From an optimization exercise on the open Yosys and OpenROAD flow, aimed at small area; shortcuts taken in it are not production practice.
RTL that was checked went through simulation tests only; none was proved equivalent to the original.
Some runs may be left out. An edit can pass the tests and still lose a function that they never use.
The RTL of run 4 was laid out without a check of its function.
The clock cells of runs 8 to 10 come from the design's own scripts or RTL, not from TritonCTS.
The clock port is modelled as an ideal driver, which makes a skipped or thinned clock tree look cheaper than it is; a real chip needs a root buffer or a tree.

## design/flow/config.mk

```make
export PLATFORM = sky130hd
export DESIGN_NAME = ex4_t
export DESIGN_NICKNAME = ex4_t
export VERILOG_FILES = /design/flow/design.v
export SDC_FILE = /design/flow/constraint.sdc
export NUM_CORES = 4
export LEC_CHECK = 0
export CAP_MARGIN = 20
export CORE_MARGIN = 2
export CORE_UTILIZATION = 40
export PLACE_DENSITY = 0.6
export SLEW_MARGIN = 20
```

## design/flow/constraint.sdc

```tcl
create_clock -name core_clock -period 30.0 [get_ports {clk}]
set_input_delay 6.0000 -clock core_clock [delete_from_list [all_inputs] [get_ports {clk}]]
set_output_delay 6.0000 -clock core_clock [all_outputs]
set_load 0.01 [all_outputs]
```

## design/flow/run.sh

```bash
#!/bin/bash
# synth_recipe.tcl (not shown) runs the flow's synth.tcl, then flattens the netlist and writes it again
# the make line also repeats each setting of config.mk as NAME=value (left out here)
make -C /OpenROAD-flow-scripts/flow DESIGN_CONFIG=/design/flow/config.mk WORK_HOME=/design/flow/orfs CLKGATE_MAP_FILE= SYNTH_SCRIPT=/design/flow/synth_recipe.tcl finish
```

## design/flow/design.v

```verilog
`timescale 1ns / 1ps
module ex4_s(    
input [3:0] NUM, 
output reg[6:0] a_to_g 
); 
always @(*) 
case(NUM) 
0:a_to_g=7'b0000001; 
1:a_to_g=7'b1001111; 
2:a_to_g=7'b0010010; 
3:a_to_g=7'b0000110; 
4:a_to_g=7'b1001100; 
5:a_to_g=7'b0100100; 
6:a_to_g=7'b0100000; 
7:a_to_g=7'b0001111; 
8:a_to_g=7'b0000000; 
9:a_to_g=7'b0000100; 
'hA: a_to_g=7'b0001000; 
'hB: a_to_g=7'b1100000; 
'hC: a_to_g=7'b0110001; 
'hD: a_to_g=7'b1000010; 
'hE: a_to_g=7'b0110000; 
'hF: a_to_g=7'b0111000; 
default: a_to_g=7'b0000001; 
endcase 
endmodule 
module ex4_t( 
input clk,       
input rst,       
input temp_a,    
input temp_b,
input temp_c,
input temp_d,
input switch1,   
input switch2,
input switch5,   
input switch6,
input switch7,
input switch8,
output[3:0]ans, 
output[6:0]a_to_g,  
output reg[7:0]light 
); 
reg[3:0]an;  
reg[7:0] clk_cnt;  
reg[9:0] delay;    
reg [3:0] NUM;      
reg [3:0] equal;    
reg [2:0]rightpos;  
reg [2:0]rightnum; 
reg [4:0] s ;     
reg [16:0] t;
reg [16:0] r;
reg [3:0]answer1; 
reg [3:0]answer2;
reg [3:0]answer3;
reg [3:0]answer4;
reg [3:0] temp_1 ;  
reg [3:0] temp_2 ; 
reg [3:0] temp_3 ; 
reg [3:0] temp_4 ; 
reg[3:0] life;  
reg flag;       
reg flag1;
reg [3:0] an_v, NUM_v, equal_v, life_v;
reg [2:0] rightpos_v, rightnum_v;
reg [7:0] light_v;
reg [9:0] delay_v;
reg flag_v, flag1_v;
reg [16:0] tv;
wire tick = (clk_cnt == 8'h7f);
always @(posedge clk) 
begin 
if(rst) clk_cnt <= 0;
else clk_cnt <= clk_cnt + 1; 
end
always @(posedge clk)  
begin
if(rst) temp_1 <= 0;
else if(tick)
begin
if((switch1)&(~switch2)&(temp_a)) temp_1 <= (temp_1+4'd1 == 4'd10) ? 4'd0 : temp_1+4'd1;
if(~switch1)temp_1 <= 0;
end
end 
always @(posedge clk) 
begin 
if(rst) temp_2 <= 0;
else if(tick)
begin
if((switch1)&(~switch2)&(temp_b)) temp_2 <= (temp_2+4'd1 == 4'd10) ? 4'd0 : temp_2+4'd1;
if(~switch1)temp_2 <= 0;
end
end 
always @(posedge clk) 
begin 
if(rst) temp_3 <= 0;
else if(tick)
begin
if((switch1)&(~switch2)&(temp_c)) temp_3 <= (temp_3+4'd1 == 4'd10) ? 4'd0 : temp_3+4'd1;
if(~switch1)temp_3 <= 0;
end
end 
always @(posedge clk) 
begin 
if(rst) temp_4 <= 0;
else if(tick)
begin
if((switch1)&(~switch2)&(temp_d)) temp_4 <= (temp_4+4'd1 == 4'd10) ? 4'd0 : temp_4+4'd1;
if(~switch1)temp_4 <= 0;
end
end 
always @( posedge clk)  
begin 
if(rst) s <= 0;
else if(s[3:0] == 4'hf) s <= 0;
else s <= s+1; 
end
always @( posedge clk) 
begin
if(rst) r <= 0;
else if(~switch1)
begin 
if(r[15:0] == 16'hffff) r <= 0;
else r <= r+1;
end 
end
always @( posedge clk)  
begin
if(rst)
begin
t <= 0;
answer1 <= 0; answer2 <= 0; answer3 <= 0; answer4 <= 0;
end
else if(tick & (switch1)&(life>0))
begin 
tv = t;
if(r[3:0]>9)tv[3:0]=r[3:0]-8;
if(r[7:4]>9)tv[7:4]=r[7:4]-9; 
if(r[11:8]>9)tv[11:8]=r[11:8]-6;
if(r[15:12]>9)tv[15:12]=r[15:12]-7;
if(r[3:0]<9)tv[3:0]=r[3:0];
if(r[7:4]<9)tv[7:4]=r[7:4]; 
if(r[11:8]<9)tv[11:8]=r[11:8];
if(r[15:12]<9)tv[15:12]=r[15:12];
if(tv[15:12]==tv[11:8])begin if(tv[11:8]==9)tv[11:8]=0;tv[11:8]=tv[11:8]+1;end
if(tv[15:12]==tv[11:8])begin if(tv[11:8]==9)tv[11:8]=0;tv[11:8]=tv[11:8]+1;end
if(tv[15:12]==tv[11:8])begin if(tv[11:8]==9)tv[11:8]=0;tv[11:8]=tv[11:8]+1;end
if(tv[15:12]==tv[11:8])begin if(tv[11:8]==9)tv[11:8]=0;tv[11:8]=tv[11:8]+1;end
if(tv[15:12]==tv[11:8])begin if(tv[11:8]==9)tv[11:8]=0;tv[11:8]=tv[11:8]+1;end
if(tv[15:12]==tv[11:8])begin if(tv[11:8]==9)tv[11:8]=0;tv[11:8]=tv[11:8]+1;end
if(tv[15:12]==tv[11:8])begin if(tv[11:8]==9)tv[11:8]=0;tv[11:8]=tv[11:8]+1;end
if(tv[15:12]==tv[11:8])begin if(tv[11:8]==9)tv[11:8]=0;tv[11:8]=tv[11:8]+1;end
if(tv[15:12]==tv[11:8])begin if(tv[11:8]==9)tv[11:8]=0;tv[11:8]=tv[11:8]+1;end
if((tv[7:4]==tv[15:12])|(tv[7:4]==tv[11:8]))begin if(tv[7:4]==9)tv[7:4]=0;tv[7:4]=tv[7:4]+1; end
if((tv[7:4]==tv[15:12])|(tv[7:4]==tv[11:8]))begin if(tv[7:4]==9)tv[7:4]=0;tv[7:4]=tv[7:4]+1; end
if((tv[7:4]==tv[15:12])|(tv[7:4]==tv[11:8]))begin if(tv[7:4]==9)tv[7:4]=0;tv[7:4]=tv[7:4]+1; end
if((tv[7:4]==tv[15:12])|(tv[7:4]==tv[11:8]))begin if(tv[7:4]==9)tv[7:4]=0;tv[7:4]=tv[7:4]+1; end
if((tv[7:4]==tv[15:12])|(tv[7:4]==tv[11:8]))begin if(tv[7:4]==9)tv[7:4]=0;tv[7:4]=tv[7:4]+1; end
if((tv[7:4]==tv[15:12])|(tv[7:4]==tv[11:8]))begin if(tv[7:4]==9)tv[7:4]=0;tv[7:4]=tv[7:4]+1; end
if((tv[7:4]==tv[15:12])|(tv[7:4]==tv[11:8]))begin if(tv[7:4]==9)tv[7:4]=0;tv[7:4]=tv[7:4]+1; end
if((tv[7:4]==tv[15:12])|(tv[7:4]==tv[11:8]))begin if(tv[7:4]==9)tv[7:4]=0;tv[7:4]=tv[7:4]+1; end
if((tv[7:4]==tv[15:12])|(tv[7:4]==tv[11:8]))begin if(tv[7:4]==9)tv[7:4]=0;tv[7:4]=tv[7:4]+1; end
if((tv[3:0]==tv[15:12])|(tv[3:0]==tv[11:8])|(tv[3:0]==tv[7:4]))begin if(tv[3:0]==9)tv[3:0]=0;tv[3:0]=tv[3:0]+1; end 
if((tv[3:0]==tv[15:12])|(tv[3:0]==tv[11:8])|(tv[3:0]==tv[7:4]))begin if(tv[3:0]==9)tv[3:0]=0;tv[3:0]=tv[3:0]+1; end 
if((tv[3:0]==tv[15:12])|(tv[3:0]==tv[11:8])|(tv[3:0]==tv[7:4]))begin if(tv[3:0]==9)tv[3:0]=0;tv[3:0]=tv[3:0]+1; end 
if((tv[3:0]==tv[15:12])|(tv[3:0]==tv[11:8])|(tv[3:0]==tv[7:4]))begin if(tv[3:0]==9)tv[3:0]=0;tv[3:0]=tv[3:0]+1; end 
if((tv[3:0]==tv[15:12])|(tv[3:0]==tv[11:8])|(tv[3:0]==tv[7:4]))begin if(tv[3:0]==9)tv[3:0]=0;tv[3:0]=tv[3:0]+1; end 
if((tv[3:0]==tv[15:12])|(tv[3:0]==tv[11:8])|(tv[3:0]==tv[7:4]))begin if(tv[3:0]==9)tv[3:0]=0;tv[3:0]=tv[3:0]+1; end 
if((tv[3:0]==tv[15:12])|(tv[3:0]==tv[11:8])|(tv[3:0]==tv[7:4]))begin if(tv[3:0]==9)tv[3:0]=0;tv[3:0]=tv[3:0]+1; end 
if((tv[3:0]==tv[15:12])|(tv[3:0]==tv[11:8])|(tv[3:0]==tv[7:4]))begin if(tv[3:0]==9)tv[3:0]=0;tv[3:0]=tv[3:0]+1; end 
if((tv[3:0]==tv[15:12])|(tv[3:0]==tv[11:8])|(tv[3:0]==tv[7:4]))begin if(tv[3:0]==9)tv[3:0]=0;tv[3:0]=tv[3:0]+1; end 
t <= tv;
answer1 <= tv[3:0];
answer2 <= tv[7:4];
answer3 <= tv[11:8];
answer4 <= tv[15:12];
end 
end
assign ans=an; 
always @(posedge clk)
begin
an_v=an; NUM_v=NUM; equal_v=equal; life_v=life; rightpos_v=rightpos; rightnum_v=rightnum;
light_v=light; delay_v=delay; flag_v=flag; flag1_v=flag1;
if(rst)
begin
an_v=4'b1111; NUM_v=0; equal_v=0; life_v=8; rightpos_v=0; rightnum_v=0;
light_v=8'b11111111; delay_v=0; flag_v=0; flag1_v=0;
end
else
begin
if((switch1)&(~switch5)&(~switch2)&(life_v>0)&(rightpos_v<4)) 
begin 
equal_v=0;
flag_v=0;
rightpos_v=0;
rightnum_v=0;
case(s[3:2]) 
0:begin NUM_v = temp_1;an_v[0]=1;an_v[1]=1;an_v[2]=1;an_v[3]=0;end  
1:begin NUM_v = temp_2;an_v[0]=1;an_v[1]=1;an_v[2]=0;an_v[3]=1;end 
2:begin NUM_v = temp_3;an_v[0]=1;an_v[1]=0;an_v[2]=1;an_v[3]=1;end  
3:begin NUM_v = temp_4;an_v[0]=0;an_v[1]=1;an_v[2]=1;an_v[3]=1;end 
endcase
end
else if((switch1)&(switch5)&(switch6)&(switch7)&(switch8)&(~switch2)) 
begin
case(s[3:2]) 
0:begin NUM_v = answer1;an_v[0]=1;an_v[1]=1;an_v[2]=1;an_v[3]=0;end  
1:begin NUM_v = answer2;an_v[0]=1;an_v[1]=1;an_v[2]=0;an_v[3]=1;end 
2:begin NUM_v = answer3;an_v[0]=1;an_v[1]=0;an_v[2]=1;an_v[3]=1;end  
3:begin NUM_v = answer4;an_v[0]=0;an_v[1]=1;an_v[2]=1;an_v[3]=1;end
endcase 
end
else if(~switch1) 
begin
an_v[0]=1;an_v[1]=1;an_v[2]=1;an_v[3]=1;flag_v=0;life_v=8;
light_v=8'b11111111;delay_v=0;flag1_v=0;rightnum_v=0;rightpos_v=0;equal_v=0;
end
else if((switch1)&(switch2)) 
	begin 
	if(temp_1==temp_2)begin equal_v[0]=1;equal_v[1]=1;end
	if(temp_1==temp_3)begin equal_v[0]=1;equal_v[2]=1;end
	if(temp_1==temp_4)begin equal_v[0]=1;equal_v[3]=1;end
	if(temp_2==temp_3)begin equal_v[1]=1;equal_v[2]=1;end
	if(temp_2==temp_4)begin equal_v[1]=1;equal_v[3]=1;end
	if(temp_3==temp_4)begin equal_v[2]=1;equal_v[3]=1;end
	if(equal_v[3:0]==0) 
		begin
		if(flag_v==0)
		begin
		flag_v=1; 
		if(life_v>0)life_v=life_v-1;
		if(life_v==8)light_v=8'b11111111;
		else if(life_v==7)light_v=8'b11111110;
		else if(life_v==6)light_v=8'b11111100;
		else if(life_v==5)light_v=8'b11111000;
		else if(life_v==4)light_v=8'b11110000;
		else if(life_v==3)light_v=8'b11100000;
		else if(life_v==2)light_v=8'b11000000;
		else if(life_v==1)light_v=8'b10000000;
		else if(life_v==0)light_v=8'b00000000;
		end
		rightpos_v=(temp_1==answer1)+(temp_4==answer4)+(temp_2==answer2)+(temp_3==answer3);
		rightnum_v=(temp_1==answer2)+(temp_1==answer3)+(temp_1==answer4)+(temp_2==answer1)+(temp_2==answer3)+(temp_2==answer4)+(temp_3==answer1)+(temp_3==answer2)+(temp_3==answer4)+(temp_4==answer1)+(temp_4==answer2)+(temp_4==answer3);
		case(s[3:2])  
		0:begin NUM_v = 11;an_v[0]=1;an_v[1]=1;an_v[2]=1;an_v[3]=0;end  
		1:begin NUM_v = rightnum_v;an_v[0]=1;an_v[1]=1;an_v[2]=0;an_v[3]=1;end 
		2:begin NUM_v = 10;an_v[0]=1;an_v[1]=0;an_v[2]=1;an_v[3]=1;end  
		3:begin NUM_v = rightpos_v;an_v[0]=0;an_v[1]=1;an_v[2]=1;an_v[3]=1;end
		endcase
		if(rightpos_v==4)  
			begin
				begin			
				if(clk_cnt[7])
				an_v=4'b1111;
				else
					begin
					case(s[3:2]) 
						0:begin NUM_v = 11;an_v[0]=1;an_v[1]=1;an_v[2]=1;an_v[3]=0;end  
						1:begin NUM_v = rightnum_v;an_v[0]=1;an_v[1]=1;an_v[2]=0;an_v[3]=1;end 
						2:begin NUM_v = 10;an_v[0]=1;an_v[1]=0;an_v[2]=1;an_v[3]=1;end  
						3:begin NUM_v = rightpos_v;an_v[0]=0;an_v[1]=1;an_v[2]=1;an_v[3]=1;end
					endcase
					end
				end
			end
		else if(life_v==0)  
			begin
			if(flag1_v==0)delay_v=delay_v+1;
			if(delay_v[9]==1)
				begin
				flag1_v=1;
				if(clk_cnt[7])
				an_v=4'b1111;
				else
					begin
					case(s[3:2]) 
					0:begin NUM_v = answer1;an_v[0]=1;an_v[1]=1;an_v[2]=1;an_v[3]=0;end  
					1:begin NUM_v = answer2;an_v[0]=1;an_v[1]=1;an_v[2]=0;an_v[3]=1;end 
					2:begin NUM_v = answer3;an_v[0]=1;an_v[1]=0;an_v[2]=1;an_v[3]=1;end  
					3:begin NUM_v = answer4;an_v[0]=0;an_v[1]=1;an_v[2]=1;an_v[3]=1;end 
					endcase
					end
				end
			end
		end
	else
		begin
		if(clk_cnt[7])
	    an_v=4'b1111;
		else
			begin
				case(s[3:2]) 
			0:begin NUM_v = temp_1;an_v[0]=1;an_v[1]=1;an_v[2]=1;an_v[3]=~equal_v[0];end  
			1:begin NUM_v = temp_2;an_v[0]=1;an_v[1]=1;an_v[2]=~equal_v[1];an_v[3]=1;end 
			2:begin NUM_v = temp_3;an_v[0]=1;an_v[1]=~equal_v[2];an_v[2]=1;an_v[3]=1;end  
			3:begin NUM_v = temp_4;an_v[0]=~equal_v[3];an_v[1]=1;an_v[2]=1;an_v[3]=1;end 
				endcase
			end
		end
	end
	else if((switch1)&(~switch5)&(~switch2)&(life_v==0)&(rightpos_v<4)) 
		begin			
			if(clk_cnt[7])
			an_v=4'b1111;
			else
				begin
				case(s[3:2]) 
				0:begin NUM_v = answer1;an_v[0]=1;an_v[1]=1;an_v[2]=1;an_v[3]=0;end  
				1:begin NUM_v = answer2;an_v[0]=1;an_v[1]=1;an_v[2]=0;an_v[3]=1;end 
				2:begin NUM_v = answer3;an_v[0]=1;an_v[1]=0;an_v[2]=1;an_v[3]=1;end  
				3:begin NUM_v = answer4;an_v[0]=0;an_v[1]=1;an_v[2]=1;an_v[3]=1;end 
				endcase
				end
		end
	else if((switch1)&(~switch5)&(~switch2)&(rightpos_v==4))  
		begin			
					if(clk_cnt[7])
					an_v=4'b1111;
					else
					begin
						case(s[3:2]) 
						0:begin NUM_v = 11;an_v[0]=1;an_v[1]=1;an_v[2]=1;an_v[3]=0;end  
						1:begin NUM_v = rightnum_v;an_v[0]=1;an_v[1]=1;an_v[2]=0;an_v[3]=1;end 
						2:begin NUM_v = 10;an_v[0]=1;an_v[1]=0;an_v[2]=1;an_v[3]=1;end  
						3:begin NUM_v = rightpos_v;an_v[0]=0;an_v[1]=1;an_v[2]=1;an_v[3]=1;end
						endcase
					end
		end
end
an <= an_v; NUM <= NUM_v; equal <= equal_v; life <= life_v; rightpos <= rightpos_v; rightnum <= rightnum_v;
light <= light_v; delay <= delay_v; flag <= flag_v; flag1 <= flag1_v;
end
ex4_s A1(.NUM(NUM),
.a_to_g(a_to_g));
endmodule
```

Fig. 1: run 1, metal 1
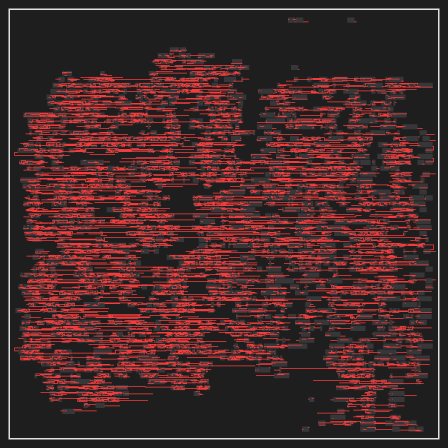
The layer holds 45% of the routed length. The layer carries 19800 um of wire. The wires run mostly horizontal.
DRT Wirelength: 44300 um
met1 global-route usage: 29.1%

Fig. 2: run 1, metal 2
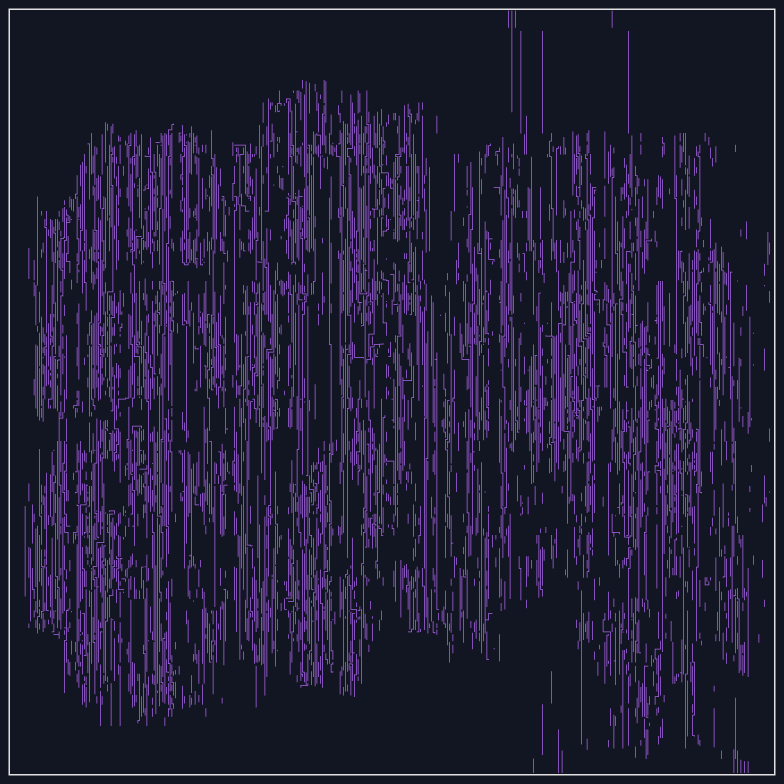
The layer holds 47% of the routed length. 1623 nets have wire on it.

Fig. 3: run 1, signal wires on met3
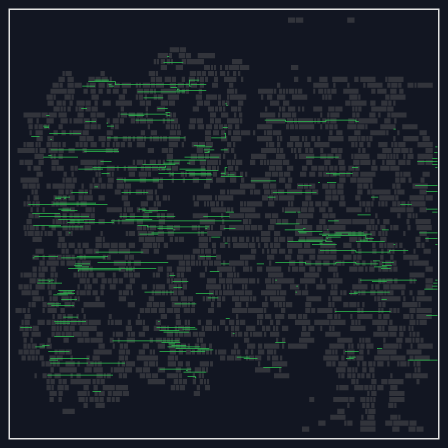
The layer carries 2280 um of wire. The layer holds 5.1% of the routed length. The longest straight run is 59.6 um.

==> flow_metrics.env, run 1 <==
export IMPL_dr_max_layer_used="met4"
export IMPL_n_antenna_cell=0
export IMPL_rsz0062_at_grt="false"
export IMPL_vias=14527
export IMPL_pin_count=31
export IMPL_cts_setup_buffers=0
export IMPL_antenna_found_initial=0
export IMPL_top_usage_layer="met2"
export IMPL_startpoint="r[13]$_SDFFE_PP0N_"
export IMPL_syn_inst=1962
export IMPL_finalNetCount=1977
export IMPL_grt_util_met2_pct=38.4
export IMPL_crit_type="flop to flop"
export IMPL_cts_buffers=9
export IMPL_setup_tns_ns=0
export IMPL_synth_cells_most_frequent="nor2_1, xnor2_1, nand2_1, a21oi_1, dfxtp_1"
export IMPL_worst_slack_ns=3.72
export IMPL_synth_compound_area_share_pct=26.8
export IMPL_die_x_um=196
export IMPL_max_stage_delay_ns=0.86
export IMPL_antenna_left=0
export IMPL_fin_crit_sh_pct=87.6
export IMPL_cts_clk_slew_worst_paths_ns=0.08
export IMPL_syn_avg_cell_area_um2=7.55
export IMPL_cp_start_kind="flop"
export IMPL_synth_adder_area_share_pct=5.64
export IMPL_drc=0
export IMPL_met1Wirelength_um=19800
export IMPL_synth_top_area_cell="dfxtp_1"
export IMPL_max_freq_mhz=38.0
export IMPL_yosys_area_share_simple_pct=24.7
export IMPL_routed_wl_met2_um=20900
export IMPL_gp_congestion=0.885
export IMPL_ys_warn_count=2
export IMPL_wire_per_inst_um=18.7
export IMPL_die_h_um=196
export IMPL_rows=70
export IMPL_min_path_type="flop to flop"
export IMPL_synth_top_family_by_area="compound AO/OA/AOI/OAI gates"
export IMPL_worst_hold_path_num_cells=2
export IMPL_synth_area_leaders="dfxtp_1, xnor2_1, nor2_1"
export IMPL_cts_htree_levels=3
export IMPL_synth_top_flop_cell="dfxtp_1"
export IMPL_grt_pass1_wl_um=71200
export IMPL_syn_area_um2=14800
export IMPL_fillCellCount=3685
export IMPL_reg2reg_depth=102
export IMPL_ys_ff_latch=109
export IMPL_crit_path_end="t[3]$_SDFFE_PP0P_"
export IMPL_tightest_slew_ns=1.01
export IMPL_r2r_slack_ns=3.72
export IMPL_gr_total_overflow=0
export IMPL_layout_drive_gt1_share_pct=9.12
export IMPL_crit_slowest_cell="o31ai_4"
export IMPL_r2r_end="t[3]$_SDFFE_PP0P_"
export IMPL_min_from="rightnum[1]$_SDFFE_PP0P_"
export IMPL_clockBufferDepth=2
export IMPL_reg2reg_from="r[13]$_SDFFE_PP0N_"
export IMPL_synth_edf_count=0
export IMPL_synth_nets=2036
export IMPL_finalSetupViolCount=0
export IMPL_synth_cell_types=136
export IMPL_synth_xor_area_share_pct=16.3
export IMPL_status="finished clean"
export IMPL_ctsResizeCount=0
export IMPL_hold_path_end="rightnum[1]$_SDFFE_PP0P_"
export IMPL_dp_hpwl_um=31900
export IMPL_cp_end_kind="flop"
export IMPL_first_pass_iters=5
export IMPL_synth_most_common_cell="nor2_1"
export IMPL_area_growth_pct=5.81
export IMPL_grt_util_all_layers_pct=22.5
export IMPL_critical_path_arrival_ns=26.51
export IMPL_crit_required_ns=30.22
export IMPL_synthArstFlopShare_pct=0
export IMPL_grtUsageMet3_pct=2.34
export IMPL_slew_viol_final=0
export IMPL_synth_top_area_share_pct=14.7
export IMPL_grt_max_degree=60
==> run 1: cell families (layout without fill, tap and decap cells) <==
family	count (synthesis)	in the layout
AO/OA/AOI/OAI	541	541
XOR/XNOR	259	259
AND/OR/NAND/NOR	715	715
multiplexers	76	76
adder cells (fa/ha/maj)	62	62
buffers and inverters	200	146
flip-flops	109	109
==> run 1: stage by stage <==
step | hold slack, ns | area (um2) | instances | utilization (%)
finish | 0.465 | 15700 | 2376 | 42.9
global route | 0.471 | 15700 | 2376 | 42.9
CTS | 0.462 | 15700 | 2376 | 42.9
detailed placement | 0.448 | 15400 | 2360 | 42.0
global placement | 0.443 | 15400 | 2360 | 42.0
floorplan | 0.426 | 14800 | 1962 | -
==> run 1: registers in the layout, indices dropped and copies added (netlist names), 4 cells and up <==
signal / flops
r: 16
clk_cnt: 8
equal: 4
a_to_g: 7
NUM: 4
an: 4
delay: 10
light: 8
temp_3: 4
life: 4
temp_4: 4
temp_2: 4
s: 4
temp_1: 4
t: 6
==> run 1: cell usage in the layout, fill, tap and decap left out, types with 27 or more instances in the layout <==
cell type	count
ha_1	54
a31oi_1	30
inv_1	67
nand4_1	30
xnor2_1	178
mux2i_1	41
nor4_1	31
clkdlybuf4s50_1	29
nor2_1	193
nand2_1	166
o21ai_0	64
a211oi_1	30
and2_1	32
dfxtp_1	109
xor2_1	68
nor3_1	52
nand3_1	50
nand2b_1	27
a21oi_1	126
==> run 1: cell type report <==
cell class	count	area, um2	area share [%]
Multi-Input combinational cell	1653	11800	75.5
Clock inverter	6	62.6	0.399
Timing Repair Buffer	56	490	3.13
Sequential cell	109	2180	13.9
Tap cell	468	586	3.74
Clock buffer	10	239	1.53
Inverter	74	278	1.77
==> run 1: critical path, delay by kind of cell (launching register included) <==
| family | cells | cell delay (ns) |
|---|---|---|
| compound gates | 38 | 11.02 |
| xor+xnor | 12 | 3.28 |
| fa+ha+maj | 12 | 3.44 |
| buf+inv | 9 | 0.99 |
| flops | 1 | 0.48 |
| mux | 6 | 2.22 |
| simple gates | 25 | 4.62 |
## Run 2: files that changed since run 1, shown whole
==> design/flow/design.v <==
module ex4_t(
input clk,
input rst,
input temp_a,
input temp_b,
input temp_c,
input temp_d,
input switch1,
input switch2,
input switch5,
input switch6,
input switch7,
input switch8,
output [3:0] ans,
output [6:0] a_to_g,
output [7:0] light
);
reg [7:0] cnt;
wire tick = (cnt == 8'h7f);
wire blink = cnt[7];
wire [1:0] sel = cnt[3:2];
always @(posedge clk)
  if (rst) cnt <= 8'd0;
  else cnt <= cnt + 8'd1;
reg [3:0] d1, d2, d3, d4;
function [3:0] inc10(input [3:0] x);
  inc10 = (x == 4'd9) ? 4'd0 : x + 4'd1;
endfunction
wire tclr = rst | (tick & ~switch1);
wire tinc = tick & switch1 & ~switch2;
always @(posedge clk) begin
  if (tclr) begin d1 <= 0; d2 <= 0; d3 <= 0; d4 <= 0; end
  else if (tinc) begin
    if (temp_a) d1 <= inc10(d1);
    if (temp_b) d2 <= inc10(d2);
    if (temp_c) d3 <= inc10(d3);
    if (temp_d) d4 <= inc10(d4);
  end
end
reg [15:0] r;
always @(posedge clk)
  if (rst) r <= 16'd0;
  else if (~switch1) r <= r + 16'd1;
reg [3:0] a1, a2, a3, a4;
reg [3:0] life;
wire life_nz = |life;
function [3:0] inc9(input [3:0] x);
  inc9 = (x == 4'd9) ? 4'd1 : x + 4'd1;
endfunction
wire [3:0] m1 = (r[3:0]   < 9) ? r[3:0]   : (r[3:0]   == 9) ? a1 : r[3:0]   - 4'd8;
wire [3:0] m2 = (r[7:4]   < 9) ? r[7:4]   : (r[7:4]   == 9) ? a2 : r[7:4]   - 4'd9;
wire [3:0] m3 = (r[11:8]  < 9) ? r[11:8]  : (r[11:8]  == 9) ? a3 : r[11:8]  - 4'd6;
wire [3:0] m4 = (r[15:12] < 9) ? r[15:12] : (r[15:12] == 9) ? a4 : r[15:12] - 4'd7;
wire [3:0] n3  = (m3 == m4) ? inc9(m3) : m3;
wire [3:0] n2a = ((m2 == m4) | (m2 == n3)) ? inc9(m2) : m2;
wire [3:0] n2  = ((n2a == m4) | (n2a == n3)) ? inc9(n2a) : n2a;
wire [3:0] n1a = ((m1 == m4) | (m1 == n3) | (m1 == n2)) ? inc9(m1) : m1;
wire [3:0] n1b = ((n1a == m4) | (n1a == n3) | (n1a == n2)) ? inc9(n1a) : n1a;
wire [3:0] n1  = ((n1b == m4) | (n1b == n3) | (n1b == n2)) ? inc9(n1b) : n1b;
always @(posedge clk)
  if (rst) begin a1 <= 0; a2 <= 0; a3 <= 0; a4 <= 0; end
  else if (tick & switch1 & life_nz) begin a1 <= n1; a2 <= n2; a3 <= n3; a4 <= m4; end
wire e12 = d1 == d2, e13 = d1 == d3, e14 = d1 == d4;
wire e23 = d2 == d3, e24 = d2 == d4, e34 = d3 == d4;
reg [3:0] equal;
wire [3:0] eqn = equal | {e14 | e24 | e34, e13 | e23 | e34, e12 | e23 | e24, e12 | e13 | e14};
wire eqz = ~|eqn;
wire [3:0] p = {d4 == a4, d3 == a3, d2 == a2, d1 == a1};
wire [3:0] q = {(d1 == a4) | (d2 == a4) | (d3 == a4),
                (d1 == a3) | (d2 == a3) | (d4 == a3),
                (d1 == a2) | (d3 == a2) | (d4 == a2),
                (d2 == a1) | (d3 == a1) | (d4 == a1)};
wire [2:0] rp = p[0] + p[1] + p[2] + p[3];
wire [2:0] rn = q[0] + q[1] + q[2] + q[3];
wire rp4 = &p;
reg flag, win;
reg [9:0] delay;
reg [3:0] NUM;
reg [3:0] an;
wire [3:0] life_dec = life_nz ? life - 4'd1 : life;
wire [3:0] life_n = (~flag) ? life_dec : life;
wire life_n_z = ~|life_n;
wire dly_inc = ~rp4 & life_n_z & ~delay[9];
wire [9:0] delay_n = delay + {9'd0, dly_inc};
wire lose_show = ~rp4 & life_n_z & delay_n[9];
reg [3:0] dsel, asel, mab;
always @(*) begin
  case (sel)
    2'd0: begin dsel = d1; asel = a1; mab = 4'd11; end
    2'd1: begin dsel = d2; asel = a2; mab = {1'b0, rn}; end
    2'd2: begin dsel = d3; asel = a3; mab = 4'd10; end
    default: begin dsel = d4; asel = a4; mab = {1'b0, rp}; end
  endcase
end
wire [3:0] oh = ~(4'b1000 >> sel);
wire [3:0] mab6 = {~sel[0], sel == 2'd3, ~sel[0], sel == 2'd0};
wire eqsel = eqn[sel];
always @(posedge clk) begin
  if (rst) begin
    an <= 4'b1111; NUM <= 0; equal <= 0; life <= 8; win <= 0;
    delay <= 0; flag <= 0;
  end else if (~switch1) begin
    an <= 4'b1111; flag <= 0; life <= 8; delay <= 0; win <= 0; equal <= 0;
  end else if (switch2) begin
    equal <= eqn;
    if (eqz) begin
      flag <= 1;
      life <= life_n;
      win <= rp4;
      delay <= delay_n;
      NUM <= (lose_show & ~blink) ? asel : mab;
      an <= ((rp4 | lose_show) & blink) ? 4'b1111 : oh;
    end else if (blink) begin
      an <= 4'b1111;
    end else begin
      NUM <= dsel;
      an <= eqsel ? oh : 4'b1111;
    end
  end else if (~switch5) begin
    if (~win & life_nz) begin
      equal <= 0; flag <= 0;
      NUM <= dsel; an <= oh;
    end else if (blink) begin
      an <= 4'b1111;
    end else begin
      NUM <= win ? mab6 : asel;
      an <= oh;
    end
  end else if (switch6 & switch7 & switch8) begin
    NUM <= asel; an <= oh;
  end
end
assign ans = an;
assign light = {life_nz, life > 1, life > 2, life > 3, life > 4, life > 5, life > 6, life > 7};
wire [6:0] seg_lo = (NUM[2:0] == 3'd0) ? 7'b0000001 :
                    (NUM[2:0] == 3'd1) ? 7'b1001111 :
                    (NUM[2:0] == 3'd2) ? 7'b0010010 :
                    (NUM[2:0] == 3'd3) ? 7'b0000110 :
                    (NUM[2:0] == 3'd4) ? 7'b1001100 :
                    (NUM[2:0] == 3'd5) ? 7'b0100100 :
                    (NUM[2:0] == 3'd6) ? 7'b0100000 : 7'b0001111;
wire [6:0] seg_hi = (NUM[1:0] == 2'd0) ? 7'b0000000 :
                    (NUM[1:0] == 2'd1) ? 7'b0000100 :
                    (NUM[1:0] == 2'd2) ? 7'b0001000 : 7'b1100000;
wire [6:0] seg = NUM[3] ? seg_hi : seg_lo;
assign a_to_g = seg;
endmodule
==> design/flow/config.mk <==
export PLATFORM = sky130hd
export DESIGN_NAME = ex4_t
export DESIGN_NICKNAME = ex4_t
export VERILOG_FILES = /design/flow/design.v
export SDC_FILE = /design/flow/constraint.sdc
export NUM_CORES = 4
export LEC_CHECK = 0
export ABC_AREA = 1
export CAP_MARGIN = 20
export CORE_MARGIN = 2
export CORE_UTILIZATION = 40
export PLACE_DENSITY = 0.6
export SLEW_MARGIN = 20
Fig. 4: run 2, signal wires on met3
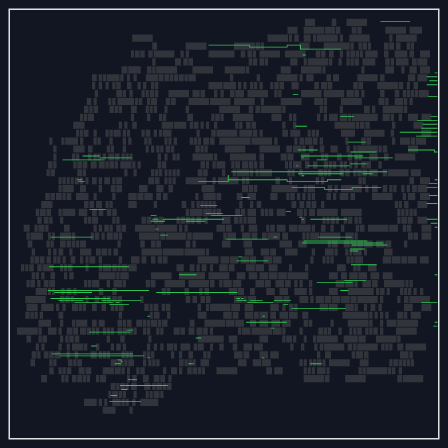
The layer holds 4.3% of the routed length. The wires run mostly horizontal.

Fig. 5: run 2, metal 1
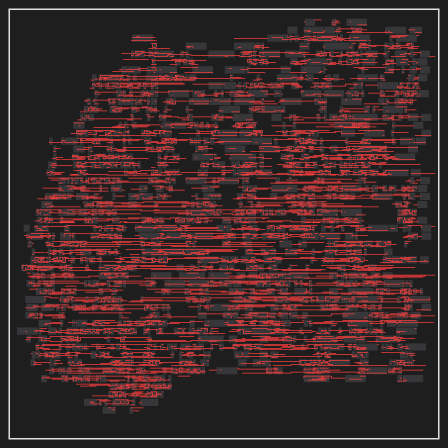
The layer holds 47% of the routed length. 1263 nets have wire on it. The layer carries 10900 um of wire. The longest straight run is 35.0 um. The wires run mostly horizontal.
via count: 8454
DRT Wirelength: 23500 um
met1 global-route usage: 29.1%

==> flow_metrics.env, run 2 <==
export IMPL_largestRegisters="r x16, delay x10, cnt x8"
export IMPL_cts_buffers=9
export IMPL_n_antenna_cell=0
export IMPL_clockBufferDepth=2
export IMPL_drv_cap=0
export IMPL_dp_hpwl_um=17700
export IMPL_first_pass_iters=5
export IMPL_worst_hold_path_num_cells=1
export IMPL_finalSetupViolCount=0
export IMPL_tightest_slew_ns=0.900
export IMPL_syn_area_um2=8180
export IMPL_grt_util_all_layers_pct=22.0
export IMPL_cp_start_kind="input pin"
export IMPL_max_freq_mhz=110
export IMPL_critical_path_arrival_ns=9.35
export IMPL_fin_crit_ns=9.09
export IMPL_ys_ff_latch=84
export IMPL_layout_drive_gt1_share_pct=6.55
export IMPL_synth_top_area_cell="dfxtp_1"
export IMPL_min_from="cnt[0]$_SDFF_PP0_"
export IMPL_die_h_um=147
export IMPL_drc=0
export IMPL_slew_viol_final=0
export IMPL_synth_area_leaders="dfxtp_1, nand2_1, xnor2_1"
export IMPL_pin_count=31
export IMPL_reg2reg_from="r[12]$_SDFFE_PP0N_"
export IMPL_syn_avg_cell_area_um2=6.14
export IMPL_wire_per_inst_um=14.7
export IMPL_crit_type="input pin to flop"
export IMPL_synth_edf_count=0
export IMPL_cts_htree_levels=3
export IMPL_status="finished clean"
export IMPL_slew_headroom_pct=39.8
export IMPL_hold_slack_ns=0.448
export IMPL_ys_warn_count=1
export IMPL_synthArstFlopShare_pct=0
export IMPL_core_um2=20200
export IMPL_initial_core_util_pct=40.6
export IMPL_grt_pass1_wl_um=38900
export IMPL_antenna_left=0
export IMPL_setup_tns_ns=0
export IMPL_die_x_um=147
export IMPL_synth_cell_types=52
export IMPL_dp_cells=1583
export IMPL_final_common_cell="nand2_1"
export IMPL_syn_inst=1332
export IMPL_regMostFlops="r"
export IMPL_worst_slack_ns=20.91
export IMPL_gr_total_overflow=0
export IMPL_initialDrtViolationCount=646
export IMPL_ctsResizeCount=0
export IMPL_rsz0062_at_grt="false"
export IMPL_reg2reg_depth=46
export IMPL_area_growth_pct=9.42
export IMPL_vias_per_cell=5.29
export IMPL_cts_root_buffer="clkbuf_16"
export IMPL_synth_nets=1375
export IMPL_cp_max_fo=20
export IMPL_cts_setup_buffers=0
export IMPL_synth_most_common_cell="nand2_1"
export IMPL_final_cell_count_no_fill=1599
export IMPL_synth_top_area_share_pct=20.5
export IMPL_fin_crit_sh_pct=30.3
export IMPL_layout_common_cells="nand2_1, inv_1, nand3_1, nor2_1, dfxtp_1"
export IMPL_finalNetCount=1367
export IMPL_r2r_end="a1[2]$_SDFFE_PP0P_"
export IMPL_grt_max_degree=28
export IMPL_hold_path_end="cnt[0]$_SDFF_PP0_"
export IMPL_largest_reg_flops=16
export IMPL_min_path_type="flop to flop"
export IMPL_rows=52
export IMPL_cp_end_kind="flop"
export IMPL_synth_top_flop_cell="dfxtp_1"
export IMPL_cts_clk_slew_worst_paths_ns=0.06
export IMPL_r2r_slack_ns=24.02
export IMPL_gp_congestion=0.866
export IMPL_antenna_found_initial=0
export IMPL_synth_cells_most_frequent="nand2_1, inv_1, nand3_1, nor2_1, dfxtp_1"
export IMPL_crit_required_ns=30.26
export IMPL_post_place_ws_ns=20.57
Fig. 6: run 2, M4 wires
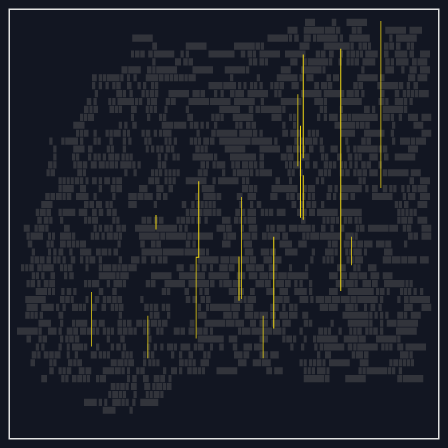
The layer carries 443 um of wire. The wires run mostly vertical. 14 nets have wire on it.

Fig. 7: run 2, metal 2
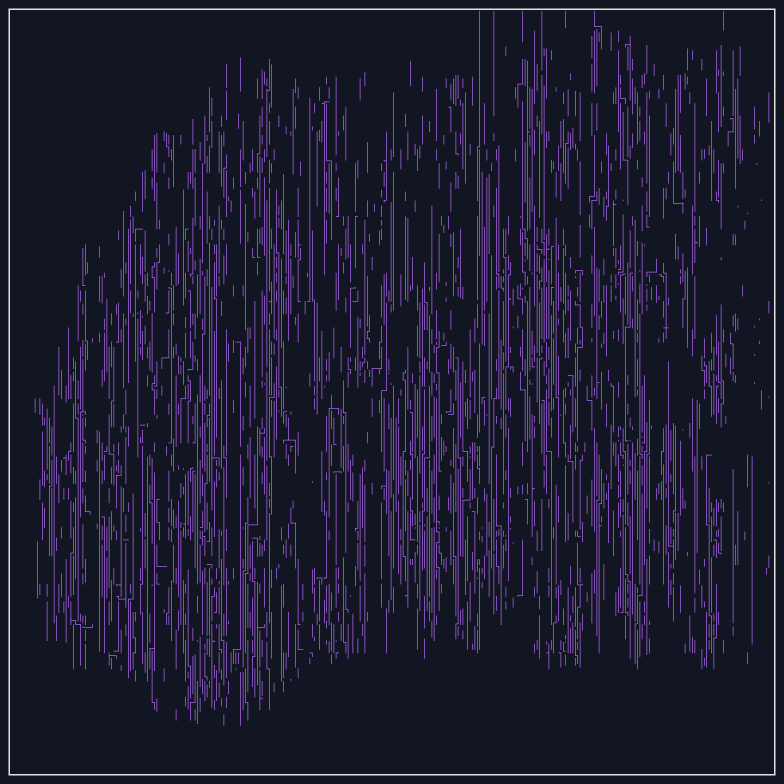
The layer holds 47% of the routed length. The wires run mostly vertical. 1019 nets have wire on it. The longest straight run is 45.6 um. The layer carries 11100 um of wire.

==> run 2: changes by cell type after synthesis, moves of 51 or more <==
cell      change
inv_1        +91
nand2_1     +159
a21oi_1      -58
nand3_1      +74
clkbuf_1     -51
xnor2_1      -99
nor2_1       -80
==> run 2: worst max path at each step <==
stage,from,end,cells past startpoint
after floorplan,switch2,NUM[1]$_SDFFE_PP0P_,7
after global placement,rst,d4[1]$_SDFFE_PP0P_,6
after detailed placement,rst,d4[1]$_SDFFE_PP0P_,6
after CTS,rst,d4[1]$_SDFFE_PP0P_,6
after global routing,rst,d1[3]$_SDFFE_PP0P_,6
final,rst,d4[1]$_SDFFE_PP0P_,6
==> run 2: layout make-up <==
cell class	instances	area (um2)
fill	2168	11200
multi-input combinational	1030	5670
sequential	84	1680
inverter	167	627
tap	270	338
timing repair buffer	32	315
clock buffer	12	267
clock inverter	4	55.1
==> run 2: per-layer routing <==
| metal | track usage [%] | wire length, um | part of all wire [%] | vias to the layer above |
|---|---|---|---|---|
| met4 | 6.49 | 442 | 1.9 | 0 |
| met3 | 2.80 | 1000 | 4.3 | 34 |
| met1 | 29.1 | 10900 | 47 | 3863 |
| met5 | 0 | 0 | 0 | - |
| met2 | 37.5 | 11100 | 47 | 201 |
| li1 | - | - | - | 4356 |
==> run 2: cell families (layout without fill, tap and decap cells) <==
kind of cell | Yosys count | after routing | synth area share, %
simple gates | 700 | 700 | 39.4
flops | 84 | 84 | 20.5
compound gates | 197 | 197 | 14.1
fa+ha+maj | 31 | 31 | 4.92
xor+xnor | 102 | 102 | 10.9
buf+inv | 218 | 215 | 10.2
==> run 2: metrics by stage <==
stage                     cell area, um2  util (%)
after global placement              8630      42.8
after detailed placement            8630      42.8
after CTS                           8950      44.4
final                               8950      44.4
after global routing                8950      44.4
after floorplan                     8180         -
==> run 2: worst max-delay path, cell delays in order <==
cell	delay, ns
clkdlybuf4s50_1	0.85
nor2_1	0.90
inv_1	0.42
o21ai_0	0.45
inv_1	0.39
nor4_1	0.33
==> run 2 -> run 3 <==
==> design/flow/flow/run.sh (new file) <==
#!/bin/bash
# Own flow: the standard synthesis, then its combinational logic mapped again for area
# (registers kept as they are, by name and cell), then the standard layout steps.
set -euo pipefail
W=$(pwd)
R=$W/orfs/results/$FLOW_PLATFORM/ex4_t/base
LIB=$FLOW_HOME/platforms/$FLOW_PLATFORM/lib/sky130_fd_sc_hd__tt_025C_1v80.lib
F=$W/flow

bash standard.sh synth > $W/log_1_synth.txt 2>&1
cp $R/1_2_yosys.v $W/std_synth.v

# 1: cells back to logic, registers left as cells
cat > $W/remap1.ys <<EOY
read_liberty -ignore_miss_func $LIB
blackbox sky130_fd_sc_hd__df* sky130_fd_sc_hd__edf* sky130_fd_sc_hd__sdf* sky130_fd_sc_hd__dl* sky130_fd_sc_hd__conb_1
read_verilog $W/std_synth.v
hierarchy -top $FLOW_TOP
flatten
opt_clean -purge
select -module $FLOW_TOP
write_verilog -noattr -selected $W/generic.v
EOY
yosys -s $W/remap1.ys > $W/log_2_remap1.txt 2>&1

# 2: map the logic again for area
cat > $W/remap2.ys <<EOY
read_liberty -lib $LIB
read_verilog $W/generic.v
hierarchy -top $FLOW_TOP
techmap
opt -fast -purge
abc -liberty $LIB -dont_use *lpflow* -dont_use *probe* -script $F/area.abc
setundef -zero
splitnets
opt_clean -purge
hilomap -singleton -hicell sky130_fd_sc_hd__conb_1 HI -locell sky130_fd_sc_hd__conb_1 LO
insbuf -buf sky130_fd_sc_hd__buf_4 A X
check -assert -mapped
stat -liberty $LIB
write_verilog -noattr -nohex -nodec $W/remapped.v
EOY
yosys -s $W/remap2.ys > $W/log_3_remap2.txt 2>&1

cp $W/remapped.v $R/1_2_yosys.v
rm -f $R/1_synth.odb $R/1_synth.sdc
export BUFFER_PORTS_ARGS="-buffer_cell sky130_fd_sc_hd__buf_1"
bash standard.sh > $W/log_4_layout.txt 2>&1
==> design/flow/flow/area.abc (new file) <==
strash
&get -n
&deepsyn -T 60
&put
dch -f
amap
==> design/flow/standard.sh (new file) <==
#!/bin/bash
# synth_recipe.tcl (not shown) runs the flow's synth.tcl, then flattens the netlist and writes it again
# the make line also repeats each setting of config.mk as NAME=value (left out here)
make -C /OpenROAD-flow-scripts/flow DESIGN_CONFIG=/design/flow/config.mk WORK_HOME=/design/flow/orfs CLKGATE_MAP_FILE= SYNTH_SCRIPT=/design/flow/synth_recipe.tcl "${@:-finish}"
removed: design/flow/run.sh
Fig. 8: run 3, signal wires on met3
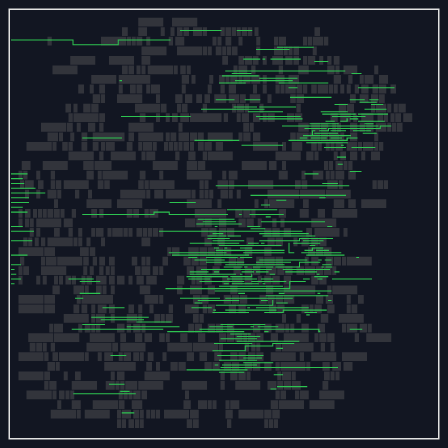
The layer holds 11% of the routed length. 164 nets have wire on it. The wires run mostly horizontal.
via count: 6597
GR Util met3: 5.66%
DRT Wirelength: 19000 um

Fig. 9: run 3, M4 wires
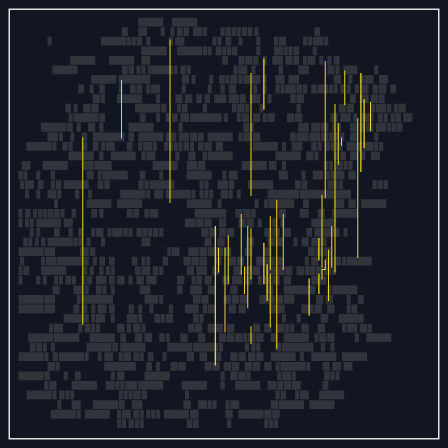
The layer carries 697 um of wire. 30 nets have wire on it. The layer holds 3.7% of the routed length. The wires run mostly vertical. The longest straight run is 53.0 um.

==> flow_metrics.env, run 3 <==
export IMPL_status="finished clean"
export IMPL_post_place_ws_ns=18.25
export IMPL_n_antenna_cell=0
export IMPL_fin_crit_sh_pct=41.2
export IMPL_drv_cap=0
export IMPL_cts_root_buffer="clkbuf_16"
export IMPL_hold_slack_ns=0.451
export IMPL_first_pass_iters=8
export IMPL_regMostFlops="r"
export IMPL_crit_required_ns=30.25
export IMPL_cp_end_kind="flop"
export IMPL_finalNetCount=845
export IMPL_syn_inst=807
export IMPL_rows=43
export IMPL_layout_drive_gt1_share_pct=2.27
export IMPL_syn_avg_cell_area_um2=6.87
export IMPL_setup_tns_ns=0
export IMPL_die_h_um=122
export IMPL_clockBufferDepth=2
export IMPL_core_um2=13700
export IMPL_min_path_type="flop to flop"
export IMPL_rsz0062_at_grt="false"
export IMPL_cts_buffers=9
export IMPL_largest_reg_flops=16
export IMPL_initialDrtViolationCount=942
export IMPL_regArea_um2=1680
export IMPL_antenna_left=0
export IMPL_initial_core_util_pct=40.4
export IMPL_synth_nets=819
export IMPL_crit_slowest_cell="o32ai_1"
export IMPL_grt_util_all_layers_pct=26.2
export IMPL_syn_area_um2=5550
export IMPL_drc=0
export IMPL_fin_crit_ns=12.36
export IMPL_largestRegisters="r x16, delay x10, cnt x8"
export IMPL_multiInputGateArea_um2=3300
export IMPL_max_stage_delay_ns=0.76
export IMPL_slew_viol_final=0
export IMPL_gp_congestion=1.06
export IMPL_ys_warn_count=1
export IMPL_slew_headroom_pct=40.7
export IMPL_area_growth_pct=9.07
export IMPL_cts_htree_levels=3
export IMPL_cts_clk_slew_worst_paths_ns=0.06
export IMPL_final_common_cell="o22ai_1"
export IMPL_max_freq_mhz=80.9
export IMPL_cts_setup_buffers=0
export IMPL_tightest_slew_ns=0.884
export IMPL_layout_common_cells="o22ai_1, nor2_1, clkinv_1, dfxtp_1, nand2_1"
export IMPL_cp_max_fo=7
export IMPL_dp_hpwl_um=13900
export IMPL_pin_count=31
export IMPL_finalSetupViolCount=0
export IMPL_worst_slack_ns=17.64
export IMPL_grt_pass1_wl_um=30800
export IMPL_die_x_um=122
export IMPL_ctsResizeCount=0
export IMPL_grt_max_degree=24
Fig. 10: run 3, the routed nets
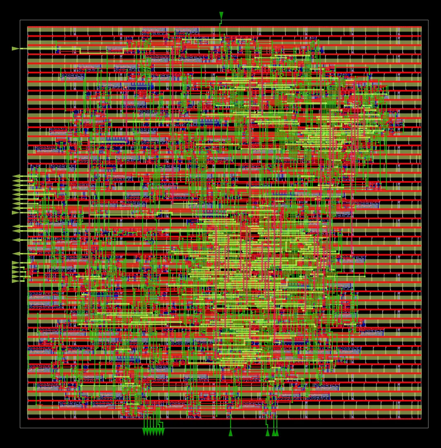
met2 wire length: 7890 um
routed len/inst: 18.7 um
M1 WL: 8390 um
max layer used: met4
met3 wire len: 2070 um

Fig. 11: run 3, metal 2
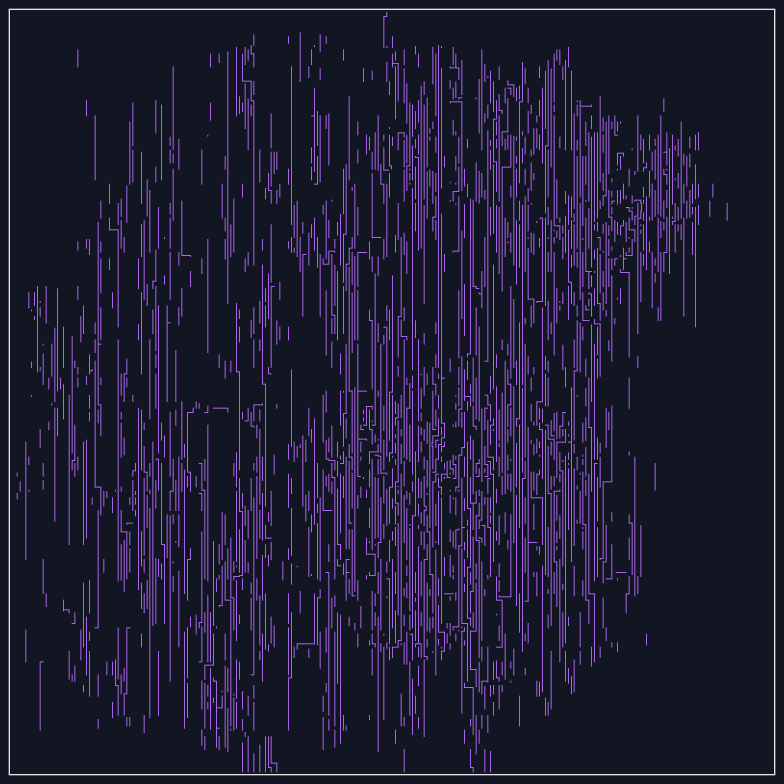
The wires run mostly vertical. 709 nets have wire on it. The layer holds 41% of the routed length. The longest straight run is 51.3 um. The layer carries 7890 um of wire.

## run 3: through the flow
step	util [%]	instance area [um2]	std cells
finish	44.1	6050	1018
global route	44.1	6050	1018
CTS	44.1	6050	1018
detailed placement	42.1	5770	1002
global placement	42.1	5770	1002
floorplan	-	5550	807
## run 3: worst max-delay path: cells and delay by family (launching register included)
kind / cells / cell delay (ns)
compound gates: 23 / 7.22
buf+inv: 13 / 2.27
flops: 1 / 0.36
simple gates: 10 / 2.39
## run 3: area by class of cell
class	count	area share, %
Multi-Input combinational cell	592	54.6
Sequential cell	84	27.8
Inverter	112	6.95
Clock buffer	11	4.01
Tap cell	180	3.72
Timing Repair Buffer	34	2.36
Clock inverter	5	0.579
## run 3: layer usage
| metal | routed length, um | track usage, % | up-vias |
|---|---|---|---|
| met5 | 0 | 0 | - |
| met3 | 2070 | 5.66 | 80 |
| met4 | 697 | 10.3 | 0 |
| met2 | 7890 | 38.0 | 443 |
| li1 | - | - | 3133 |
| met1 | 8390 | 37.5 | 2941 |
## run 3: final timing paths
kind                               from                    end  slack [ns]  cells after the start
setup reg to reg     r[13]$_SDFFE_PP0N_     a1[0]$_SDFFE_PP0P_       17.64                     46
hold reg to reg   delay[8]$_SDFFE_PP0P_  delay[8]$_SDFFE_PP0P_        0.45                      1
setup / recovery     r[13]$_SDFFE_PP0N_     a1[0]$_SDFFE_PP0P_       17.64                     46
hold / removal    delay[8]$_SDFFE_PP0P_  delay[8]$_SDFFE_PP0P_        0.45                      1
--- run 4 (changed files replaced; the others as in run 3) ---
==> design/flow/design.v <==
module ex4_t(
input clk,
input rst,
input temp_a,
input temp_b,
input temp_c,
input temp_d,
input switch1,
input switch2,
input switch5,
input switch6,
input switch7,
input switch8,
output [3:0] ans,
output [6:0] a_to_g,
output [7:0] light
);
reg [7:0] cnt;
wire tick = (cnt == 8'h7f);
wire blink = cnt[7];
wire [1:0] sel = cnt[3:2];
always @(posedge clk)
  if (rst) cnt <= 8'd0;
  else cnt <= cnt + 8'd1;
reg [3:0] d1, d2, d3, d4;
function [3:0] inc10(input [3:0] x);
  inc10 = {(x[0] & x[1] & x[2]) | (~x[0] & x[3]), (~x[0] & x[2]) | (~x[1] & x[2]) | (x[0] & x[1] & ~x[2]), (~x[0] & x[1]) | (x[0] & ~x[1] & ~x[3]), (~x[0])};
endfunction
wire tclr = rst | (tick & ~switch1);
wire tinc = tick & switch1 & ~switch2;
always @(posedge clk) begin
  if (tclr) begin d1 <= 0; d2 <= 0; d3 <= 0; d4 <= 0; end
  else if (tinc) begin
    if (temp_a) d1 <= inc10(d1);
    if (temp_b) d2 <= inc10(d2);
    if (temp_c) d3 <= inc10(d3);
    if (temp_d) d4 <= inc10(d4);
  end
end
reg [15:0] r;
always @(posedge clk)
  if (rst) r <= 16'd0;
  else if (~switch1) r <= r + 16'd1;
reg [3:0] a1, a2, a3, a4;
reg [9:0] z;
wire life_nz = ~|z[9:3];
function [3:0] inc9(input [3:0] x);
  inc9 = {(x[0] & x[1] & x[2]) | (~x[0] & x[3]), (~x[0] & x[2]) | (~x[1] & x[2]) | (x[0] & x[1] & ~x[2]), (~x[0] & x[1]) | (x[0] & ~x[1] & ~x[3]), (~x[0]) | (x[3])};
endfunction
function [3:0] g0(input [3:0] x);
  g0 = {(~x[1] & ~x[2] & x[3]), (x[2]), (x[1]), (x[0])};
endfunction
function [3:0] g1(input [3:0] x);
  g1 = {(~x[1] & ~x[2] & x[3]), (x[0] & x[2]) | (x[1] & x[2]) | (x[2] & ~x[3]), (x[0] & x[1]) | (x[1] & ~x[3]) | (~x[0] & ~x[1] & x[2] & x[3]), (x[0] & ~x[3]) | (~x[0] & x[1] & x[3]) | (~x[0] & x[2] & x[3])};
endfunction
function [3:0] g2(input [3:0] x);
  g2 = {(~x[1] & ~x[2] & x[3]) | (x[1] & x[2] & x[3]), (~x[1] & x[2]) | (x[2] & ~x[3]) | (x[1] & ~x[2] & x[3]), (x[1] & ~x[3]) | (~x[1] & x[2] & x[3]), (x[0])};
endfunction
function [3:0] g3(input [3:0] x);
  g3 = {(~x[1] & ~x[2] & x[3]) | (x[0] & x[1] & x[2] & x[3]), (~x[0] & x[2]) | (~x[1] & x[2]) | (x[2] & ~x[3]) | (x[0] & ~x[2] & x[3]), (~x[0] & x[1]) | (x[1] & ~x[3]) | (x[0] & ~x[1] & x[3]), (x[0] & ~x[3]) | (~x[0] & x[1] & x[3]) | (~x[0] & x[2] & x[3])};
endfunction
wire [3:0] m1 = (r[3:0]   == 4'd9) ? a1 : g0(r[3:0]);
wire [3:0] m2 = (r[7:4]   == 4'd9) ? a2 : g1(r[7:4]);
wire [3:0] m3 = (r[11:8]  == 4'd9) ? a3 : g2(r[11:8]);
wire [3:0] m4 = (r[15:12] == 4'd9) ? a4 : g3(r[15:12]);
wire [3:0] n3  = (m3 == m4) ? inc9(m3) : m3;
wire [3:0] n2a = ((m2 == m4) | (m2 == n3)) ? inc9(m2) : m2;
wire [3:0] n2  = ((n2a == m4) | (n2a == n3)) ? inc9(n2a) : n2a;
wire [3:0] n1a = ((m1 == m4) | (m1 == n3) | (m1 == n2)) ? inc9(m1) : m1;
wire [3:0] n1b = ((n1a == m4) | (n1a == n3) | (n1a == n2)) ? inc9(n1a) : n1a;
wire [3:0] n1  = ((n1b == m4) | (n1b == n3) | (n1b == n2)) ? inc9(n1b) : n1b;
always @(posedge clk)
  if (rst) begin a1 <= 0; a2 <= 0; a3 <= 0; a4 <= 0; end
  else if (tick & switch1 & life_nz) begin a1 <= n1; a2 <= n2; a3 <= n3; a4 <= m4; end
wire e12 = d1 == d2, e13 = d1 == d3, e14 = d1 == d4;
wire e23 = d2 == d3, e24 = d2 == d4, e34 = d3 == d4;
reg [3:0] equal;
wire [3:0] eqn = equal | {e14 | e24 | e34, e13 | e23 | e34, e12 | e23 | e24, e12 | e13 | e14};
wire eqz = ~|eqn;
wire [3:0] p = {d4 == a4, d3 == a3, d2 == a2, d1 == a1};
wire [2:0] rp = p[0] + p[1] + p[2] + p[3];
reg [2:0] rnacc;
wire [3:0] aj = cnt[1] ? (cnt[0] ? a4 : a3) : (cnt[0] ? a2 : a1);
wire [3:0] hit = {d4 == aj, d3 == aj, d2 == aj, d1 == aj};
wire qj = |(hit & ~(4'b0001 << cnt[1:0]));
always @(posedge clk)
  if (cnt[3:2] == 2'd0) rnacc <= (cnt[1:0] == 2'd0 ? 3'd0 : rnacc) + {2'd0, qj};
wire [2:0] rn = rnacc;
wire rp4 = &p;
reg flag, win;
reg [3:0] NUM;
reg dark;
reg [1:0] pos;
wire judge_ok = switch1 & switch2 & eqz;
wire lose1 = judge_ok & ~flag;
wire z_lt8 = ~|z[9:3];
wire life_n_z = ~z_lt8 | (lose1 & (z[2:0] == 3'd7));
wire done = z[9] & z[3];
wire dly_inc = judge_ok & ~rp4 & life_n_z & ~done;
wire [9:0] z_n = z + {8'd0, lose1 & dly_inc, lose1 ^ dly_inc};
wire lose_show = ~rp4 & life_n_z & (done | (z == 10'd519));
reg [3:0] dsel, asel, mab;
always @(*) begin
  case (sel)
    2'd0: begin dsel = d1; asel = a1; mab = 4'd11; end
    2'd1: begin dsel = d2; asel = a2; mab = {1'b0, rn}; end
    2'd2: begin dsel = d3; asel = a3; mab = 4'd10; end
    default: begin dsel = d4; asel = a4; mab = {1'b0, rp}; end
  endcase
end
wire [3:0] mab6 = {~sel[0], sel == 2'd3, ~sel[0], sel == 2'd0};
wire eqsel = eqn[sel];
always @(posedge clk) begin
  if (rst) begin
    dark <= 1; NUM <= 0; equal <= 0; z <= 0; win <= 0; flag <= 0;
  end else if (~switch1) begin
    dark <= 1; flag <= 0; z <= 0; win <= 0; equal <= 0;
  end else if (switch2) begin
    equal <= eqn;
    if (eqz) begin
      flag <= 1;
      z <= z_n;
      win <= rp4;
      NUM <= (lose_show & ~blink) ? asel : mab;
      dark <= (rp4 | lose_show) & blink;
    end else begin
      if (~blink) NUM <= dsel;
      dark <= blink | ~eqsel;
    end
  end else if (~switch5) begin
    if (~win & life_nz) begin
      equal <= 0; flag <= 0;
      NUM <= dsel; dark <= 0;
    end else begin
      if (~blink) NUM <= win ? mab6 : asel;
      dark <= blink;
    end
  end else if (switch6 & switch7 & switch8) begin
    NUM <= asel; dark <= 0;
  end
end
wire hold_an = switch1 & ~switch2 & switch5 & ~(switch6 & switch7 & switch8);
always @(posedge clk)
  if (~hold_an) pos <= sel;
assign ans = dark ? 4'b1111 : ~(4'b1000 >> pos);
assign light = {8{life_nz}} & {1'b1, z[2:0] <= 3'd6, z[2:0] <= 3'd5, z[2:0] <= 3'd4,
                               z[2:0] <= 3'd3, z[2:0] <= 3'd2, z[2:0] <= 3'd1, z[2:0] == 3'd0};
wire [6:0] seg = {(~NUM[0] & ~NUM[1] & NUM[2]) | (NUM[0] & NUM[1] & NUM[3]) | (NUM[0] & ~NUM[1] & ~NUM[2] & ~NUM[3]), (NUM[0] & ~NUM[1] & NUM[2]) | (~NUM[0] & NUM[1] & NUM[2]) | (NUM[0] & NUM[1] & NUM[3]), (~NUM[0] & NUM[1] & ~NUM[2] & ~NUM[3]), (~NUM[0] & ~NUM[1] & NUM[2]) | (NUM[0] & NUM[1] & NUM[2]) | (~NUM[0] & NUM[1] & NUM[3]) | (NUM[0] & ~NUM[1] & ~NUM[2] & ~NUM[3]), (NUM[0] & ~NUM[1]) | (~NUM[1] & NUM[2]) | (NUM[0] & ~NUM[3]), (NUM[0] & NUM[1] & NUM[2]) | (NUM[0] & ~NUM[2] & ~NUM[3]) | (NUM[1] & ~NUM[2] & ~NUM[3]), (NUM[0] & NUM[1] & NUM[2]) | (~NUM[1] & ~NUM[2] & ~NUM[3])};
assign a_to_g = seg;
endmodule
==> design/flow/flow/run.sh <==
#!/bin/bash
# Own flow: the standard synthesis, then its combinational logic mapped again for
# area (every register kept as the same cell under the same name), then the standard
# layout steps. Each tool writes its full output to a log_*.txt file here.
set -euo pipefail
W=$(pwd)
R=$W/orfs/results/$FLOW_PLATFORM/ex4_t/base
LIB=$FLOW_HOME/platforms/$FLOW_PLATFORM/lib/sky130_fd_sc_hd__tt_025C_1v80.lib
F=$W/flow
source $F/knobs.sh

bash standard.sh synth > $W/log_1_synth.txt 2>&1
cp $R/1_2_yosys.v $W/std_synth.v

# 1: the standard netlist's cells back to logic; registers stay cells
cat > $W/remap1.ys <<EOY
read_liberty -ignore_miss_func $LIB
blackbox sky130_fd_sc_hd__df* sky130_fd_sc_hd__edf* sky130_fd_sc_hd__sdf* sky130_fd_sc_hd__dl* sky130_fd_sc_hd__conb_1
read_verilog $W/std_synth.v
hierarchy -top $FLOW_TOP
flatten
rename -hide w:*.*
opt_clean -purge
select -module $FLOW_TOP
write_verilog -noattr -selected $W/generic.v
EOY
yosys -s $W/remap1.ys > $W/log_2_remap1.txt 2>&1

# 2: map that logic again, for area
cat > $W/remap2.ys <<EOY
read_liberty -lib $LIB
read_verilog $W/generic.v
hierarchy -top $FLOW_TOP
techmap
opt -fast -purge
abc -liberty $LIB -dont_use *lpflow* -dont_use *probe* -script $F/area.abc
setundef -zero
splitnets
opt_clean -purge
hilomap -singleton -hicell sky130_fd_sc_hd__conb_1 HI -locell sky130_fd_sc_hd__conb_1 LO
insbuf -buf sky130_fd_sc_hd__buf_1 A X
check -assert -mapped
stat -liberty $LIB
write_verilog -noattr -nohex -nodec $W/remapped.v
EOY
yosys -s $W/remap2.ys > $W/log_3_remap2.txt 2>&1

cp $W/remapped.v $R/1_2_yosys.v
rm -f $R/1_synth.odb $R/1_synth.sdc
export BUFFER_PORTS_ARGS="-buffer_cell sky130_fd_sc_hd__buf_1"
export CTS_ARGS="-sink_clustering_enable -repair_clock_nets $CTS_EXTRA"
bash standard.sh > $W/log_4_layout.txt 2>&1
==> design/flow/flow/area.abc <==
strash
&get -n
&deepsyn -T 10
&put
dc2
dch -f
amap
==> design/flow/flow/knobs.sh <==
CTS_EXTRA="-buf_list sky130_fd_sc_hd__clkbuf_8 -dont_use_dummy_load"
Fig. 12: run 4, signal wires on met3
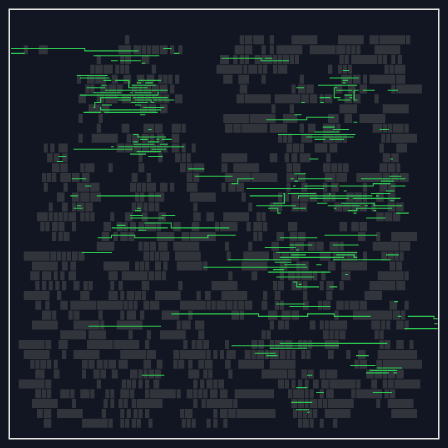
The layer carries 1330 um of wire. The wires run mostly horizontal. The longest straight run is 29.4 um.
DRT Wirelength: 19100 um
GR Util met3: 5.74%
via count: 6339

Fig. 13: run 4, the routed nets
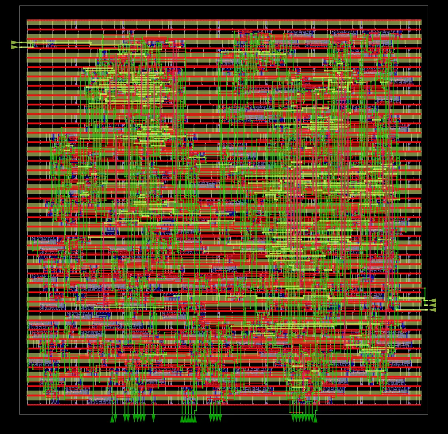
met3 wire len: 1330 um
met2 wire length: 8570 um
M1 WL: 8270 um

==> flow_metrics.env, run 4 <==
export IMPL_cp_start_kind="flop"
export IMPL_grt_pass1_vias=5471
export IMPL_reg2reg_from="r[15]$_SDFFE_PP0N_"
export IMPL_slew_viol_final=0
export IMPL_clockBufferDepth=2
export IMPL_finalSetupViolCount=0
export IMPL_min_path_type="flop to flop"
export IMPL_fin_crit_ns=11.83
export IMPL_cp_max_fo=8
export IMPL_antenna_found_initial=0
export IMPL_grt_pass1_wl_um=29200
export IMPL_drc=0
export IMPL_drv_cap=0
export IMPL_synth_nets=786
export IMPL_status="finished clean"
export IMPL_max_freq_mhz=84.5
export IMPL_tightest_slew_ns=0.917
export IMPL_crit_top_cell="nor2_1"
export IMPL_layout_common_cells="clkinv_1, nor2_1, o22ai_1, dfxtp_1, nand2_1"
export IMPL_largest_reg_flops=16
export IMPL_worst_hold_path_num_cells=1
export IMPL_syn_avg_cell_area_um2=6.77
export IMPL_pin_count=31
export IMPL_die_h_um=118
export IMPL_cts_root_buffer="clkbuf_8"
export IMPL_first_pass_iters=6
export IMPL_layout_drive_gt1_share_pct=1.84
export IMPL_cts_clk_slew_worst_paths_ns=0.07
export IMPL_die_x_um=118
export IMPL_initial_core_util_pct=41.2
export IMPL_setup_tns_ns=0
export IMPL_gr_total_overflow=0
export IMPL_syn_inst=774
export IMPL_regMostFlops="r"
export IMPL_cts_buffers=9
export IMPL_ys_warn_count=1
export IMPL_hold_slack_ns=0.468
export IMPL_finalNetCount=830
export IMPL_min_from="cnt[0]$_SDFF_PP0_"
export IMPL_core_um2=12700
export IMPL_critical_path_arrival_ns=12.05
export IMPL_startpoint="r[15]$_SDFFE_PP0N_"
export IMPL_slew_headroom_pct=38.9
export IMPL_n_antenna_cell=0
export IMPL_vias_per_cell=6.42
export IMPL_grt_util_met2_pct=42.0
export IMPL_crit_buf_inv=13
export IMPL_cts_setup_buffers=0
export IMPL_reg2reg_depth=56
export IMPL_wire_per_inst_um=19.4
export IMPL_crit_required_ns=30.21
export IMPL_r2r_slack_ns=18.17
export IMPL_crit_type="flop to flop"
export IMPL_fin_skew_ns=0.0224
export IMPL_cpLargestDelayFamily="compound AO/OA/AOI/OAI gates"
export IMPL_dp_hpwl_um=14500
export IMPL_final_common_cell="clkinv_1"
export IMPL_gp_congestion=0.991
export IMPL_largestRegisters="r x16, z x10, cnt x8"
export IMPL_initialDrtViolationCount=675
export IMPL_hold_path_end="cnt[0]$_SDFF_PP0_"
export IMPL_grt_max_degree=29
export IMPL_hold_viol=0
export IMPL_antenna_left=0
export IMPL_top_usage_layer="met2"
export IMPL_area_growth_pct=9.27
export IMPL_cp_end_kind="flop"
export IMPL_grt_util_all_layers_pct=26.4
export IMPL_rows=41
export IMPL_ctsResizeCount=0
export IMPL_cts_htree_levels=3
export IMPL_syn_area_um2=5240
export IMPL_max_stage_delay_ns=0.56
export IMPL_fin_crit_sh_pct=39.4
export IMPL_rsz0062_at_grt="false"
export IMPL_r2r_end="a1[2]$_SDFFE_PP0P_"
export IMPL_crit_slowest_cell="o22ai_1"
Fig. 14: run 4, metal 1
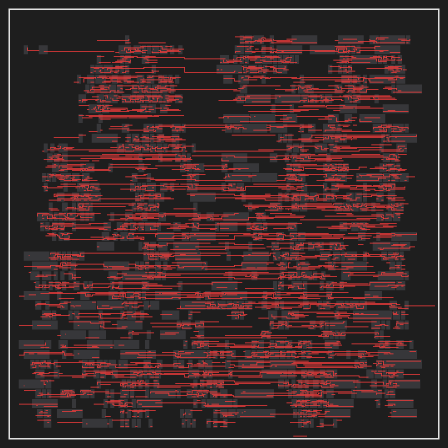
The layer carries 8270 um of wire. 795 nets have wire on it. The wires run mostly horizontal.
met1 global-route usage: 33.7%

Fig. 15: run 4, metal 2
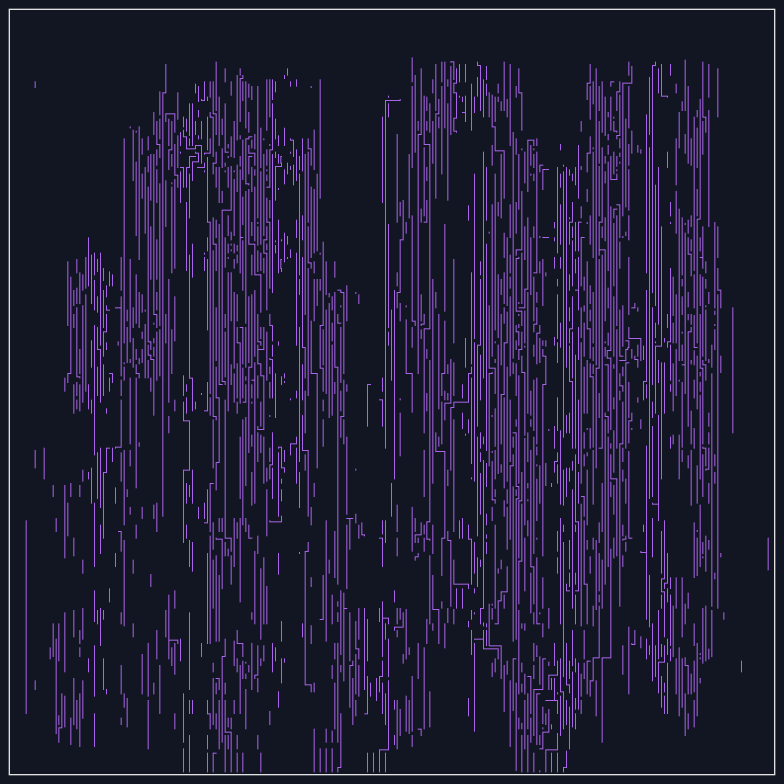
725 nets have wire on it. The wires run mostly vertical. The layer holds 45% of the routed length.

[run 4: layer usage]
metal  vias up  part of all wire (%)
li1       2975                     -
met4         0                   5.1
met1      2953                    43
met3        64                   7.0
met2       347                    45
met5         -                     0
[run 4: final cells by class]
type | count | area (um2)
clock buffers | 9 | 124
well taps | 172 | 215
inverters | 137 | 514
flip-flops and latches | 82 | 1690
multi-input cells | 552 | 3020
repair buffers | 36 | 158
fillers | 1391 | 7000
[run 4: stage by stage]
| stage | worst slack, ns | instances | util, % | area, um2 |
|---|---|---|---|---|
| after floorplan | 20.96 | 774 | - | 5240 |
| after global placement | 18.68 | 979 | 44.0 | 5600 |
| after detailed placement | 18.62 | 979 | 44.0 | 5600 |
| after CTS | 18.61 | 988 | 45.0 | 5720 |
| after global routing | 17.12 | 988 | 45.0 | 5720 |
| final | 18.17 | 988 | 45.0 | 5720 |
[run 4: worst max path at each step]
stage | to | cells after the start | slack (ns)
floorplan | a1[2]$_SDFFE_PP0P_ | 56 | 20.96
global placement | a1[2]$_SDFFE_PP0P_ | 56 | 18.68
detailed placement | a1[2]$_SDFFE_PP0P_ | 56 | 18.62
CTS | a1[2]$_SDFFE_PP0P_ | 56 | 18.61
global route | a1[2]$_SDFFE_PP0P_ | 56 | 17.12
finish | a1[2]$_SDFFE_PP0P_ | 56 | 18.17
==> run 4 -> run 5 <==
--- a/design/flow/design.v
+++ b/design/flow/design.v
@@ -79,12 +79,11 @@
 wire eqz = ~|eqn;
 wire [3:0] p = {d4 == a4, d3 == a3, d2 == a2, d1 == a1};
-wire [2:0] rp = p[0] + p[1] + p[2] + p[3];
-reg [2:0] rnacc;
+reg [2:0] acc;
 wire [3:0] aj = cnt[1] ? (cnt[0] ? a4 : a3) : (cnt[0] ? a2 : a1);
 wire [3:0] hit = {d4 == aj, d3 == aj, d2 == aj, d1 == aj};
-wire qj = |(hit & ~(4'b0001 << cnt[1:0]));
+wire [3:0] jmask = 4'b0001 << cnt[1:0];
+wire bitj = cnt[3] ? |(hit & jmask) : |(hit & ~jmask);
 always @(posedge clk)
-  if (cnt[3:2] == 2'd0) rnacc <= (cnt[1:0] == 2'd0 ? 3'd0 : rnacc) + {2'd0, qj};
-wire [2:0] rn = rnacc;
+  if (~cnt[2]) acc <= (cnt[1:0] == 2'd0 ? 3'd0 : acc) + {2'd0, bitj};
 wire rp4 = &p;
 reg flag, win;
@@ -104,7 +103,7 @@
   case (sel)
     2'd0: begin dsel = d1; asel = a1; mab = 4'd11; end
-    2'd1: begin dsel = d2; asel = a2; mab = {1'b0, rn}; end
+    2'd1: begin dsel = d2; asel = a2; mab = {1'b0, acc}; end
     2'd2: begin dsel = d3; asel = a3; mab = 4'd10; end
-    default: begin dsel = d4; asel = a4; mab = {1'b0, rp}; end
+    default: begin dsel = d4; asel = a4; mab = {1'b0, acc}; end
   endcase
 end
==> design/flow/flow/knobs.sh (replaced) <==
CTS_EXTRA="-buf_list sky130_fd_sc_hd__clkbuf_4 sky130_fd_sc_hd__clkbuf_8 -dont_use_dummy_load"
--- a/design/flow/config.mk
+++ b/design/flow/config.mk
@@ -10,4 +10,5 @@
 export CORE_MARGIN = 2
 export CORE_UTILIZATION = 40
+export GPL_TIMING_DRIVEN = 0
 export PLACE_DENSITY = 0.6
 export SLEW_MARGIN = 20
==> flow_metrics.env, run 5 <==
export IMPL_status="stopped before the end"
export IMPL_haltStage="clock tree synthesis"
export IMPL_toolErrorMsg="[ERROR STA-0564] clock_tree_synthesis positional arguments not supported."
export IMPL_gp_congestion=0.965
export IMPL_dp_hpwl_um=13400
export IMPL_syn_avg_cell_area_um2=6.90
export IMPL_dp_cells=949
export IMPL_post_place_ws_ns=17.86
export IMPL_io_buffers=30
export IMPL_die_x_um=117
export IMPL_syn_area_um2=5150
export IMPL_die_h_um=117
export IMPL_syn_inst=747
export IMPL_placed_area_um2=5480
export IMPL_pin_count=31
export IMPL_initial_core_util_pct=40.8
export IMPL_ys_warn_count=1
export IMPL_synth_nets=759
export IMPL_rows=41
[run 5: how the worst min path moves through the flow]
stage	to	slack (ns)	cells past startpoint
3_3_place_gp	equal[0]$_SDFFE_PP0P_	0.44	2
3_5_place_dp	cnt[0]$_SDFF_PP0_	0.45	1
2_1_floorplan	equal[0]$_SDFFE_PP0P_	0.43	2
[run 5: per-stage QoR]
stage	util (%)
2_1_floorplan	-
3_3_place_gp	43.4
3_5_place_dp	43.5
==> run 5 -> run 6 <==
==> design/flow/flow/knobs.sh (replaced) <==
CTS_EXTRA="-buf_list {sky130_fd_sc_hd__clkbuf_4 sky130_fd_sc_hd__clkbuf_8} -dont_use_dummy_load"
Fig. 16: run 6, the routed nets
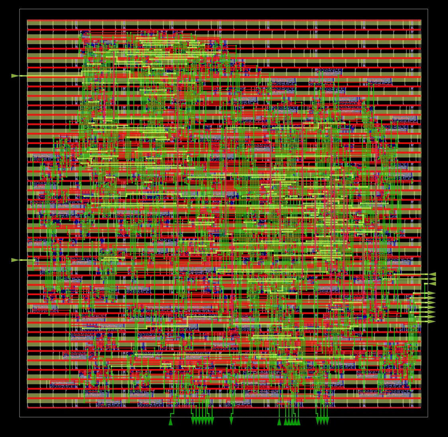
via count: 6041
met2 wire length: 8100 um
GRT Total Usage: 25.2%

Fig. 17: run 6, M4 wires
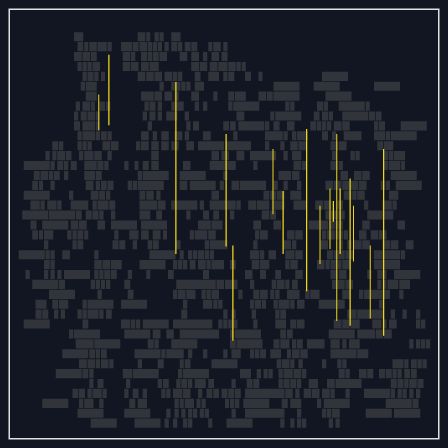
The longest straight run is 51.0 um. 16 nets have wire on it.
DRT Wirelength: 17700 um

==> flow_metrics.env, run 6 <==
export IMPL_cts_clk_slew_worst_paths_ns=0.08
export IMPL_crit_slowest_cell="o22ai_1"
export IMPL_regArea_um2=1690
export IMPL_tightest_slew_ns=1.04
export IMPL_cp_max_fo=8
export IMPL_drc=0
export IMPL_io_buffers=30
export IMPL_gp_congestion=0.965
export IMPL_crit_required_ns=30.29
export IMPL_slew_headroom_pct=30.6
export IMPL_area_growth_pct=8.84
export IMPL_hold_viol=0
export IMPL_drv_cap=0
export IMPL_finalSetupViolCount=0
export IMPL_antenna_left=0
export IMPL_max_stage_delay_ns=0.82
export IMPL_finalNetCount=800
export IMPL_rsz0062_at_grt="false"
export IMPL_crit_type="flop to flop"
export IMPL_initialDrtViolationCount=679
export IMPL_met1Wirelength_um=7640
export IMPL_first_pass_iters=5
export IMPL_vias_per_cell=6.31
export IMPL_worst_hold_path_num_cells=1
export IMPL_cts_buffers=9
export IMPL_final_common_cell="clkinv_1"
export IMPL_fin_skew_ns=0.0170
export IMPL_status="finished clean"
export IMPL_cts_setup_buffers=0
export IMPL_cts_root_buffer="clkbuf_8"
export IMPL_syn_area_um2=5150
export IMPL_gr_total_overflow=0
export IMPL_dp_hpwl_um=13400
export IMPL_grt_pass1_vias=5457
export IMPL_regMostFlops="r"
export IMPL_ctsResizeCount=0
export IMPL_postLayoutCoreUtil_pct=44.4
export IMPL_cts_hold_buf=0
export IMPL_met3_length_um=1510
export IMPL_die_x_um=117
export IMPL_dr_max_layer_used="met4"
export IMPL_setup_tns_ns=0
export IMPL_die_h_um=117
export IMPL_cts_htree_levels=3
export IMPL_fin_crit_ns=12.68
export IMPL_reg2reg_depth=49
export IMPL_n_antenna_cell=0
export IMPL_largest_reg_flops=16
export IMPL_cts_sinks=82
export IMPL_clockBufferDepth=2
export IMPL_fin_crit_sh_pct=42.3
export IMPL_clkLatencyLatePin_ns=0.37
export IMPL_cp_start_kind="flop"
export IMPL_rows=41
export IMPL_ys_warn_count=1
export IMPL_grt_max_degree=23
export IMPL_multiInputGateArea_um2=2960
export IMPL_layout_drive_gt1_share_pct=1.27
export IMPL_fillCellCount=1363
export IMPL_antenna_found_initial=0
export IMPL_cp_end_kind="flop"
export IMPL_critical_path_arrival_ns=12.97
export IMPL_cts_tree="done"
export IMPL_wire_per_inst_um=18.5
export IMPL_slew_viol_final=0
export IMPL_syn_inst=747
export IMPL_layout_common_cells="clkinv_1, nor2_1, o22ai_1, dfxtp_1, nand2_1"
export IMPL_grt_pass1_wl_um=28100
export IMPL_initial_core_util_pct=40.8
export IMPL_largestRegisters="r x16, z x10, cnt x8"
export IMPL_crit_top_cell="clkinv_1"
export IMPL_pin_count=31
export IMPL_synth_nets=759
export IMPL_dieArea_um2=13800
export IMPL_max_freq_mhz=78.8
export IMPL_core_um2=12600
export IMPL_min_path_type="flop to flop"
export IMPL_syn_avg_cell_area_um2=6.90
Fig. 18: run 6, metal 2
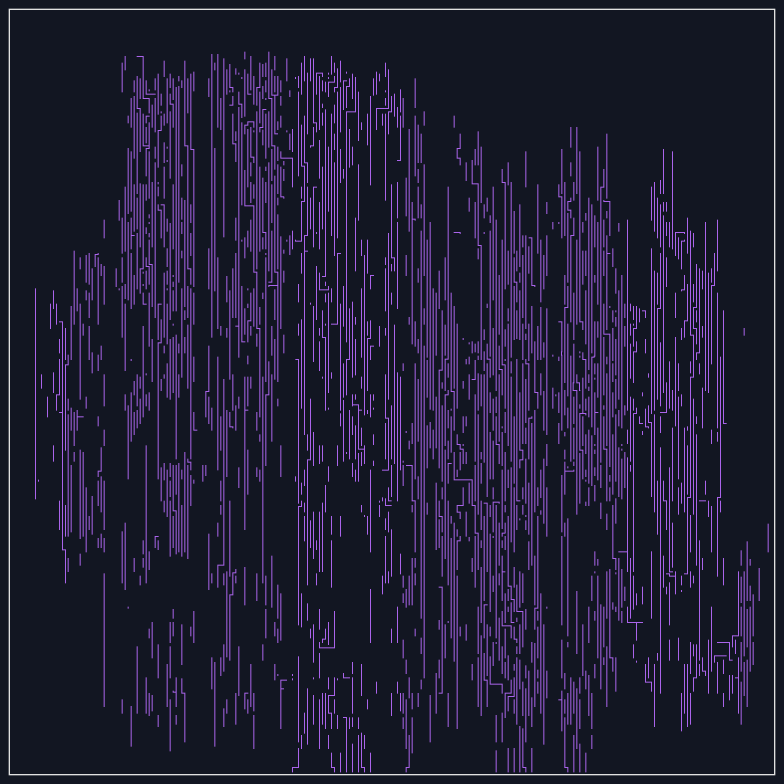
The layer carries 8100 um of wire. 707 nets have wire on it. The longest straight run is 59.5 um.
M2 GR Usage: 39.9%

Fig. 19: run 6, metal 1
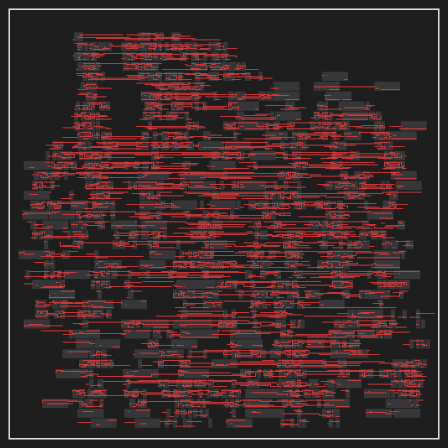
The layer carries 7640 um of wire. The wires run mostly horizontal.
met1 global-route usage: 34.1%

==> run 6: routing by layer <==
layer | vias up | track usage (%)
li1 | 2916 | -
met1 | 2794 | 34.1
met2 | 295 | 39.9
met3 | 36 | 5.28
met4 | 0 | 8.89
met5 | - | 0
==> run 6: area by class of cell <==
cell class	count	area share [%]
buffer	3	0.201
tap	172	3.84
multi-input combinational	531	52.8
sequential	82	30.2
timing repair buffer	30	2.01
clock buffer	9	2.21
inverter	131	8.77
==> run 6: critical path, delay by kind of cell (launching register included) <==
family | cells | cell delay (ns)
AND/OR/NAND/NOR | 17 | 2.70
AO/OA/AOI/OAI | 20 | 6.77
flip-flops | 1 | 0.41
buffers and inverters | 12 | 2.68
==> run 6: metrics by stage <==
stage / setup WS [ns] / hold slack (ns) / std cells / area [um2]
floorplan: 20.74 / 0.425 / 747 / 5150
global placement: 18.17 / 0.440 / 949 / 5480
detailed placement: 17.86 / 0.449 / 949 / 5480
CTS: 17.75 / 0.465 / 958 / 5610
global route: 16.38 / 0.477 / 958 / 5610
finish: 17.32 / 0.462 / 958 / 5610
==> run 6: final timing paths <==
kind | start | to | slack [ns]
hold reg to reg | cnt[0]$_SDFF_PP0_ | cnt[0]$_SDFF_PP0_ | 0.46
setup / recovery | r[12]$_SDFFE_PP0N_ | a1[2]$_SDFFE_PP0P_ | 17.32
hold / removal | cnt[0]$_SDFF_PP0_ | cnt[0]$_SDFF_PP0_ | 0.46
setup reg to reg | r[12]$_SDFFE_PP0N_ | a1[2]$_SDFFE_PP0P_ | 17.32
==> run 6 -> run 7 <==
==> design/flow/flow/area.abc (replaced) <==
strash
&get -n
&deepsyn -T 60
&put
dc2
dch -f
amap
==> design/flow/flow/knobs.sh (replaced) <==
CTS_EXTRA="-buf_list sky130_fd_sc_hd__clkbuf_8 -dont_use_dummy_load"
Fig. 20: run 7, signal wires on met3
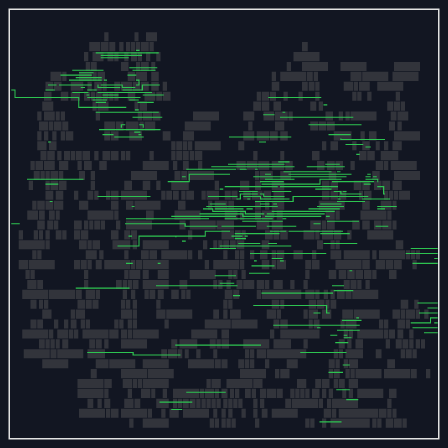
The longest straight run is 25.3 um. The wires run mostly horizontal. 135 nets have wire on it.
GR Util met3: 5.18%
DRT Wirelength: 18200 um
via count: 6140

Fig. 21: run 7, metal 1
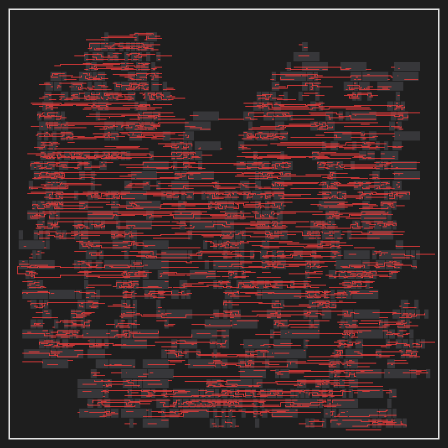
The layer holds 42% of the routed length. The wires run mostly horizontal. The longest straight run is 45.1 um.
met1 global-route usage: 32.8%

==> flow_metrics.env, run 7 <==
export IMPL_status="finished clean"
export IMPL_dieArea_um2=13800
export IMPL_drv_cap=0
export IMPL_crit_top_cell="clkinv_1"
export IMPL_initial_core_util_pct=40.8
export IMPL_syn_inst=739
export IMPL_final_common_cell="clkinv_1"
export IMPL_rsz0062_at_grt="false"
export IMPL_die_h_um=118
export IMPL_n_antenna_cell=0
export IMPL_antenna_found_initial=0
export IMPL_critical_path_arrival_ns=11.93
export IMPL_syn_avg_cell_area_um2=6.97
export IMPL_max_freq_mhz=85.9
export IMPL_cts_sinks=82
export IMPL_cp_max_fo=8
export IMPL_ys_warn_count=1
export IMPL_grt_pass1_vias=5702
export IMPL_io_buffers=30
export IMPL_antenna_left=0
export IMPL_cts_clk_slew_worst_paths_ns=0.10
export IMPL_synth_nets=751
export IMPL_cts_buffers=9
export IMPL_layout_drive_gt1_share_pct=1.54
export IMPL_vias_per_cell=6.45
export IMPL_hold_viol=0
export IMPL_max_stage_delay_ns=0.55
export IMPL_syn_area_um2=5150
export IMPL_finalSetupViolCount=0
export IMPL_slew_headroom_pct=34.5
export IMPL_cts_tree="done"
export IMPL_fillCellCount=1330
export IMPL_min_path_type="flop to flop"
export IMPL_slew_viol_final=0
export IMPL_cp_end_kind="flop"
export IMPL_layout_common_cells="clkinv_1, nor2_1, o22ai_1, dfxtp_1, nand2_1"
export IMPL_fin_crit_sh_pct=38.8
export IMPL_rows=41
export IMPL_grt_max_degree=21
export IMPL_hold_slack_ns=0.470
export IMPL_gr_total_overflow=0
export IMPL_crit_required_ns=30.29
export IMPL_cts_hold_buf=0
export IMPL_grt_pass1_wl_um=28900
export IMPL_clockBufferDepth=2
export IMPL_die_x_um=118
export IMPL_drc=0
export IMPL_initialDrtViolationCount=794
export IMPL_gp_congestion=0.988
export IMPL_finalNetCount=794
export IMPL_pin_count=31
export IMPL_clkLatencyLatePin_ns=0.39
export IMPL_cts_setup_buffers=0
export IMPL_crit_type="flop to flop"
export IMPL_first_pass_iters=7
export IMPL_largest_reg_flops=16
export IMPL_fin_crit_ns=11.64
export IMPL_largestRegisters="r x16, z x10, cnt x8"
export IMPL_setup_tns_ns=0
export IMPL_tightest_slew_ns=0.972
export IMPL_cts_root_buffer="clkbuf_8"
export IMPL_crit_slowest_cell="a2111oi_0"
Fig. 22: run 7, metal 2
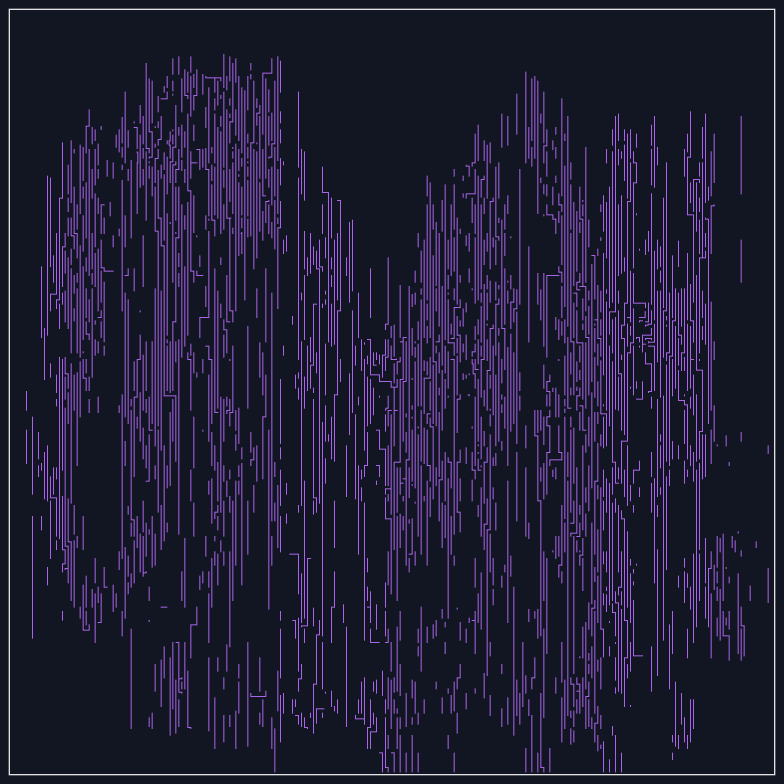
698 nets have wire on it. The wires run mostly vertical. The layer carries 8340 um of wire. The longest straight run is 37.6 um.
M2 GR Usage: 42.0%

Fig. 23: run 7, the routed nets
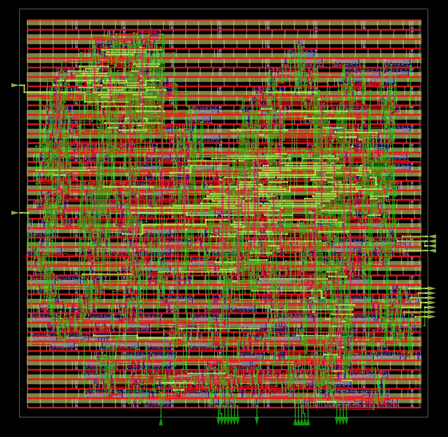
M1 WL: 7680 um
met3 wire len: 1480 um
routed len/inst: 19.1 um
met2 wire length: 8340 um
GRT Total Usage: 25.7%

## run 7: changes by cell type in the layout (fill, tap and decap cells not counted), sizes merged, moves of 3 or more
cell    previous run  this run
nor3              41        28
o22ai            107        94
nand2             44        55
nor2             109       104
a221oi             9        12
nor4              19        16
o211ai             0         3
o221ai             7        10
o41ai              0         3
or2                3         6
or4                3         0
## run 7: final timing paths
kind | from | to | slack [ns] | cells past startpoint
setup / recovery | r[14]$_SDFFE_PP0N_ | a1[2]$_SDFFE_PP0P_ | 18.36 | 48
hold / removal | equal[2]$_SDFFE_PP0P_ | equal[2]$_SDFFE_PP0P_ | 0.47 | 2
setup reg to reg | r[14]$_SDFFE_PP0N_ | a1[2]$_SDFFE_PP0P_ | 18.36 | 48
hold reg to reg | equal[2]$_SDFFE_PP0P_ | equal[2]$_SDFFE_PP0P_ | 0.47 | 2
## run 7: routing by layer
metal  track usage, %  wire (um)  share of wire, %  vias to the layer above
li1                 -          -                 -                     2896
met1             32.8       7680                42                     2832
met2             42.0       8340                46                      337
met3             5.18       1480               8.1                       75
met4             11.7        698               3.8                        0
met5                0          0                 0                        -
## run 7: per-stage QoR
step	util (%)	instance area (um2)	worst slack, ns	cells
after CTS	44.5	5620	18.91	952
after global placement	43.4	5480	18.90	941
after detailed placement	43.5	5500	18.98	943
after floorplan	-	5150	21.27	739
after global routing	44.5	5620	17.70	952
final	44.5	5620	18.36	952
## run 7: area by class of cell
class / instances / area [um2] / share of cell area, %
Clock buffer: 9 / 124 / 2.20
Tap cell: 172 / 215 / 3.83
Timing Repair Buffer: 32 / 123 / 2.18
Sequential cell: 82 / 1690 / 30.1
Buffer: 3 / 11.3 / 0.200
Multi-Input combinational cell: 525 / 2970 / 52.9
Inverter: 129 / 484 / 8.62
## run 7: critical path, delay by kind of cell, from the launching register on
kind / cells / cell delay [ns]
AO/OA/AOI/OAI: 20 / 4.97
buffers and inverters: 11 / 2.43
AND/OR/NAND/NOR: 17 / 3.75
flip-flops: 1 / 0.36
==> run 7 -> run 8 <==
--- a/design/flow/flow/run.sh
+++ b/design/flow/flow/run.sh
@@ -49,4 +49,8 @@
 rm -f $R/1_synth.odb $R/1_synth.sdc
 export BUFFER_PORTS_ARGS="-buffer_cell sky130_fd_sc_hd__buf_1"
-export CTS_ARGS="-sink_clustering_enable -repair_clock_nets $CTS_EXTRA"
+if [[ -n "${CLKTREE_N:-}" ]]; then
+  export PRE_CTS_TCL=$F/clktree.tcl CLKTREE_ROOT CLKTREE_LEAF CLKTREE_N
+else
+  export CTS_ARGS="-sink_clustering_enable -repair_clock_nets $CTS_EXTRA"
+fi
 bash standard.sh > $W/log_4_layout.txt 2>&1
==> design/flow/flow/area.abc (replaced) <==
strash
&get -n
&deepsyn -T 10
&put
dc2
dch -f
amap
==> design/flow/flow/clktree.tcl (new file) <==
# Clock distribution: the clock port drives one inverter, which drives NLEAF inverters, each
# driving the clock pins of the registers nearest to it (grouped by position).
proc build_clock_tree {root_master leaf_master nleaf} {
  set db [ord::get_db]
  set block [ord::get_db_block]
  set clkport [$block findBTerm clk]
  set clknet [$clkport getNet]
  set sinks {}
  foreach it [$clknet getITerms] { lappend sinks $it }
  # positions of the sinks
  set pts {}
  foreach it $sinks {
    set inst [$it getInst]
    set bb [$inst getBBox]
    lappend pts [list $it [expr {([$bb xMin] + [$bb xMax]) / 2}] [expr {([$bb yMin] + [$bb yMax]) / 2}]]
  }
  # k-means on the sink positions
  set n [llength $pts]
  set cent {}
  set sorted [lsort -real -index 1 $pts]
  for {set k 0} {$k < $nleaf} {incr k} {
    set p [lindex $sorted [expr {int(($k + 0.5) * $n / $nleaf)}]]
    lappend cent [list [lindex $p 1] [lindex $p 2]]
  }
  for {set iter 0} {$iter < 50} {incr iter} {
    set groups {}
    for {set k 0} {$k < $nleaf} {incr k} { lappend groups {} }
    foreach p $pts {
      set best -1; set bd 0
      for {set k 0} {$k < $nleaf} {incr k} {
        set c [lindex $cent $k]
        set d [expr {abs([lindex $p 1] - [lindex $c 0]) + abs([lindex $p 2] - [lindex $c 1])}]
        if {$best < 0 || $d < $bd} { set best $k; set bd $d }
      }
      lset groups $best [concat [lindex $groups $best] [list $p]]
    }
    set newc {}
    for {set k 0} {$k < $nleaf} {incr k} {
      set g [lindex $groups $k]
      if {[llength $g] == 0} { lappend newc [lindex $cent $k]; continue }
      set sx 0; set sy 0
      foreach p $g { set sx [expr {$sx + [lindex $p 1]}]; set sy [expr {$sy + [lindex $p 2]}] }
      lappend newc [list [expr {$sx / [llength $g]}] [expr {$sy / [llength $g]}]]
    }
    set cent $newc
  }
  set rm [$db findMaster $root_master]
  set lm [$db findMaster $leaf_master]
  set root [odb::dbInst_create $block $rm clktree_root]
  set rnet [odb::dbNet_create $block clktree_root_net]
  $rnet setSigType CLOCK
  set sx 0; set sy 0
  foreach c $cent { set sx [expr {$sx + [lindex $c 0]}]; set sy [expr {$sy + [lindex $c 1]}] }
  $root setLocation [expr {int($sx / $nleaf)}] [expr {int($sy / $nleaf)}]
  $root setPlacementStatus PLACED
  [$root findITerm A] connect $clknet
  [$root findITerm Y] connect $rnet
  for {set k 0} {$k < $nleaf} {incr k} {
    set leaf [odb::dbInst_create $block $lm clktree_leaf_$k]
    set lnet [odb::dbNet_create $block clktree_leaf_net_$k]
    $lnet setSigType CLOCK
    set c [lindex $cent $k]
    $leaf setLocation [expr {int([lindex $c 0])}] [expr {int([lindex $c 1])}]
    $leaf setPlacementStatus PLACED
    [$leaf findITerm A] connect $rnet
    [$leaf findITerm Y] connect $lnet
    foreach p [lindex $groups $k] {
      set it [lindex $p 0]
      $it disconnect
      $it connect $lnet
    }
    puts "clock leaf $k: [llength [lindex $groups $k]] registers"
  }
}

# Sourced by ORFS's cts.tcl before clock_tree_synthesis (PRE_CTS_TCL): build the tree above,
# keep repair_clock_inverters (next in cts.tcl) from cloning its inverters once per register,
# and let the clock_tree_synthesis call that follows do nothing but mark the clock propagated.
build_clock_tree $::env(CLKTREE_ROOT) $::env(CLKTREE_LEAF) $::env(CLKTREE_N)
rename repair_clock_inverters repair_clock_inverters_unused
proc repair_clock_inverters {args} {
  puts "clock tree inverters kept as built"
}
rename clock_tree_synthesis clock_tree_synthesis_unused
proc clock_tree_synthesis {args} {
  puts "clock tree built by PRE_CTS_TCL"
  set_propagated_clock [all_clocks]
}
==> design/flow/flow/knobs.sh (replaced) <==
CLKTREE_ROOT=sky130_fd_sc_hd__inv_6; CLKTREE_LEAF=sky130_fd_sc_hd__inv_8; CLKTREE_N=6
Fig. 24: run 8, the routed nets
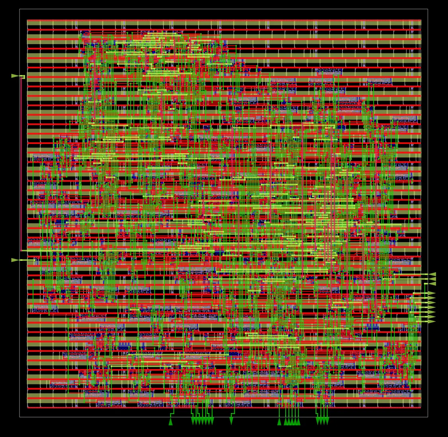
GRT Total Usage: 24.1%
met3 wire len: 1390 um

Fig. 25: run 8, M4 wires
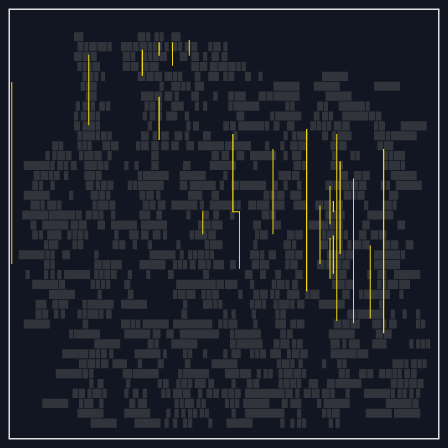
The layer carries 448 um of wire. 20 nets have wire on it. The wires run mostly vertical. The longest straight run is 51.0 um.

==> flow_metrics.env, run 8 <==
export IMPL_vias_per_cell=6.32
export IMPL_rows=41
export IMPL_gp_congestion=0.965
export IMPL_final_common_cell="clkinv_1"
export IMPL_cts_clk_slew_worst_paths_ns=0.09
export IMPL_antenna_found_initial=0
export IMPL_die_x_um=117
export IMPL_layout_drive_gt1_share_pct=1.02
export IMPL_crit_required_ns=30.15
export IMPL_max_stage_delay_ns=0.82
export IMPL_ctsResizeCount=0
export IMPL_r2r_slack_ns=17.35
export IMPL_core_um2=12600
export IMPL_dp_cells=949
export IMPL_cp_start_kind="flop"
export IMPL_pin_count=31
export IMPL_tightest_slew_ns=1.04
export IMPL_drv_cap=0
export IMPL_slew_headroom_pct=30.4
export IMPL_fin_crit_sh_pct=42.2
export IMPL_cts_setup_buffers=0
export IMPL_synth_nets=759
export IMPL_gr_total_overflow=0
export IMPL_cp_end_kind="flop"
export IMPL_critical_path_arrival_ns=12.80
export IMPL_clkLatencyLatePin_ns=0.22
export IMPL_finalSetupViolCount=0
export IMPL_crit_type="flop to flop"
export IMPL_first_pass_iters=7
export IMPL_postLayoutCoreUtil_pct=44.1
export IMPL_status="finished clean"
export IMPL_cts_hold_buf=0
export IMPL_min_path_type="flop to flop"
export IMPL_crit_top_cell="clkinv_1"
export IMPL_syn_avg_cell_area_um2=6.90
export IMPL_grt_pass1_wl_um=27900
export IMPL_hold_viol=0
export IMPL_fin_skew_ns=0.0267
export IMPL_antenna_left=0
export IMPL_largestRegisters="r x16, z x10, cnt x8"
export IMPL_io_buffers=30
export IMPL_largest_reg_flops=16
export IMPL_finalNetCount=798
export IMPL_slew_viol_final=0
export IMPL_n_antenna_cell=0
export IMPL_syn_inst=747
export IMPL_layout_common_cells="clkinv_1, nor2_1, o22ai_1, dfxtp_1, nand2_1"
export IMPL_grt_max_degree=23
export IMPL_final_cell_count_no_fill=956
export IMPL_rsz0062_at_grt="false"
export IMPL_max_freq_mhz=79.0
export IMPL_final_area_um2=5560
export IMPL_area_growth_pct=7.92
export IMPL_setup_tns_ns=0
export IMPL_dp_hpwl_um=13400
export IMPL_wire_per_inst_um=18.5
export IMPL_cp_max_fo=8
export IMPL_crit_slowest_cell="o22ai_1"
export IMPL_regMostFlops="r"
export IMPL_placed_area_um2=5480
export IMPL_ys_warn_count=1
export IMPL_fin_crit_ns=12.65
export IMPL_grt_pass1_vias=5420
export IMPL_dieArea_um2=13800
export IMPL_initial_core_util_pct=40.8
export IMPL_die_h_um=117
export IMPL_drc=0
export IMPL_syn_area_um2=5150
export IMPL_initialDrtViolationCount=736
Fig. 26: run 8, metal 2
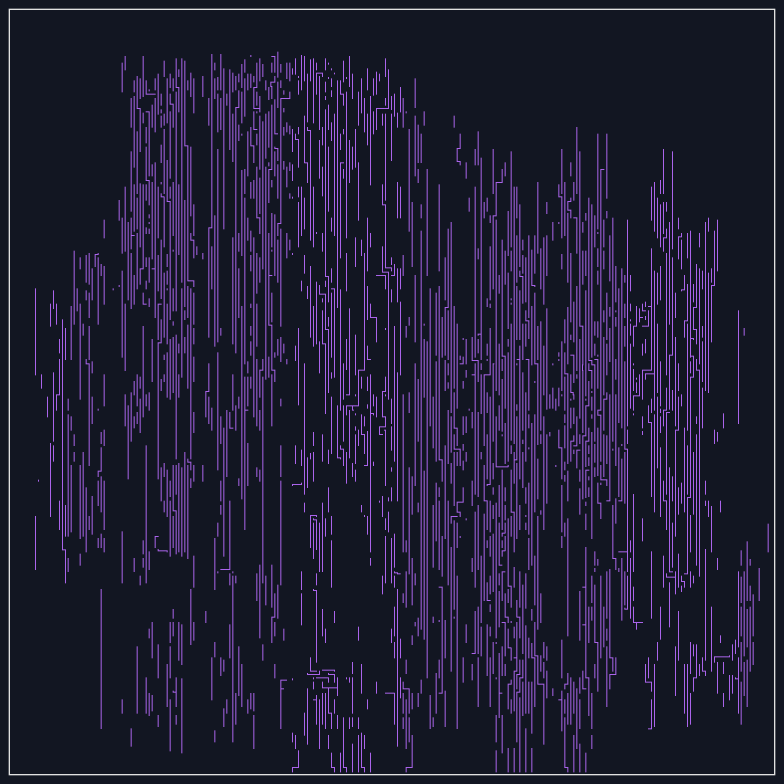
The layer carries 8050 um of wire. The wires run mostly vertical. The layer holds 46% of the routed length.
DRT Wirelength: 17600 um
via count: 6042
M2 GR Usage: 39.4%

Fig. 27: run 8, signal wires on met3
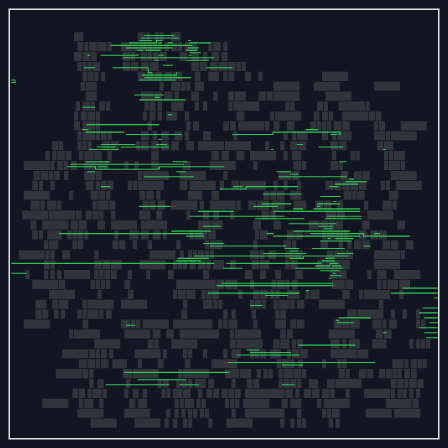
The layer carries 1390 um of wire. The layer holds 7.9% of the routed length.

[run 8: worst paths after layout]
kind,end,depth (start not counted),startpoint
setup / recovery,a1[2]$_SDFFE_PP0P_,49,r[12]$_SDFFE_PP0N_
hold / removal,cnt[0]$_SDFF_PP0_,1,cnt[0]$_SDFF_PP0_
setup reg to reg,a1[2]$_SDFFE_PP0P_,49,r[12]$_SDFFE_PP0N_
hold reg to reg,cnt[0]$_SDFF_PP0_,1,cnt[0]$_SDFF_PP0_
[run 8: cell type report]
cell class | instances | area [um2]
multi-input cells | 531 | 2960
repair buffers | 30 | 113
fillers | 1368 | 7060
plain buffers | 3 | 11.3
flip-flops and latches | 82 | 1690
well taps | 172 | 215
inverters | 138 | 568
[run 8: routing by layer]
| metal | GRT usage, % | up-vias | wire length [um] |
|---|---|---|---|
| li1 | - | 2911 | - |
| met1 | 33.9 | 2802 | 7760 |
| met2 | 39.4 | 285 | 8050 |
| met3 | 2.47 | 44 | 1390 |
| met4 | 6.40 | 0 | 447 |
| met5 | 0 | - | 0 |
[run 8: worst max-delay path: cells and delay by family, from the launching register on]
kind                   cells  cell delay, ns
and+or+nand+nor           17            2.69
AOI/OAI and AO/OA         20            6.79
buffers and inverters     12            2.70
DFF                        1            0.41
[run 8: per-stage QoR]
step / hold slack [ns] / setup WS (ns)
detailed placement: 0.449 / 17.86
CTS: 0.469 / 17.80
finish: 0.466 / 17.35
floorplan: 0.425 / 20.74
global placement: 0.440 / 18.17
global route: 0.481 / 16.43
==> run 8 -> run 9 <==
--- a/design/flow/flow/run.sh
+++ b/design/flow/flow/run.sh
@@ -8,4 +8,5 @@
 LIB=$FLOW_HOME/platforms/$FLOW_PLATFORM/lib/sky130_fd_sc_hd__tt_025C_1v80.lib
 F=$W/flow
+SEEDS="1 2 3 4"
 source $F/knobs.sh
 
@@ -27,6 +28,10 @@
 yosys -s $W/remap1.ys > $W/log_2_remap1.txt 2>&1
 
-# 2: map that logic again, for area
-cat > $W/remap2.ys <<EOY
+# 2: map that logic again, for area: a few runs of the script with different seeds, in
+# parallel, keeping the smallest
+remap2() {
+  local k=$1
+  sed "s/@SEED@/$k/" $F/area.abc > $W/area_$k.abc
+  cat > $W/remap2_$k.ys <<EOY
 read_liberty -lib $LIB
 read_verilog $W/generic.v
@@ -34,5 +39,5 @@
 techmap
 opt -fast -purge
-abc -liberty $LIB -dont_use *lpflow* -dont_use *probe* -script $F/area.abc
+abc -liberty $LIB -dont_use *lpflow* -dont_use *probe* -script $W/area_$k.abc
 setundef -zero
 splitnets
@@ -41,8 +46,19 @@
 insbuf -buf sky130_fd_sc_hd__buf_1 A X
 check -assert -mapped
-stat -liberty $LIB
-write_verilog -noattr -nohex -nodec $W/remapped.v
+tee -o $W/area_$k.txt stat -liberty $LIB
+write_verilog -noattr -nohex -nodec $W/remapped_$k.v
 EOY
-yosys -s $W/remap2.ys > $W/log_3_remap2.txt 2>&1
+  yosys -s $W/remap2_$k.ys > $W/log_3_remap2_$k.txt 2>&1
+}
+for k in $SEEDS; do remap2 $k & done
+wait
+best=""; bestarea=""
+for k in $SEEDS; do
+  a=$(awk '/Chip area for module/ {print $NF}' $W/area_$k.txt)
+  echo "seed $k: area $a" >> $W/log_3_remap2_choice.txt
+  if [[ -z "$best" ]] || awk -v x="$a" -v y="$bestarea" 'BEGIN {exit !(x < y)}'; then best=$k; bestarea=$a; fi
+done
+echo "kept seed $best" >> $W/log_3_remap2_choice.txt
+cp $W/remapped_$best.v $W/remapped.v
 
 cp $W/remapped.v $R/1_2_yosys.v
==> design/flow/flow/area.abc (replaced) <==
strash
&get -n
&deepsyn -T 60 -S @SEED@
&put
dc2
dch -f
amap
Fig. 28: run 9, the routed nets
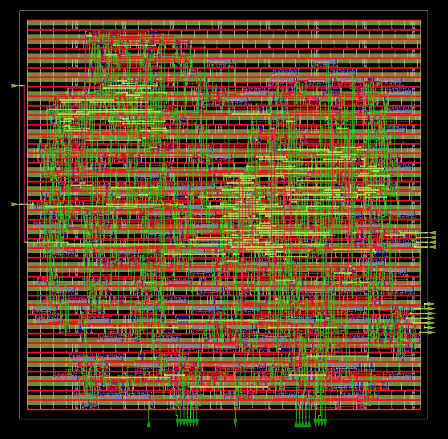
met2 wire length: 7790 um
met3 wire len: 1320 um
M1 WL: 7660 um

Fig. 29: run 9, M4 wires
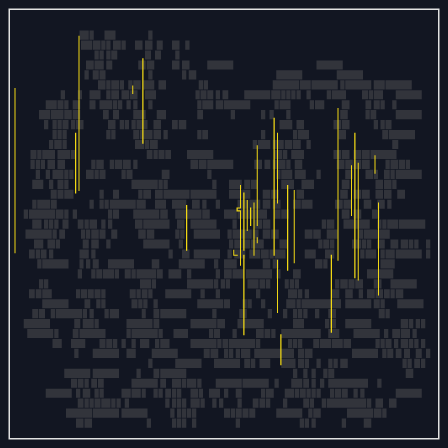
23 nets have wire on it. The longest straight run is 44.9 um. The layer holds 3.2% of the routed length. The wires run mostly vertical. The layer carries 554 um of wire.
via count: 5922
DRT Wirelength: 17300 um

==> flow_metrics.env, run 9 <==
export IMPL_cts_setup_buffers=0
export IMPL_clkLatencyLatePin_ns=0.22
export IMPL_ctsResizeCount=0
export IMPL_grt_pass1_wl_um=28000
export IMPL_antenna_found_initial=0
export IMPL_cts_hold_buf=0
export IMPL_vias_per_cell=6.29
export IMPL_final_area_um2=5520
export IMPL_wire_per_inst_um=18.4
export IMPL_dp_cells=935
export IMPL_crit_type="flop to flop"
export IMPL_n_antenna_cell=0
export IMPL_syn_area_um2=5110
export IMPL_grt_util_all_layers_pct=25.3
export IMPL_die_h_um=117
export IMPL_die_x_um=117
export IMPL_layout_drive_gt1_share_pct=1.17
export IMPL_layout_common_cells="clkinv_1, nor2_1, o22ai_1, dfxtp_1, nand2_1"
export IMPL_multiInputGateArea_um2=2930
export IMPL_largestRegisters="r x16, z x10, cnt x8"
export IMPL_final_common_cell="clkinv_1"
export IMPL_first_pass_iters=6
export IMPL_initial_core_util_pct=40.7
export IMPL_antenna_left=0
export IMPL_cts_clk_slew_worst_paths_ns=0.10
export IMPL_tightest_slew_ns=1.11
export IMPL_fin_crit_sh_pct=40.4
export IMPL_largest_reg_flops=16
export IMPL_max_freq_mhz=82.4
export IMPL_crit_required_ns=30.10
export IMPL_drv_cap=0
export IMPL_final_cell_count_no_fill=942
export IMPL_ys_warn_count=1
export IMPL_critical_path_arrival_ns=12.23
export IMPL_crit_slowest_cell="a32oi_1"
export IMPL_fillCellCount=1311
export IMPL_rsz0062_at_grt="false"
export IMPL_gp_congestion=0.952
export IMPL_crit_top_cell="nor2_1"
export IMPL_setup_tns_ns=0
export IMPL_synth_nets=745
export IMPL_drc=0
export IMPL_status="finished clean"
export IMPL_hold_viol=0
export IMPL_fin_skew_ns=0.0241
export IMPL_core_um2=12600
export IMPL_placed_area_um2=5450
export IMPL_finalSetupViolCount=0
export IMPL_slew_viol_final=0
export IMPL_max_stage_delay_ns=0.91
export IMPL_gr_total_overflow=0
export IMPL_regMostFlops="r"
export IMPL_slew_headroom_pct=25.9
export IMPL_cp_max_fo=8
export IMPL_min_path_type="flop to flop"
export IMPL_finalNetCount=784
export IMPL_grt_max_degree=20
export IMPL_dp_hpwl_um=13100
export IMPL_grt_pass1_vias=5399
export IMPL_fin_crit_ns=12.13
export IMPL_pin_count=31
export IMPL_cp_start_kind="flop"
export IMPL_cp_end_kind="flop"
export IMPL_io_buffers=30
export IMPL_dieArea_um2=13700
export IMPL_area_growth_pct=8.10
export IMPL_cpLargestDelayFamily="compound AO/OA/AOI/OAI gates"
export IMPL_regArea_um2=1690
export IMPL_crit_buf_inv=11
export IMPL_syn_avg_cell_area_um2=6.97
export IMPL_rows=41
export IMPL_syn_inst=733
export IMPL_initialDrtViolationCount=702
Fig. 30: run 9, metal 2
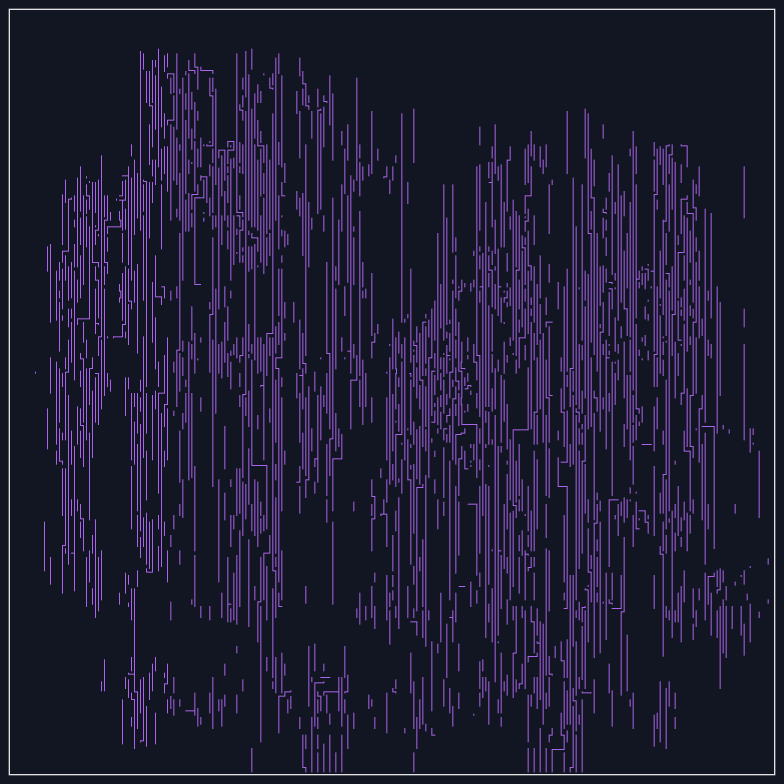
The layer holds 45% of the routed length. The wires run mostly vertical. 672 nets have wire on it. The longest straight run is 43.3 um.
M2 GR Usage: 41.3%

Fig. 31: run 9, signal wires on met3
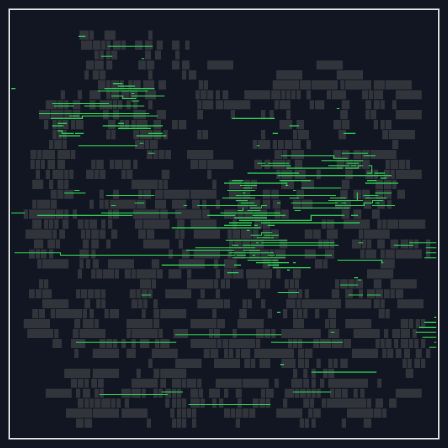
The layer carries 1320 um of wire. The wires run mostly horizontal.
GR Util met3: 2.27%

## run 9: final timing paths
check / startpoint / to / slack [ns] / cells after the start
setup / recovery: r[14]$_SDFFE_PP0N_ / a1[2]$_SDFFE_PP0P_ / 17.87 / 50
setup reg to reg: r[14]$_SDFFE_PP0N_ / a1[2]$_SDFFE_PP0P_ / 17.87 / 50
hold / removal: cnt[0]$_SDFF_PP0_ / cnt[0]$_SDFF_PP0_ / 0.46 / 1
hold reg to reg: cnt[0]$_SDFF_PP0_ / cnt[0]$_SDFF_PP0_ / 0.46 / 1
## run 9: per-layer routing
| layer | vias up | track usage [%] | wire, um |
|---|---|---|---|
| li1 | 2876 | - | - |
| met1 | 2697 | 35.7 | 7660 |
| met2 | 289 | 41.3 | 7790 |
| met3 | 60 | 2.27 | 1320 |
| met4 | 0 | 7.53 | 553 |
| met5 | - | 0 | 0 |
## run 9: cell type report
class	instances	area share, %
multi-input cells	518	53.0
plain buffers	3	0.204
inverters	137	10.2
well taps	172	3.90
repair buffers	30	2.04
flip-flops and latches	82	30.6
## run 9: through the flow
| step | utilization, % | setup slack [ns] | hold WS [ns] |
|---|---|---|---|
| finish | 44.0 | 17.87 | 0.465 |
| global route | 44.0 | 16.59 | 0.498 |
| CTS | 44.0 | 18.31 | 0.468 |
| detailed placement | 43.3 | 18.32 | 0.453 |
| global placement | 43.3 | 18.55 | 0.438 |
| floorplan | - | 21.13 | 0.425 |
## run 9: worst register-to-register path, delay by kind of cell, from the launching register on
family | cells | cell delay, ns
buf+inv | 11 | 2.42
flops | 1 | 0.42
compound gates | 18 | 5.57
simple gates | 21 | 3.64
==> run 9 -> run 10 <==
--- a/design/flow/flow/run.sh
+++ b/design/flow/flow/run.sh
@@ -44,5 +44,5 @@
 opt_clean -purge
 hilomap -singleton -hicell sky130_fd_sc_hd__conb_1 HI -locell sky130_fd_sc_hd__conb_1 LO
-insbuf -buf sky130_fd_sc_hd__buf_1 A X
+
 check -assert -mapped
 tee -o $W/area_$k.txt stat -liberty $LIB
==> design/flow/flow/area.abc (replaced) <==
strash
&get -n
&deepsyn -T 90 -S @SEED@
&put
dc2
dch -f
amap
Fig. 32: run 10, metal 1
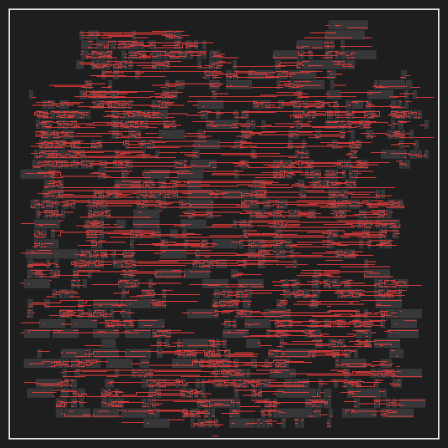
The layer carries 7940 um of wire. The wires run mostly horizontal. 762 nets have wire on it. The layer holds 43% of the routed length.
met1 global-route usage: 36.0%
DRT Wirelength: 18400 um
via count: 5958

Fig. 33: run 10, metal 2
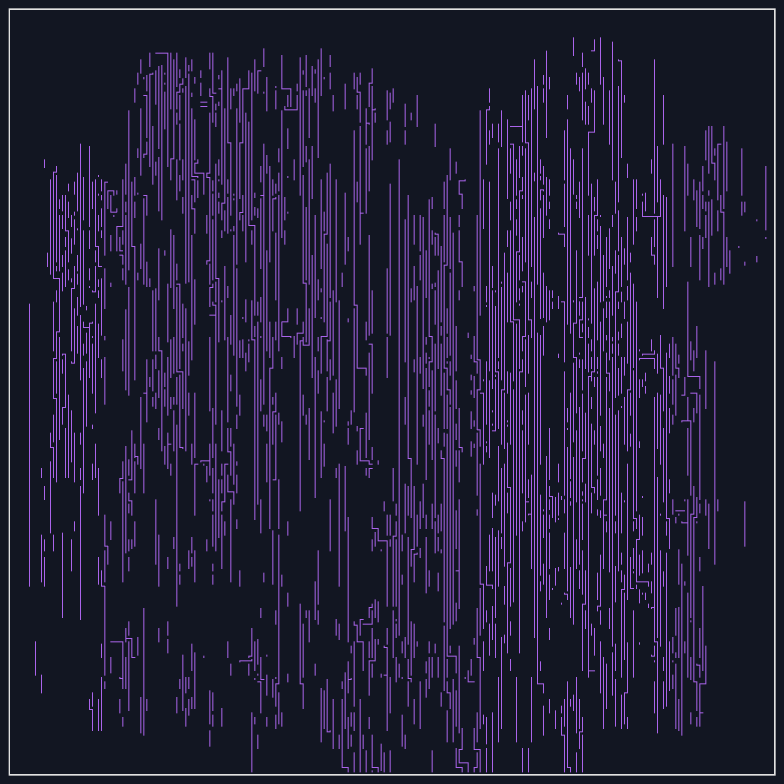
The longest straight run is 72.8 um. 670 nets have wire on it. The wires run mostly vertical. The layer holds 46% of the routed length.
M2 GR Usage: 44.9%

==> flow_metrics.env, run 10 <==
export IMPL_critical_path_arrival_ns=11.52
export IMPL_setup_tns_ns=0
export IMPL_cts_setup_buffers=0
export IMPL_fin_skew_ns=0.0389
export IMPL_min_path_type="flop to flop"
export IMPL_hold_viol=0
export IMPL_die_x_um=117
export IMPL_cp_end_kind="flop"
export IMPL_max_freq_mhz=87.4
export IMPL_dp_cells=934
export IMPL_rsz0062_at_grt="false"
export IMPL_first_pass_iters=6
export IMPL_crit_required_ns=30.08
export IMPL_cts_clk_slew_worst_paths_ns=0.09
export IMPL_dieArea_um2=13700
export IMPL_max_stage_delay_ns=0.69
export IMPL_grt_max_degree=20
export IMPL_startpoint="a4[1]$_SDFFE_PP0P_"
export IMPL_synth_nets=742
export IMPL_gr_total_overflow=0
export IMPL_drv_cap=0
export IMPL_io_buffers=30
export IMPL_crit_slowest_cell="a221oi_1"
export IMPL_layout_drive_gt1_share_pct=1.30
export IMPL_ctsResizeCount=0
export IMPL_final_cell_count_no_fill=941
export IMPL_rows=41
export IMPL_syn_inst=730
export IMPL_crit_top_cell="clkinv_1"
export IMPL_cts_hold_buf=0
export IMPL_syn_area_um2=5100
export IMPL_r2r_slack_ns=18.55
export IMPL_cp_start_kind="flop"
export IMPL_final_common_cell="clkinv_1"
export IMPL_crit_path_end="a1[2]$_SDFFE_PP0P_"
export IMPL_reg2reg_depth=42
export IMPL_die_h_um=117
export IMPL_core_um2=12500
export IMPL_drc=0
export IMPL_largest_reg_flops=16
export IMPL_gp_congestion=0.960
export IMPL_finalNetCount=783
export IMPL_ys_warn_count=1
export IMPL_antenna_found_initial=0
export IMPL_vias_per_cell=6.33
export IMPL_initialDrtViolationCount=697
export IMPL_fin_crit_sh_pct=38.2
export IMPL_n_antenna_cell=0
export IMPL_layout_common_cells="clkinv_1, nor2_1, o22ai_1, dfxtp_1, nand2_1"
export IMPL_finalSetupViolCount=0
export IMPL_pin_count=31
export IMPL_fin_crit_ns=11.45
export IMPL_largestRegisters="r x16, z x10, cnt x8"
export IMPL_cp_max_fo=7
export IMPL_slew_viol_final=0
export IMPL_area_growth_pct=8.24
export IMPL_status="finished clean"
Fig. 34: run 10, the routed nets
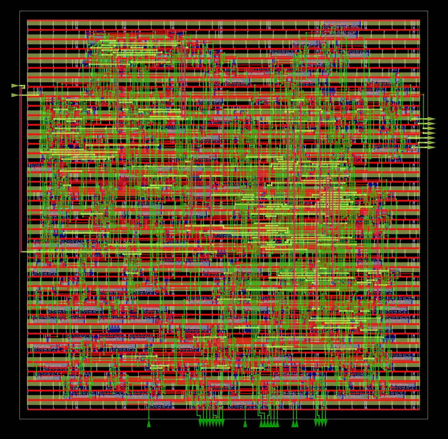
routed len/inst: 19.5 um
met3 wire len: 1440 um
GRT Total Usage: 26.4%

Fig. 35: run 10, M4 wires
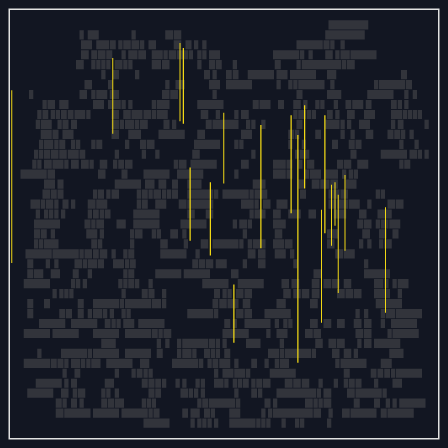
17 nets have wire on it. The longest straight run is 61.9 um. The layer holds 2.7% of the routed length. The layer carries 493 um of wire.

-- run 10: cell count changes in the layout (fill, tap and decap cells not counted), sizes merged, moves of 5 or more --
cell,delta
a211oi,-5
a221oi,+5
o21ai,+6
nor2,-7
a222oi,-6
o22ai,-5
nand3,+6
-- run 10: critical path, delay by kind of cell, from the launching register on --
family | cells | cell delay [ns]
AO/OA/AOI/OAI | 22 | 6.74
buffers and inverters | 7 | 2.01
flip-flops | 1 | 0.42
AND/OR/NAND/NOR | 13 | 2.13
-- run 10: stage by stage --
stage	area (um2)	util, %	worst slack [ns]	hold slack [ns]
3_3_place_gp	5430	43.4	18.52	0.436
3_5_place_dp	5450	43.5	18.92	0.447
5_1_grt	5520	44.1	17.53	0.491
4_1_cts	5520	44.1	18.86	0.467
6_report	5520	44.1	18.55	0.465
2_1_floorplan	5100	-	21.06	0.425
-- run 10: area by class of cell --
type | instances | area [um2]
inverter | 133 | 549
multi-input combinational | 522 | 2940
sequential | 82 | 1690
tap | 172 | 215
fill | 1338 | 6990
timing repair buffer | 32 | 125
-- run 10: routing by layer --
| layer | share of wire [%] | vias up | track usage (%) |
|---|---|---|---|
| met3 | 7.8 | 40 | 2.73 |
| li1 | - | 2872 | - |
| met2 | 46 | 287 | 44.9 |
| met4 | 2.7 | 0 | 7.06 |
| met5 | 0 | - | 0 |
| met1 | 43 | 2759 | 36.0 |
-- run 10: worst min-delay path by stage --
stage / depth (start not counted) / end / from / slack [ns]
2_1_floorplan: 2 / equal[1]$_SDFFE_PP0P_ / equal[1]$_SDFFE_PP0P_ / 0.43
3_3_place_gp: 2 / equal[2]$_SDFFE_PP0P_ / equal[2]$_SDFFE_PP0P_ / 0.44
3_5_place_dp: 2 / equal[3]$_SDFFE_PP0P_ / equal[3]$_SDFFE_PP0P_ / 0.45
4_1_cts: 2 / equal[3]$_SDFFE_PP0P_ / equal[3]$_SDFFE_PP0P_ / 0.47
5_1_grt: 2 / equal[3]$_SDFFE_PP0P_ / equal[3]$_SDFFE_PP0P_ / 0.49
6_report: 2 / equal[3]$_SDFFE_PP0P_ / equal[3]$_SDFFE_PP0P_ / 0.47

## re-timing with driven ports
Ports are ideal in the flow. The routed layouts listed here were re-timed in OpenROAD. Step 1 (the two cells are an assumption about what drives the block):
set clk [get_ports {clk}]
set_driving_cell -lib_cell sky130_fd_sc_hd__clkbuf_16 $clk
set_driving_cell -lib_cell sky130_fd_sc_hd__buf_2 [delete_from_list [all_inputs] $clk]
Step 2 times the ports against the registers' clock, not the clock port: input delays grow and output delays shrink by t, the midpoint of the rising clock arrivals with the driver on. a / b / c = no drivers / after step 1 / after step 2; a / b = the first two.
run | t (ns) | setup slack, ns | worst register clock-pin slew, ns
run 1 | 0.414 | 3.717 / 3.717 / 3.717 | 0.09 / 0.09
run 2 | 0.392 | 20.910 / 20.923 / 20.532 | 0.07 / 0.07
run 3 | 0.384 | 17.639 / 17.639 / 17.639 | 0.06 / 0.06
run 4 | 0.396 | 18.168 / 18.168 / 18.168 | 0.09 / 0.09
run 6 | 0.399 | 17.316 / 17.316 / 17.316 | 0.08 / 0.08
run 7 | 0.406 | 18.362 / 18.362 / 18.362 | 0.10 / 0.10
run 8 | 0.251 | 17.349 / 17.349 / 17.349 | 0.09 / 0.09
run 9 | 0.256 | 17.870 / 17.870 / 17.870 | 0.10 / 0.10
run 10 | 0.242 | 18.554 / 18.554 / 18.554 | 0.09 / 0.09
After both steps setup and hold are still met in every run listed. For run 2, which loses most, drivers alone change the setup slack by +0.013 ns; drivers and shift together by -0.378 ns.
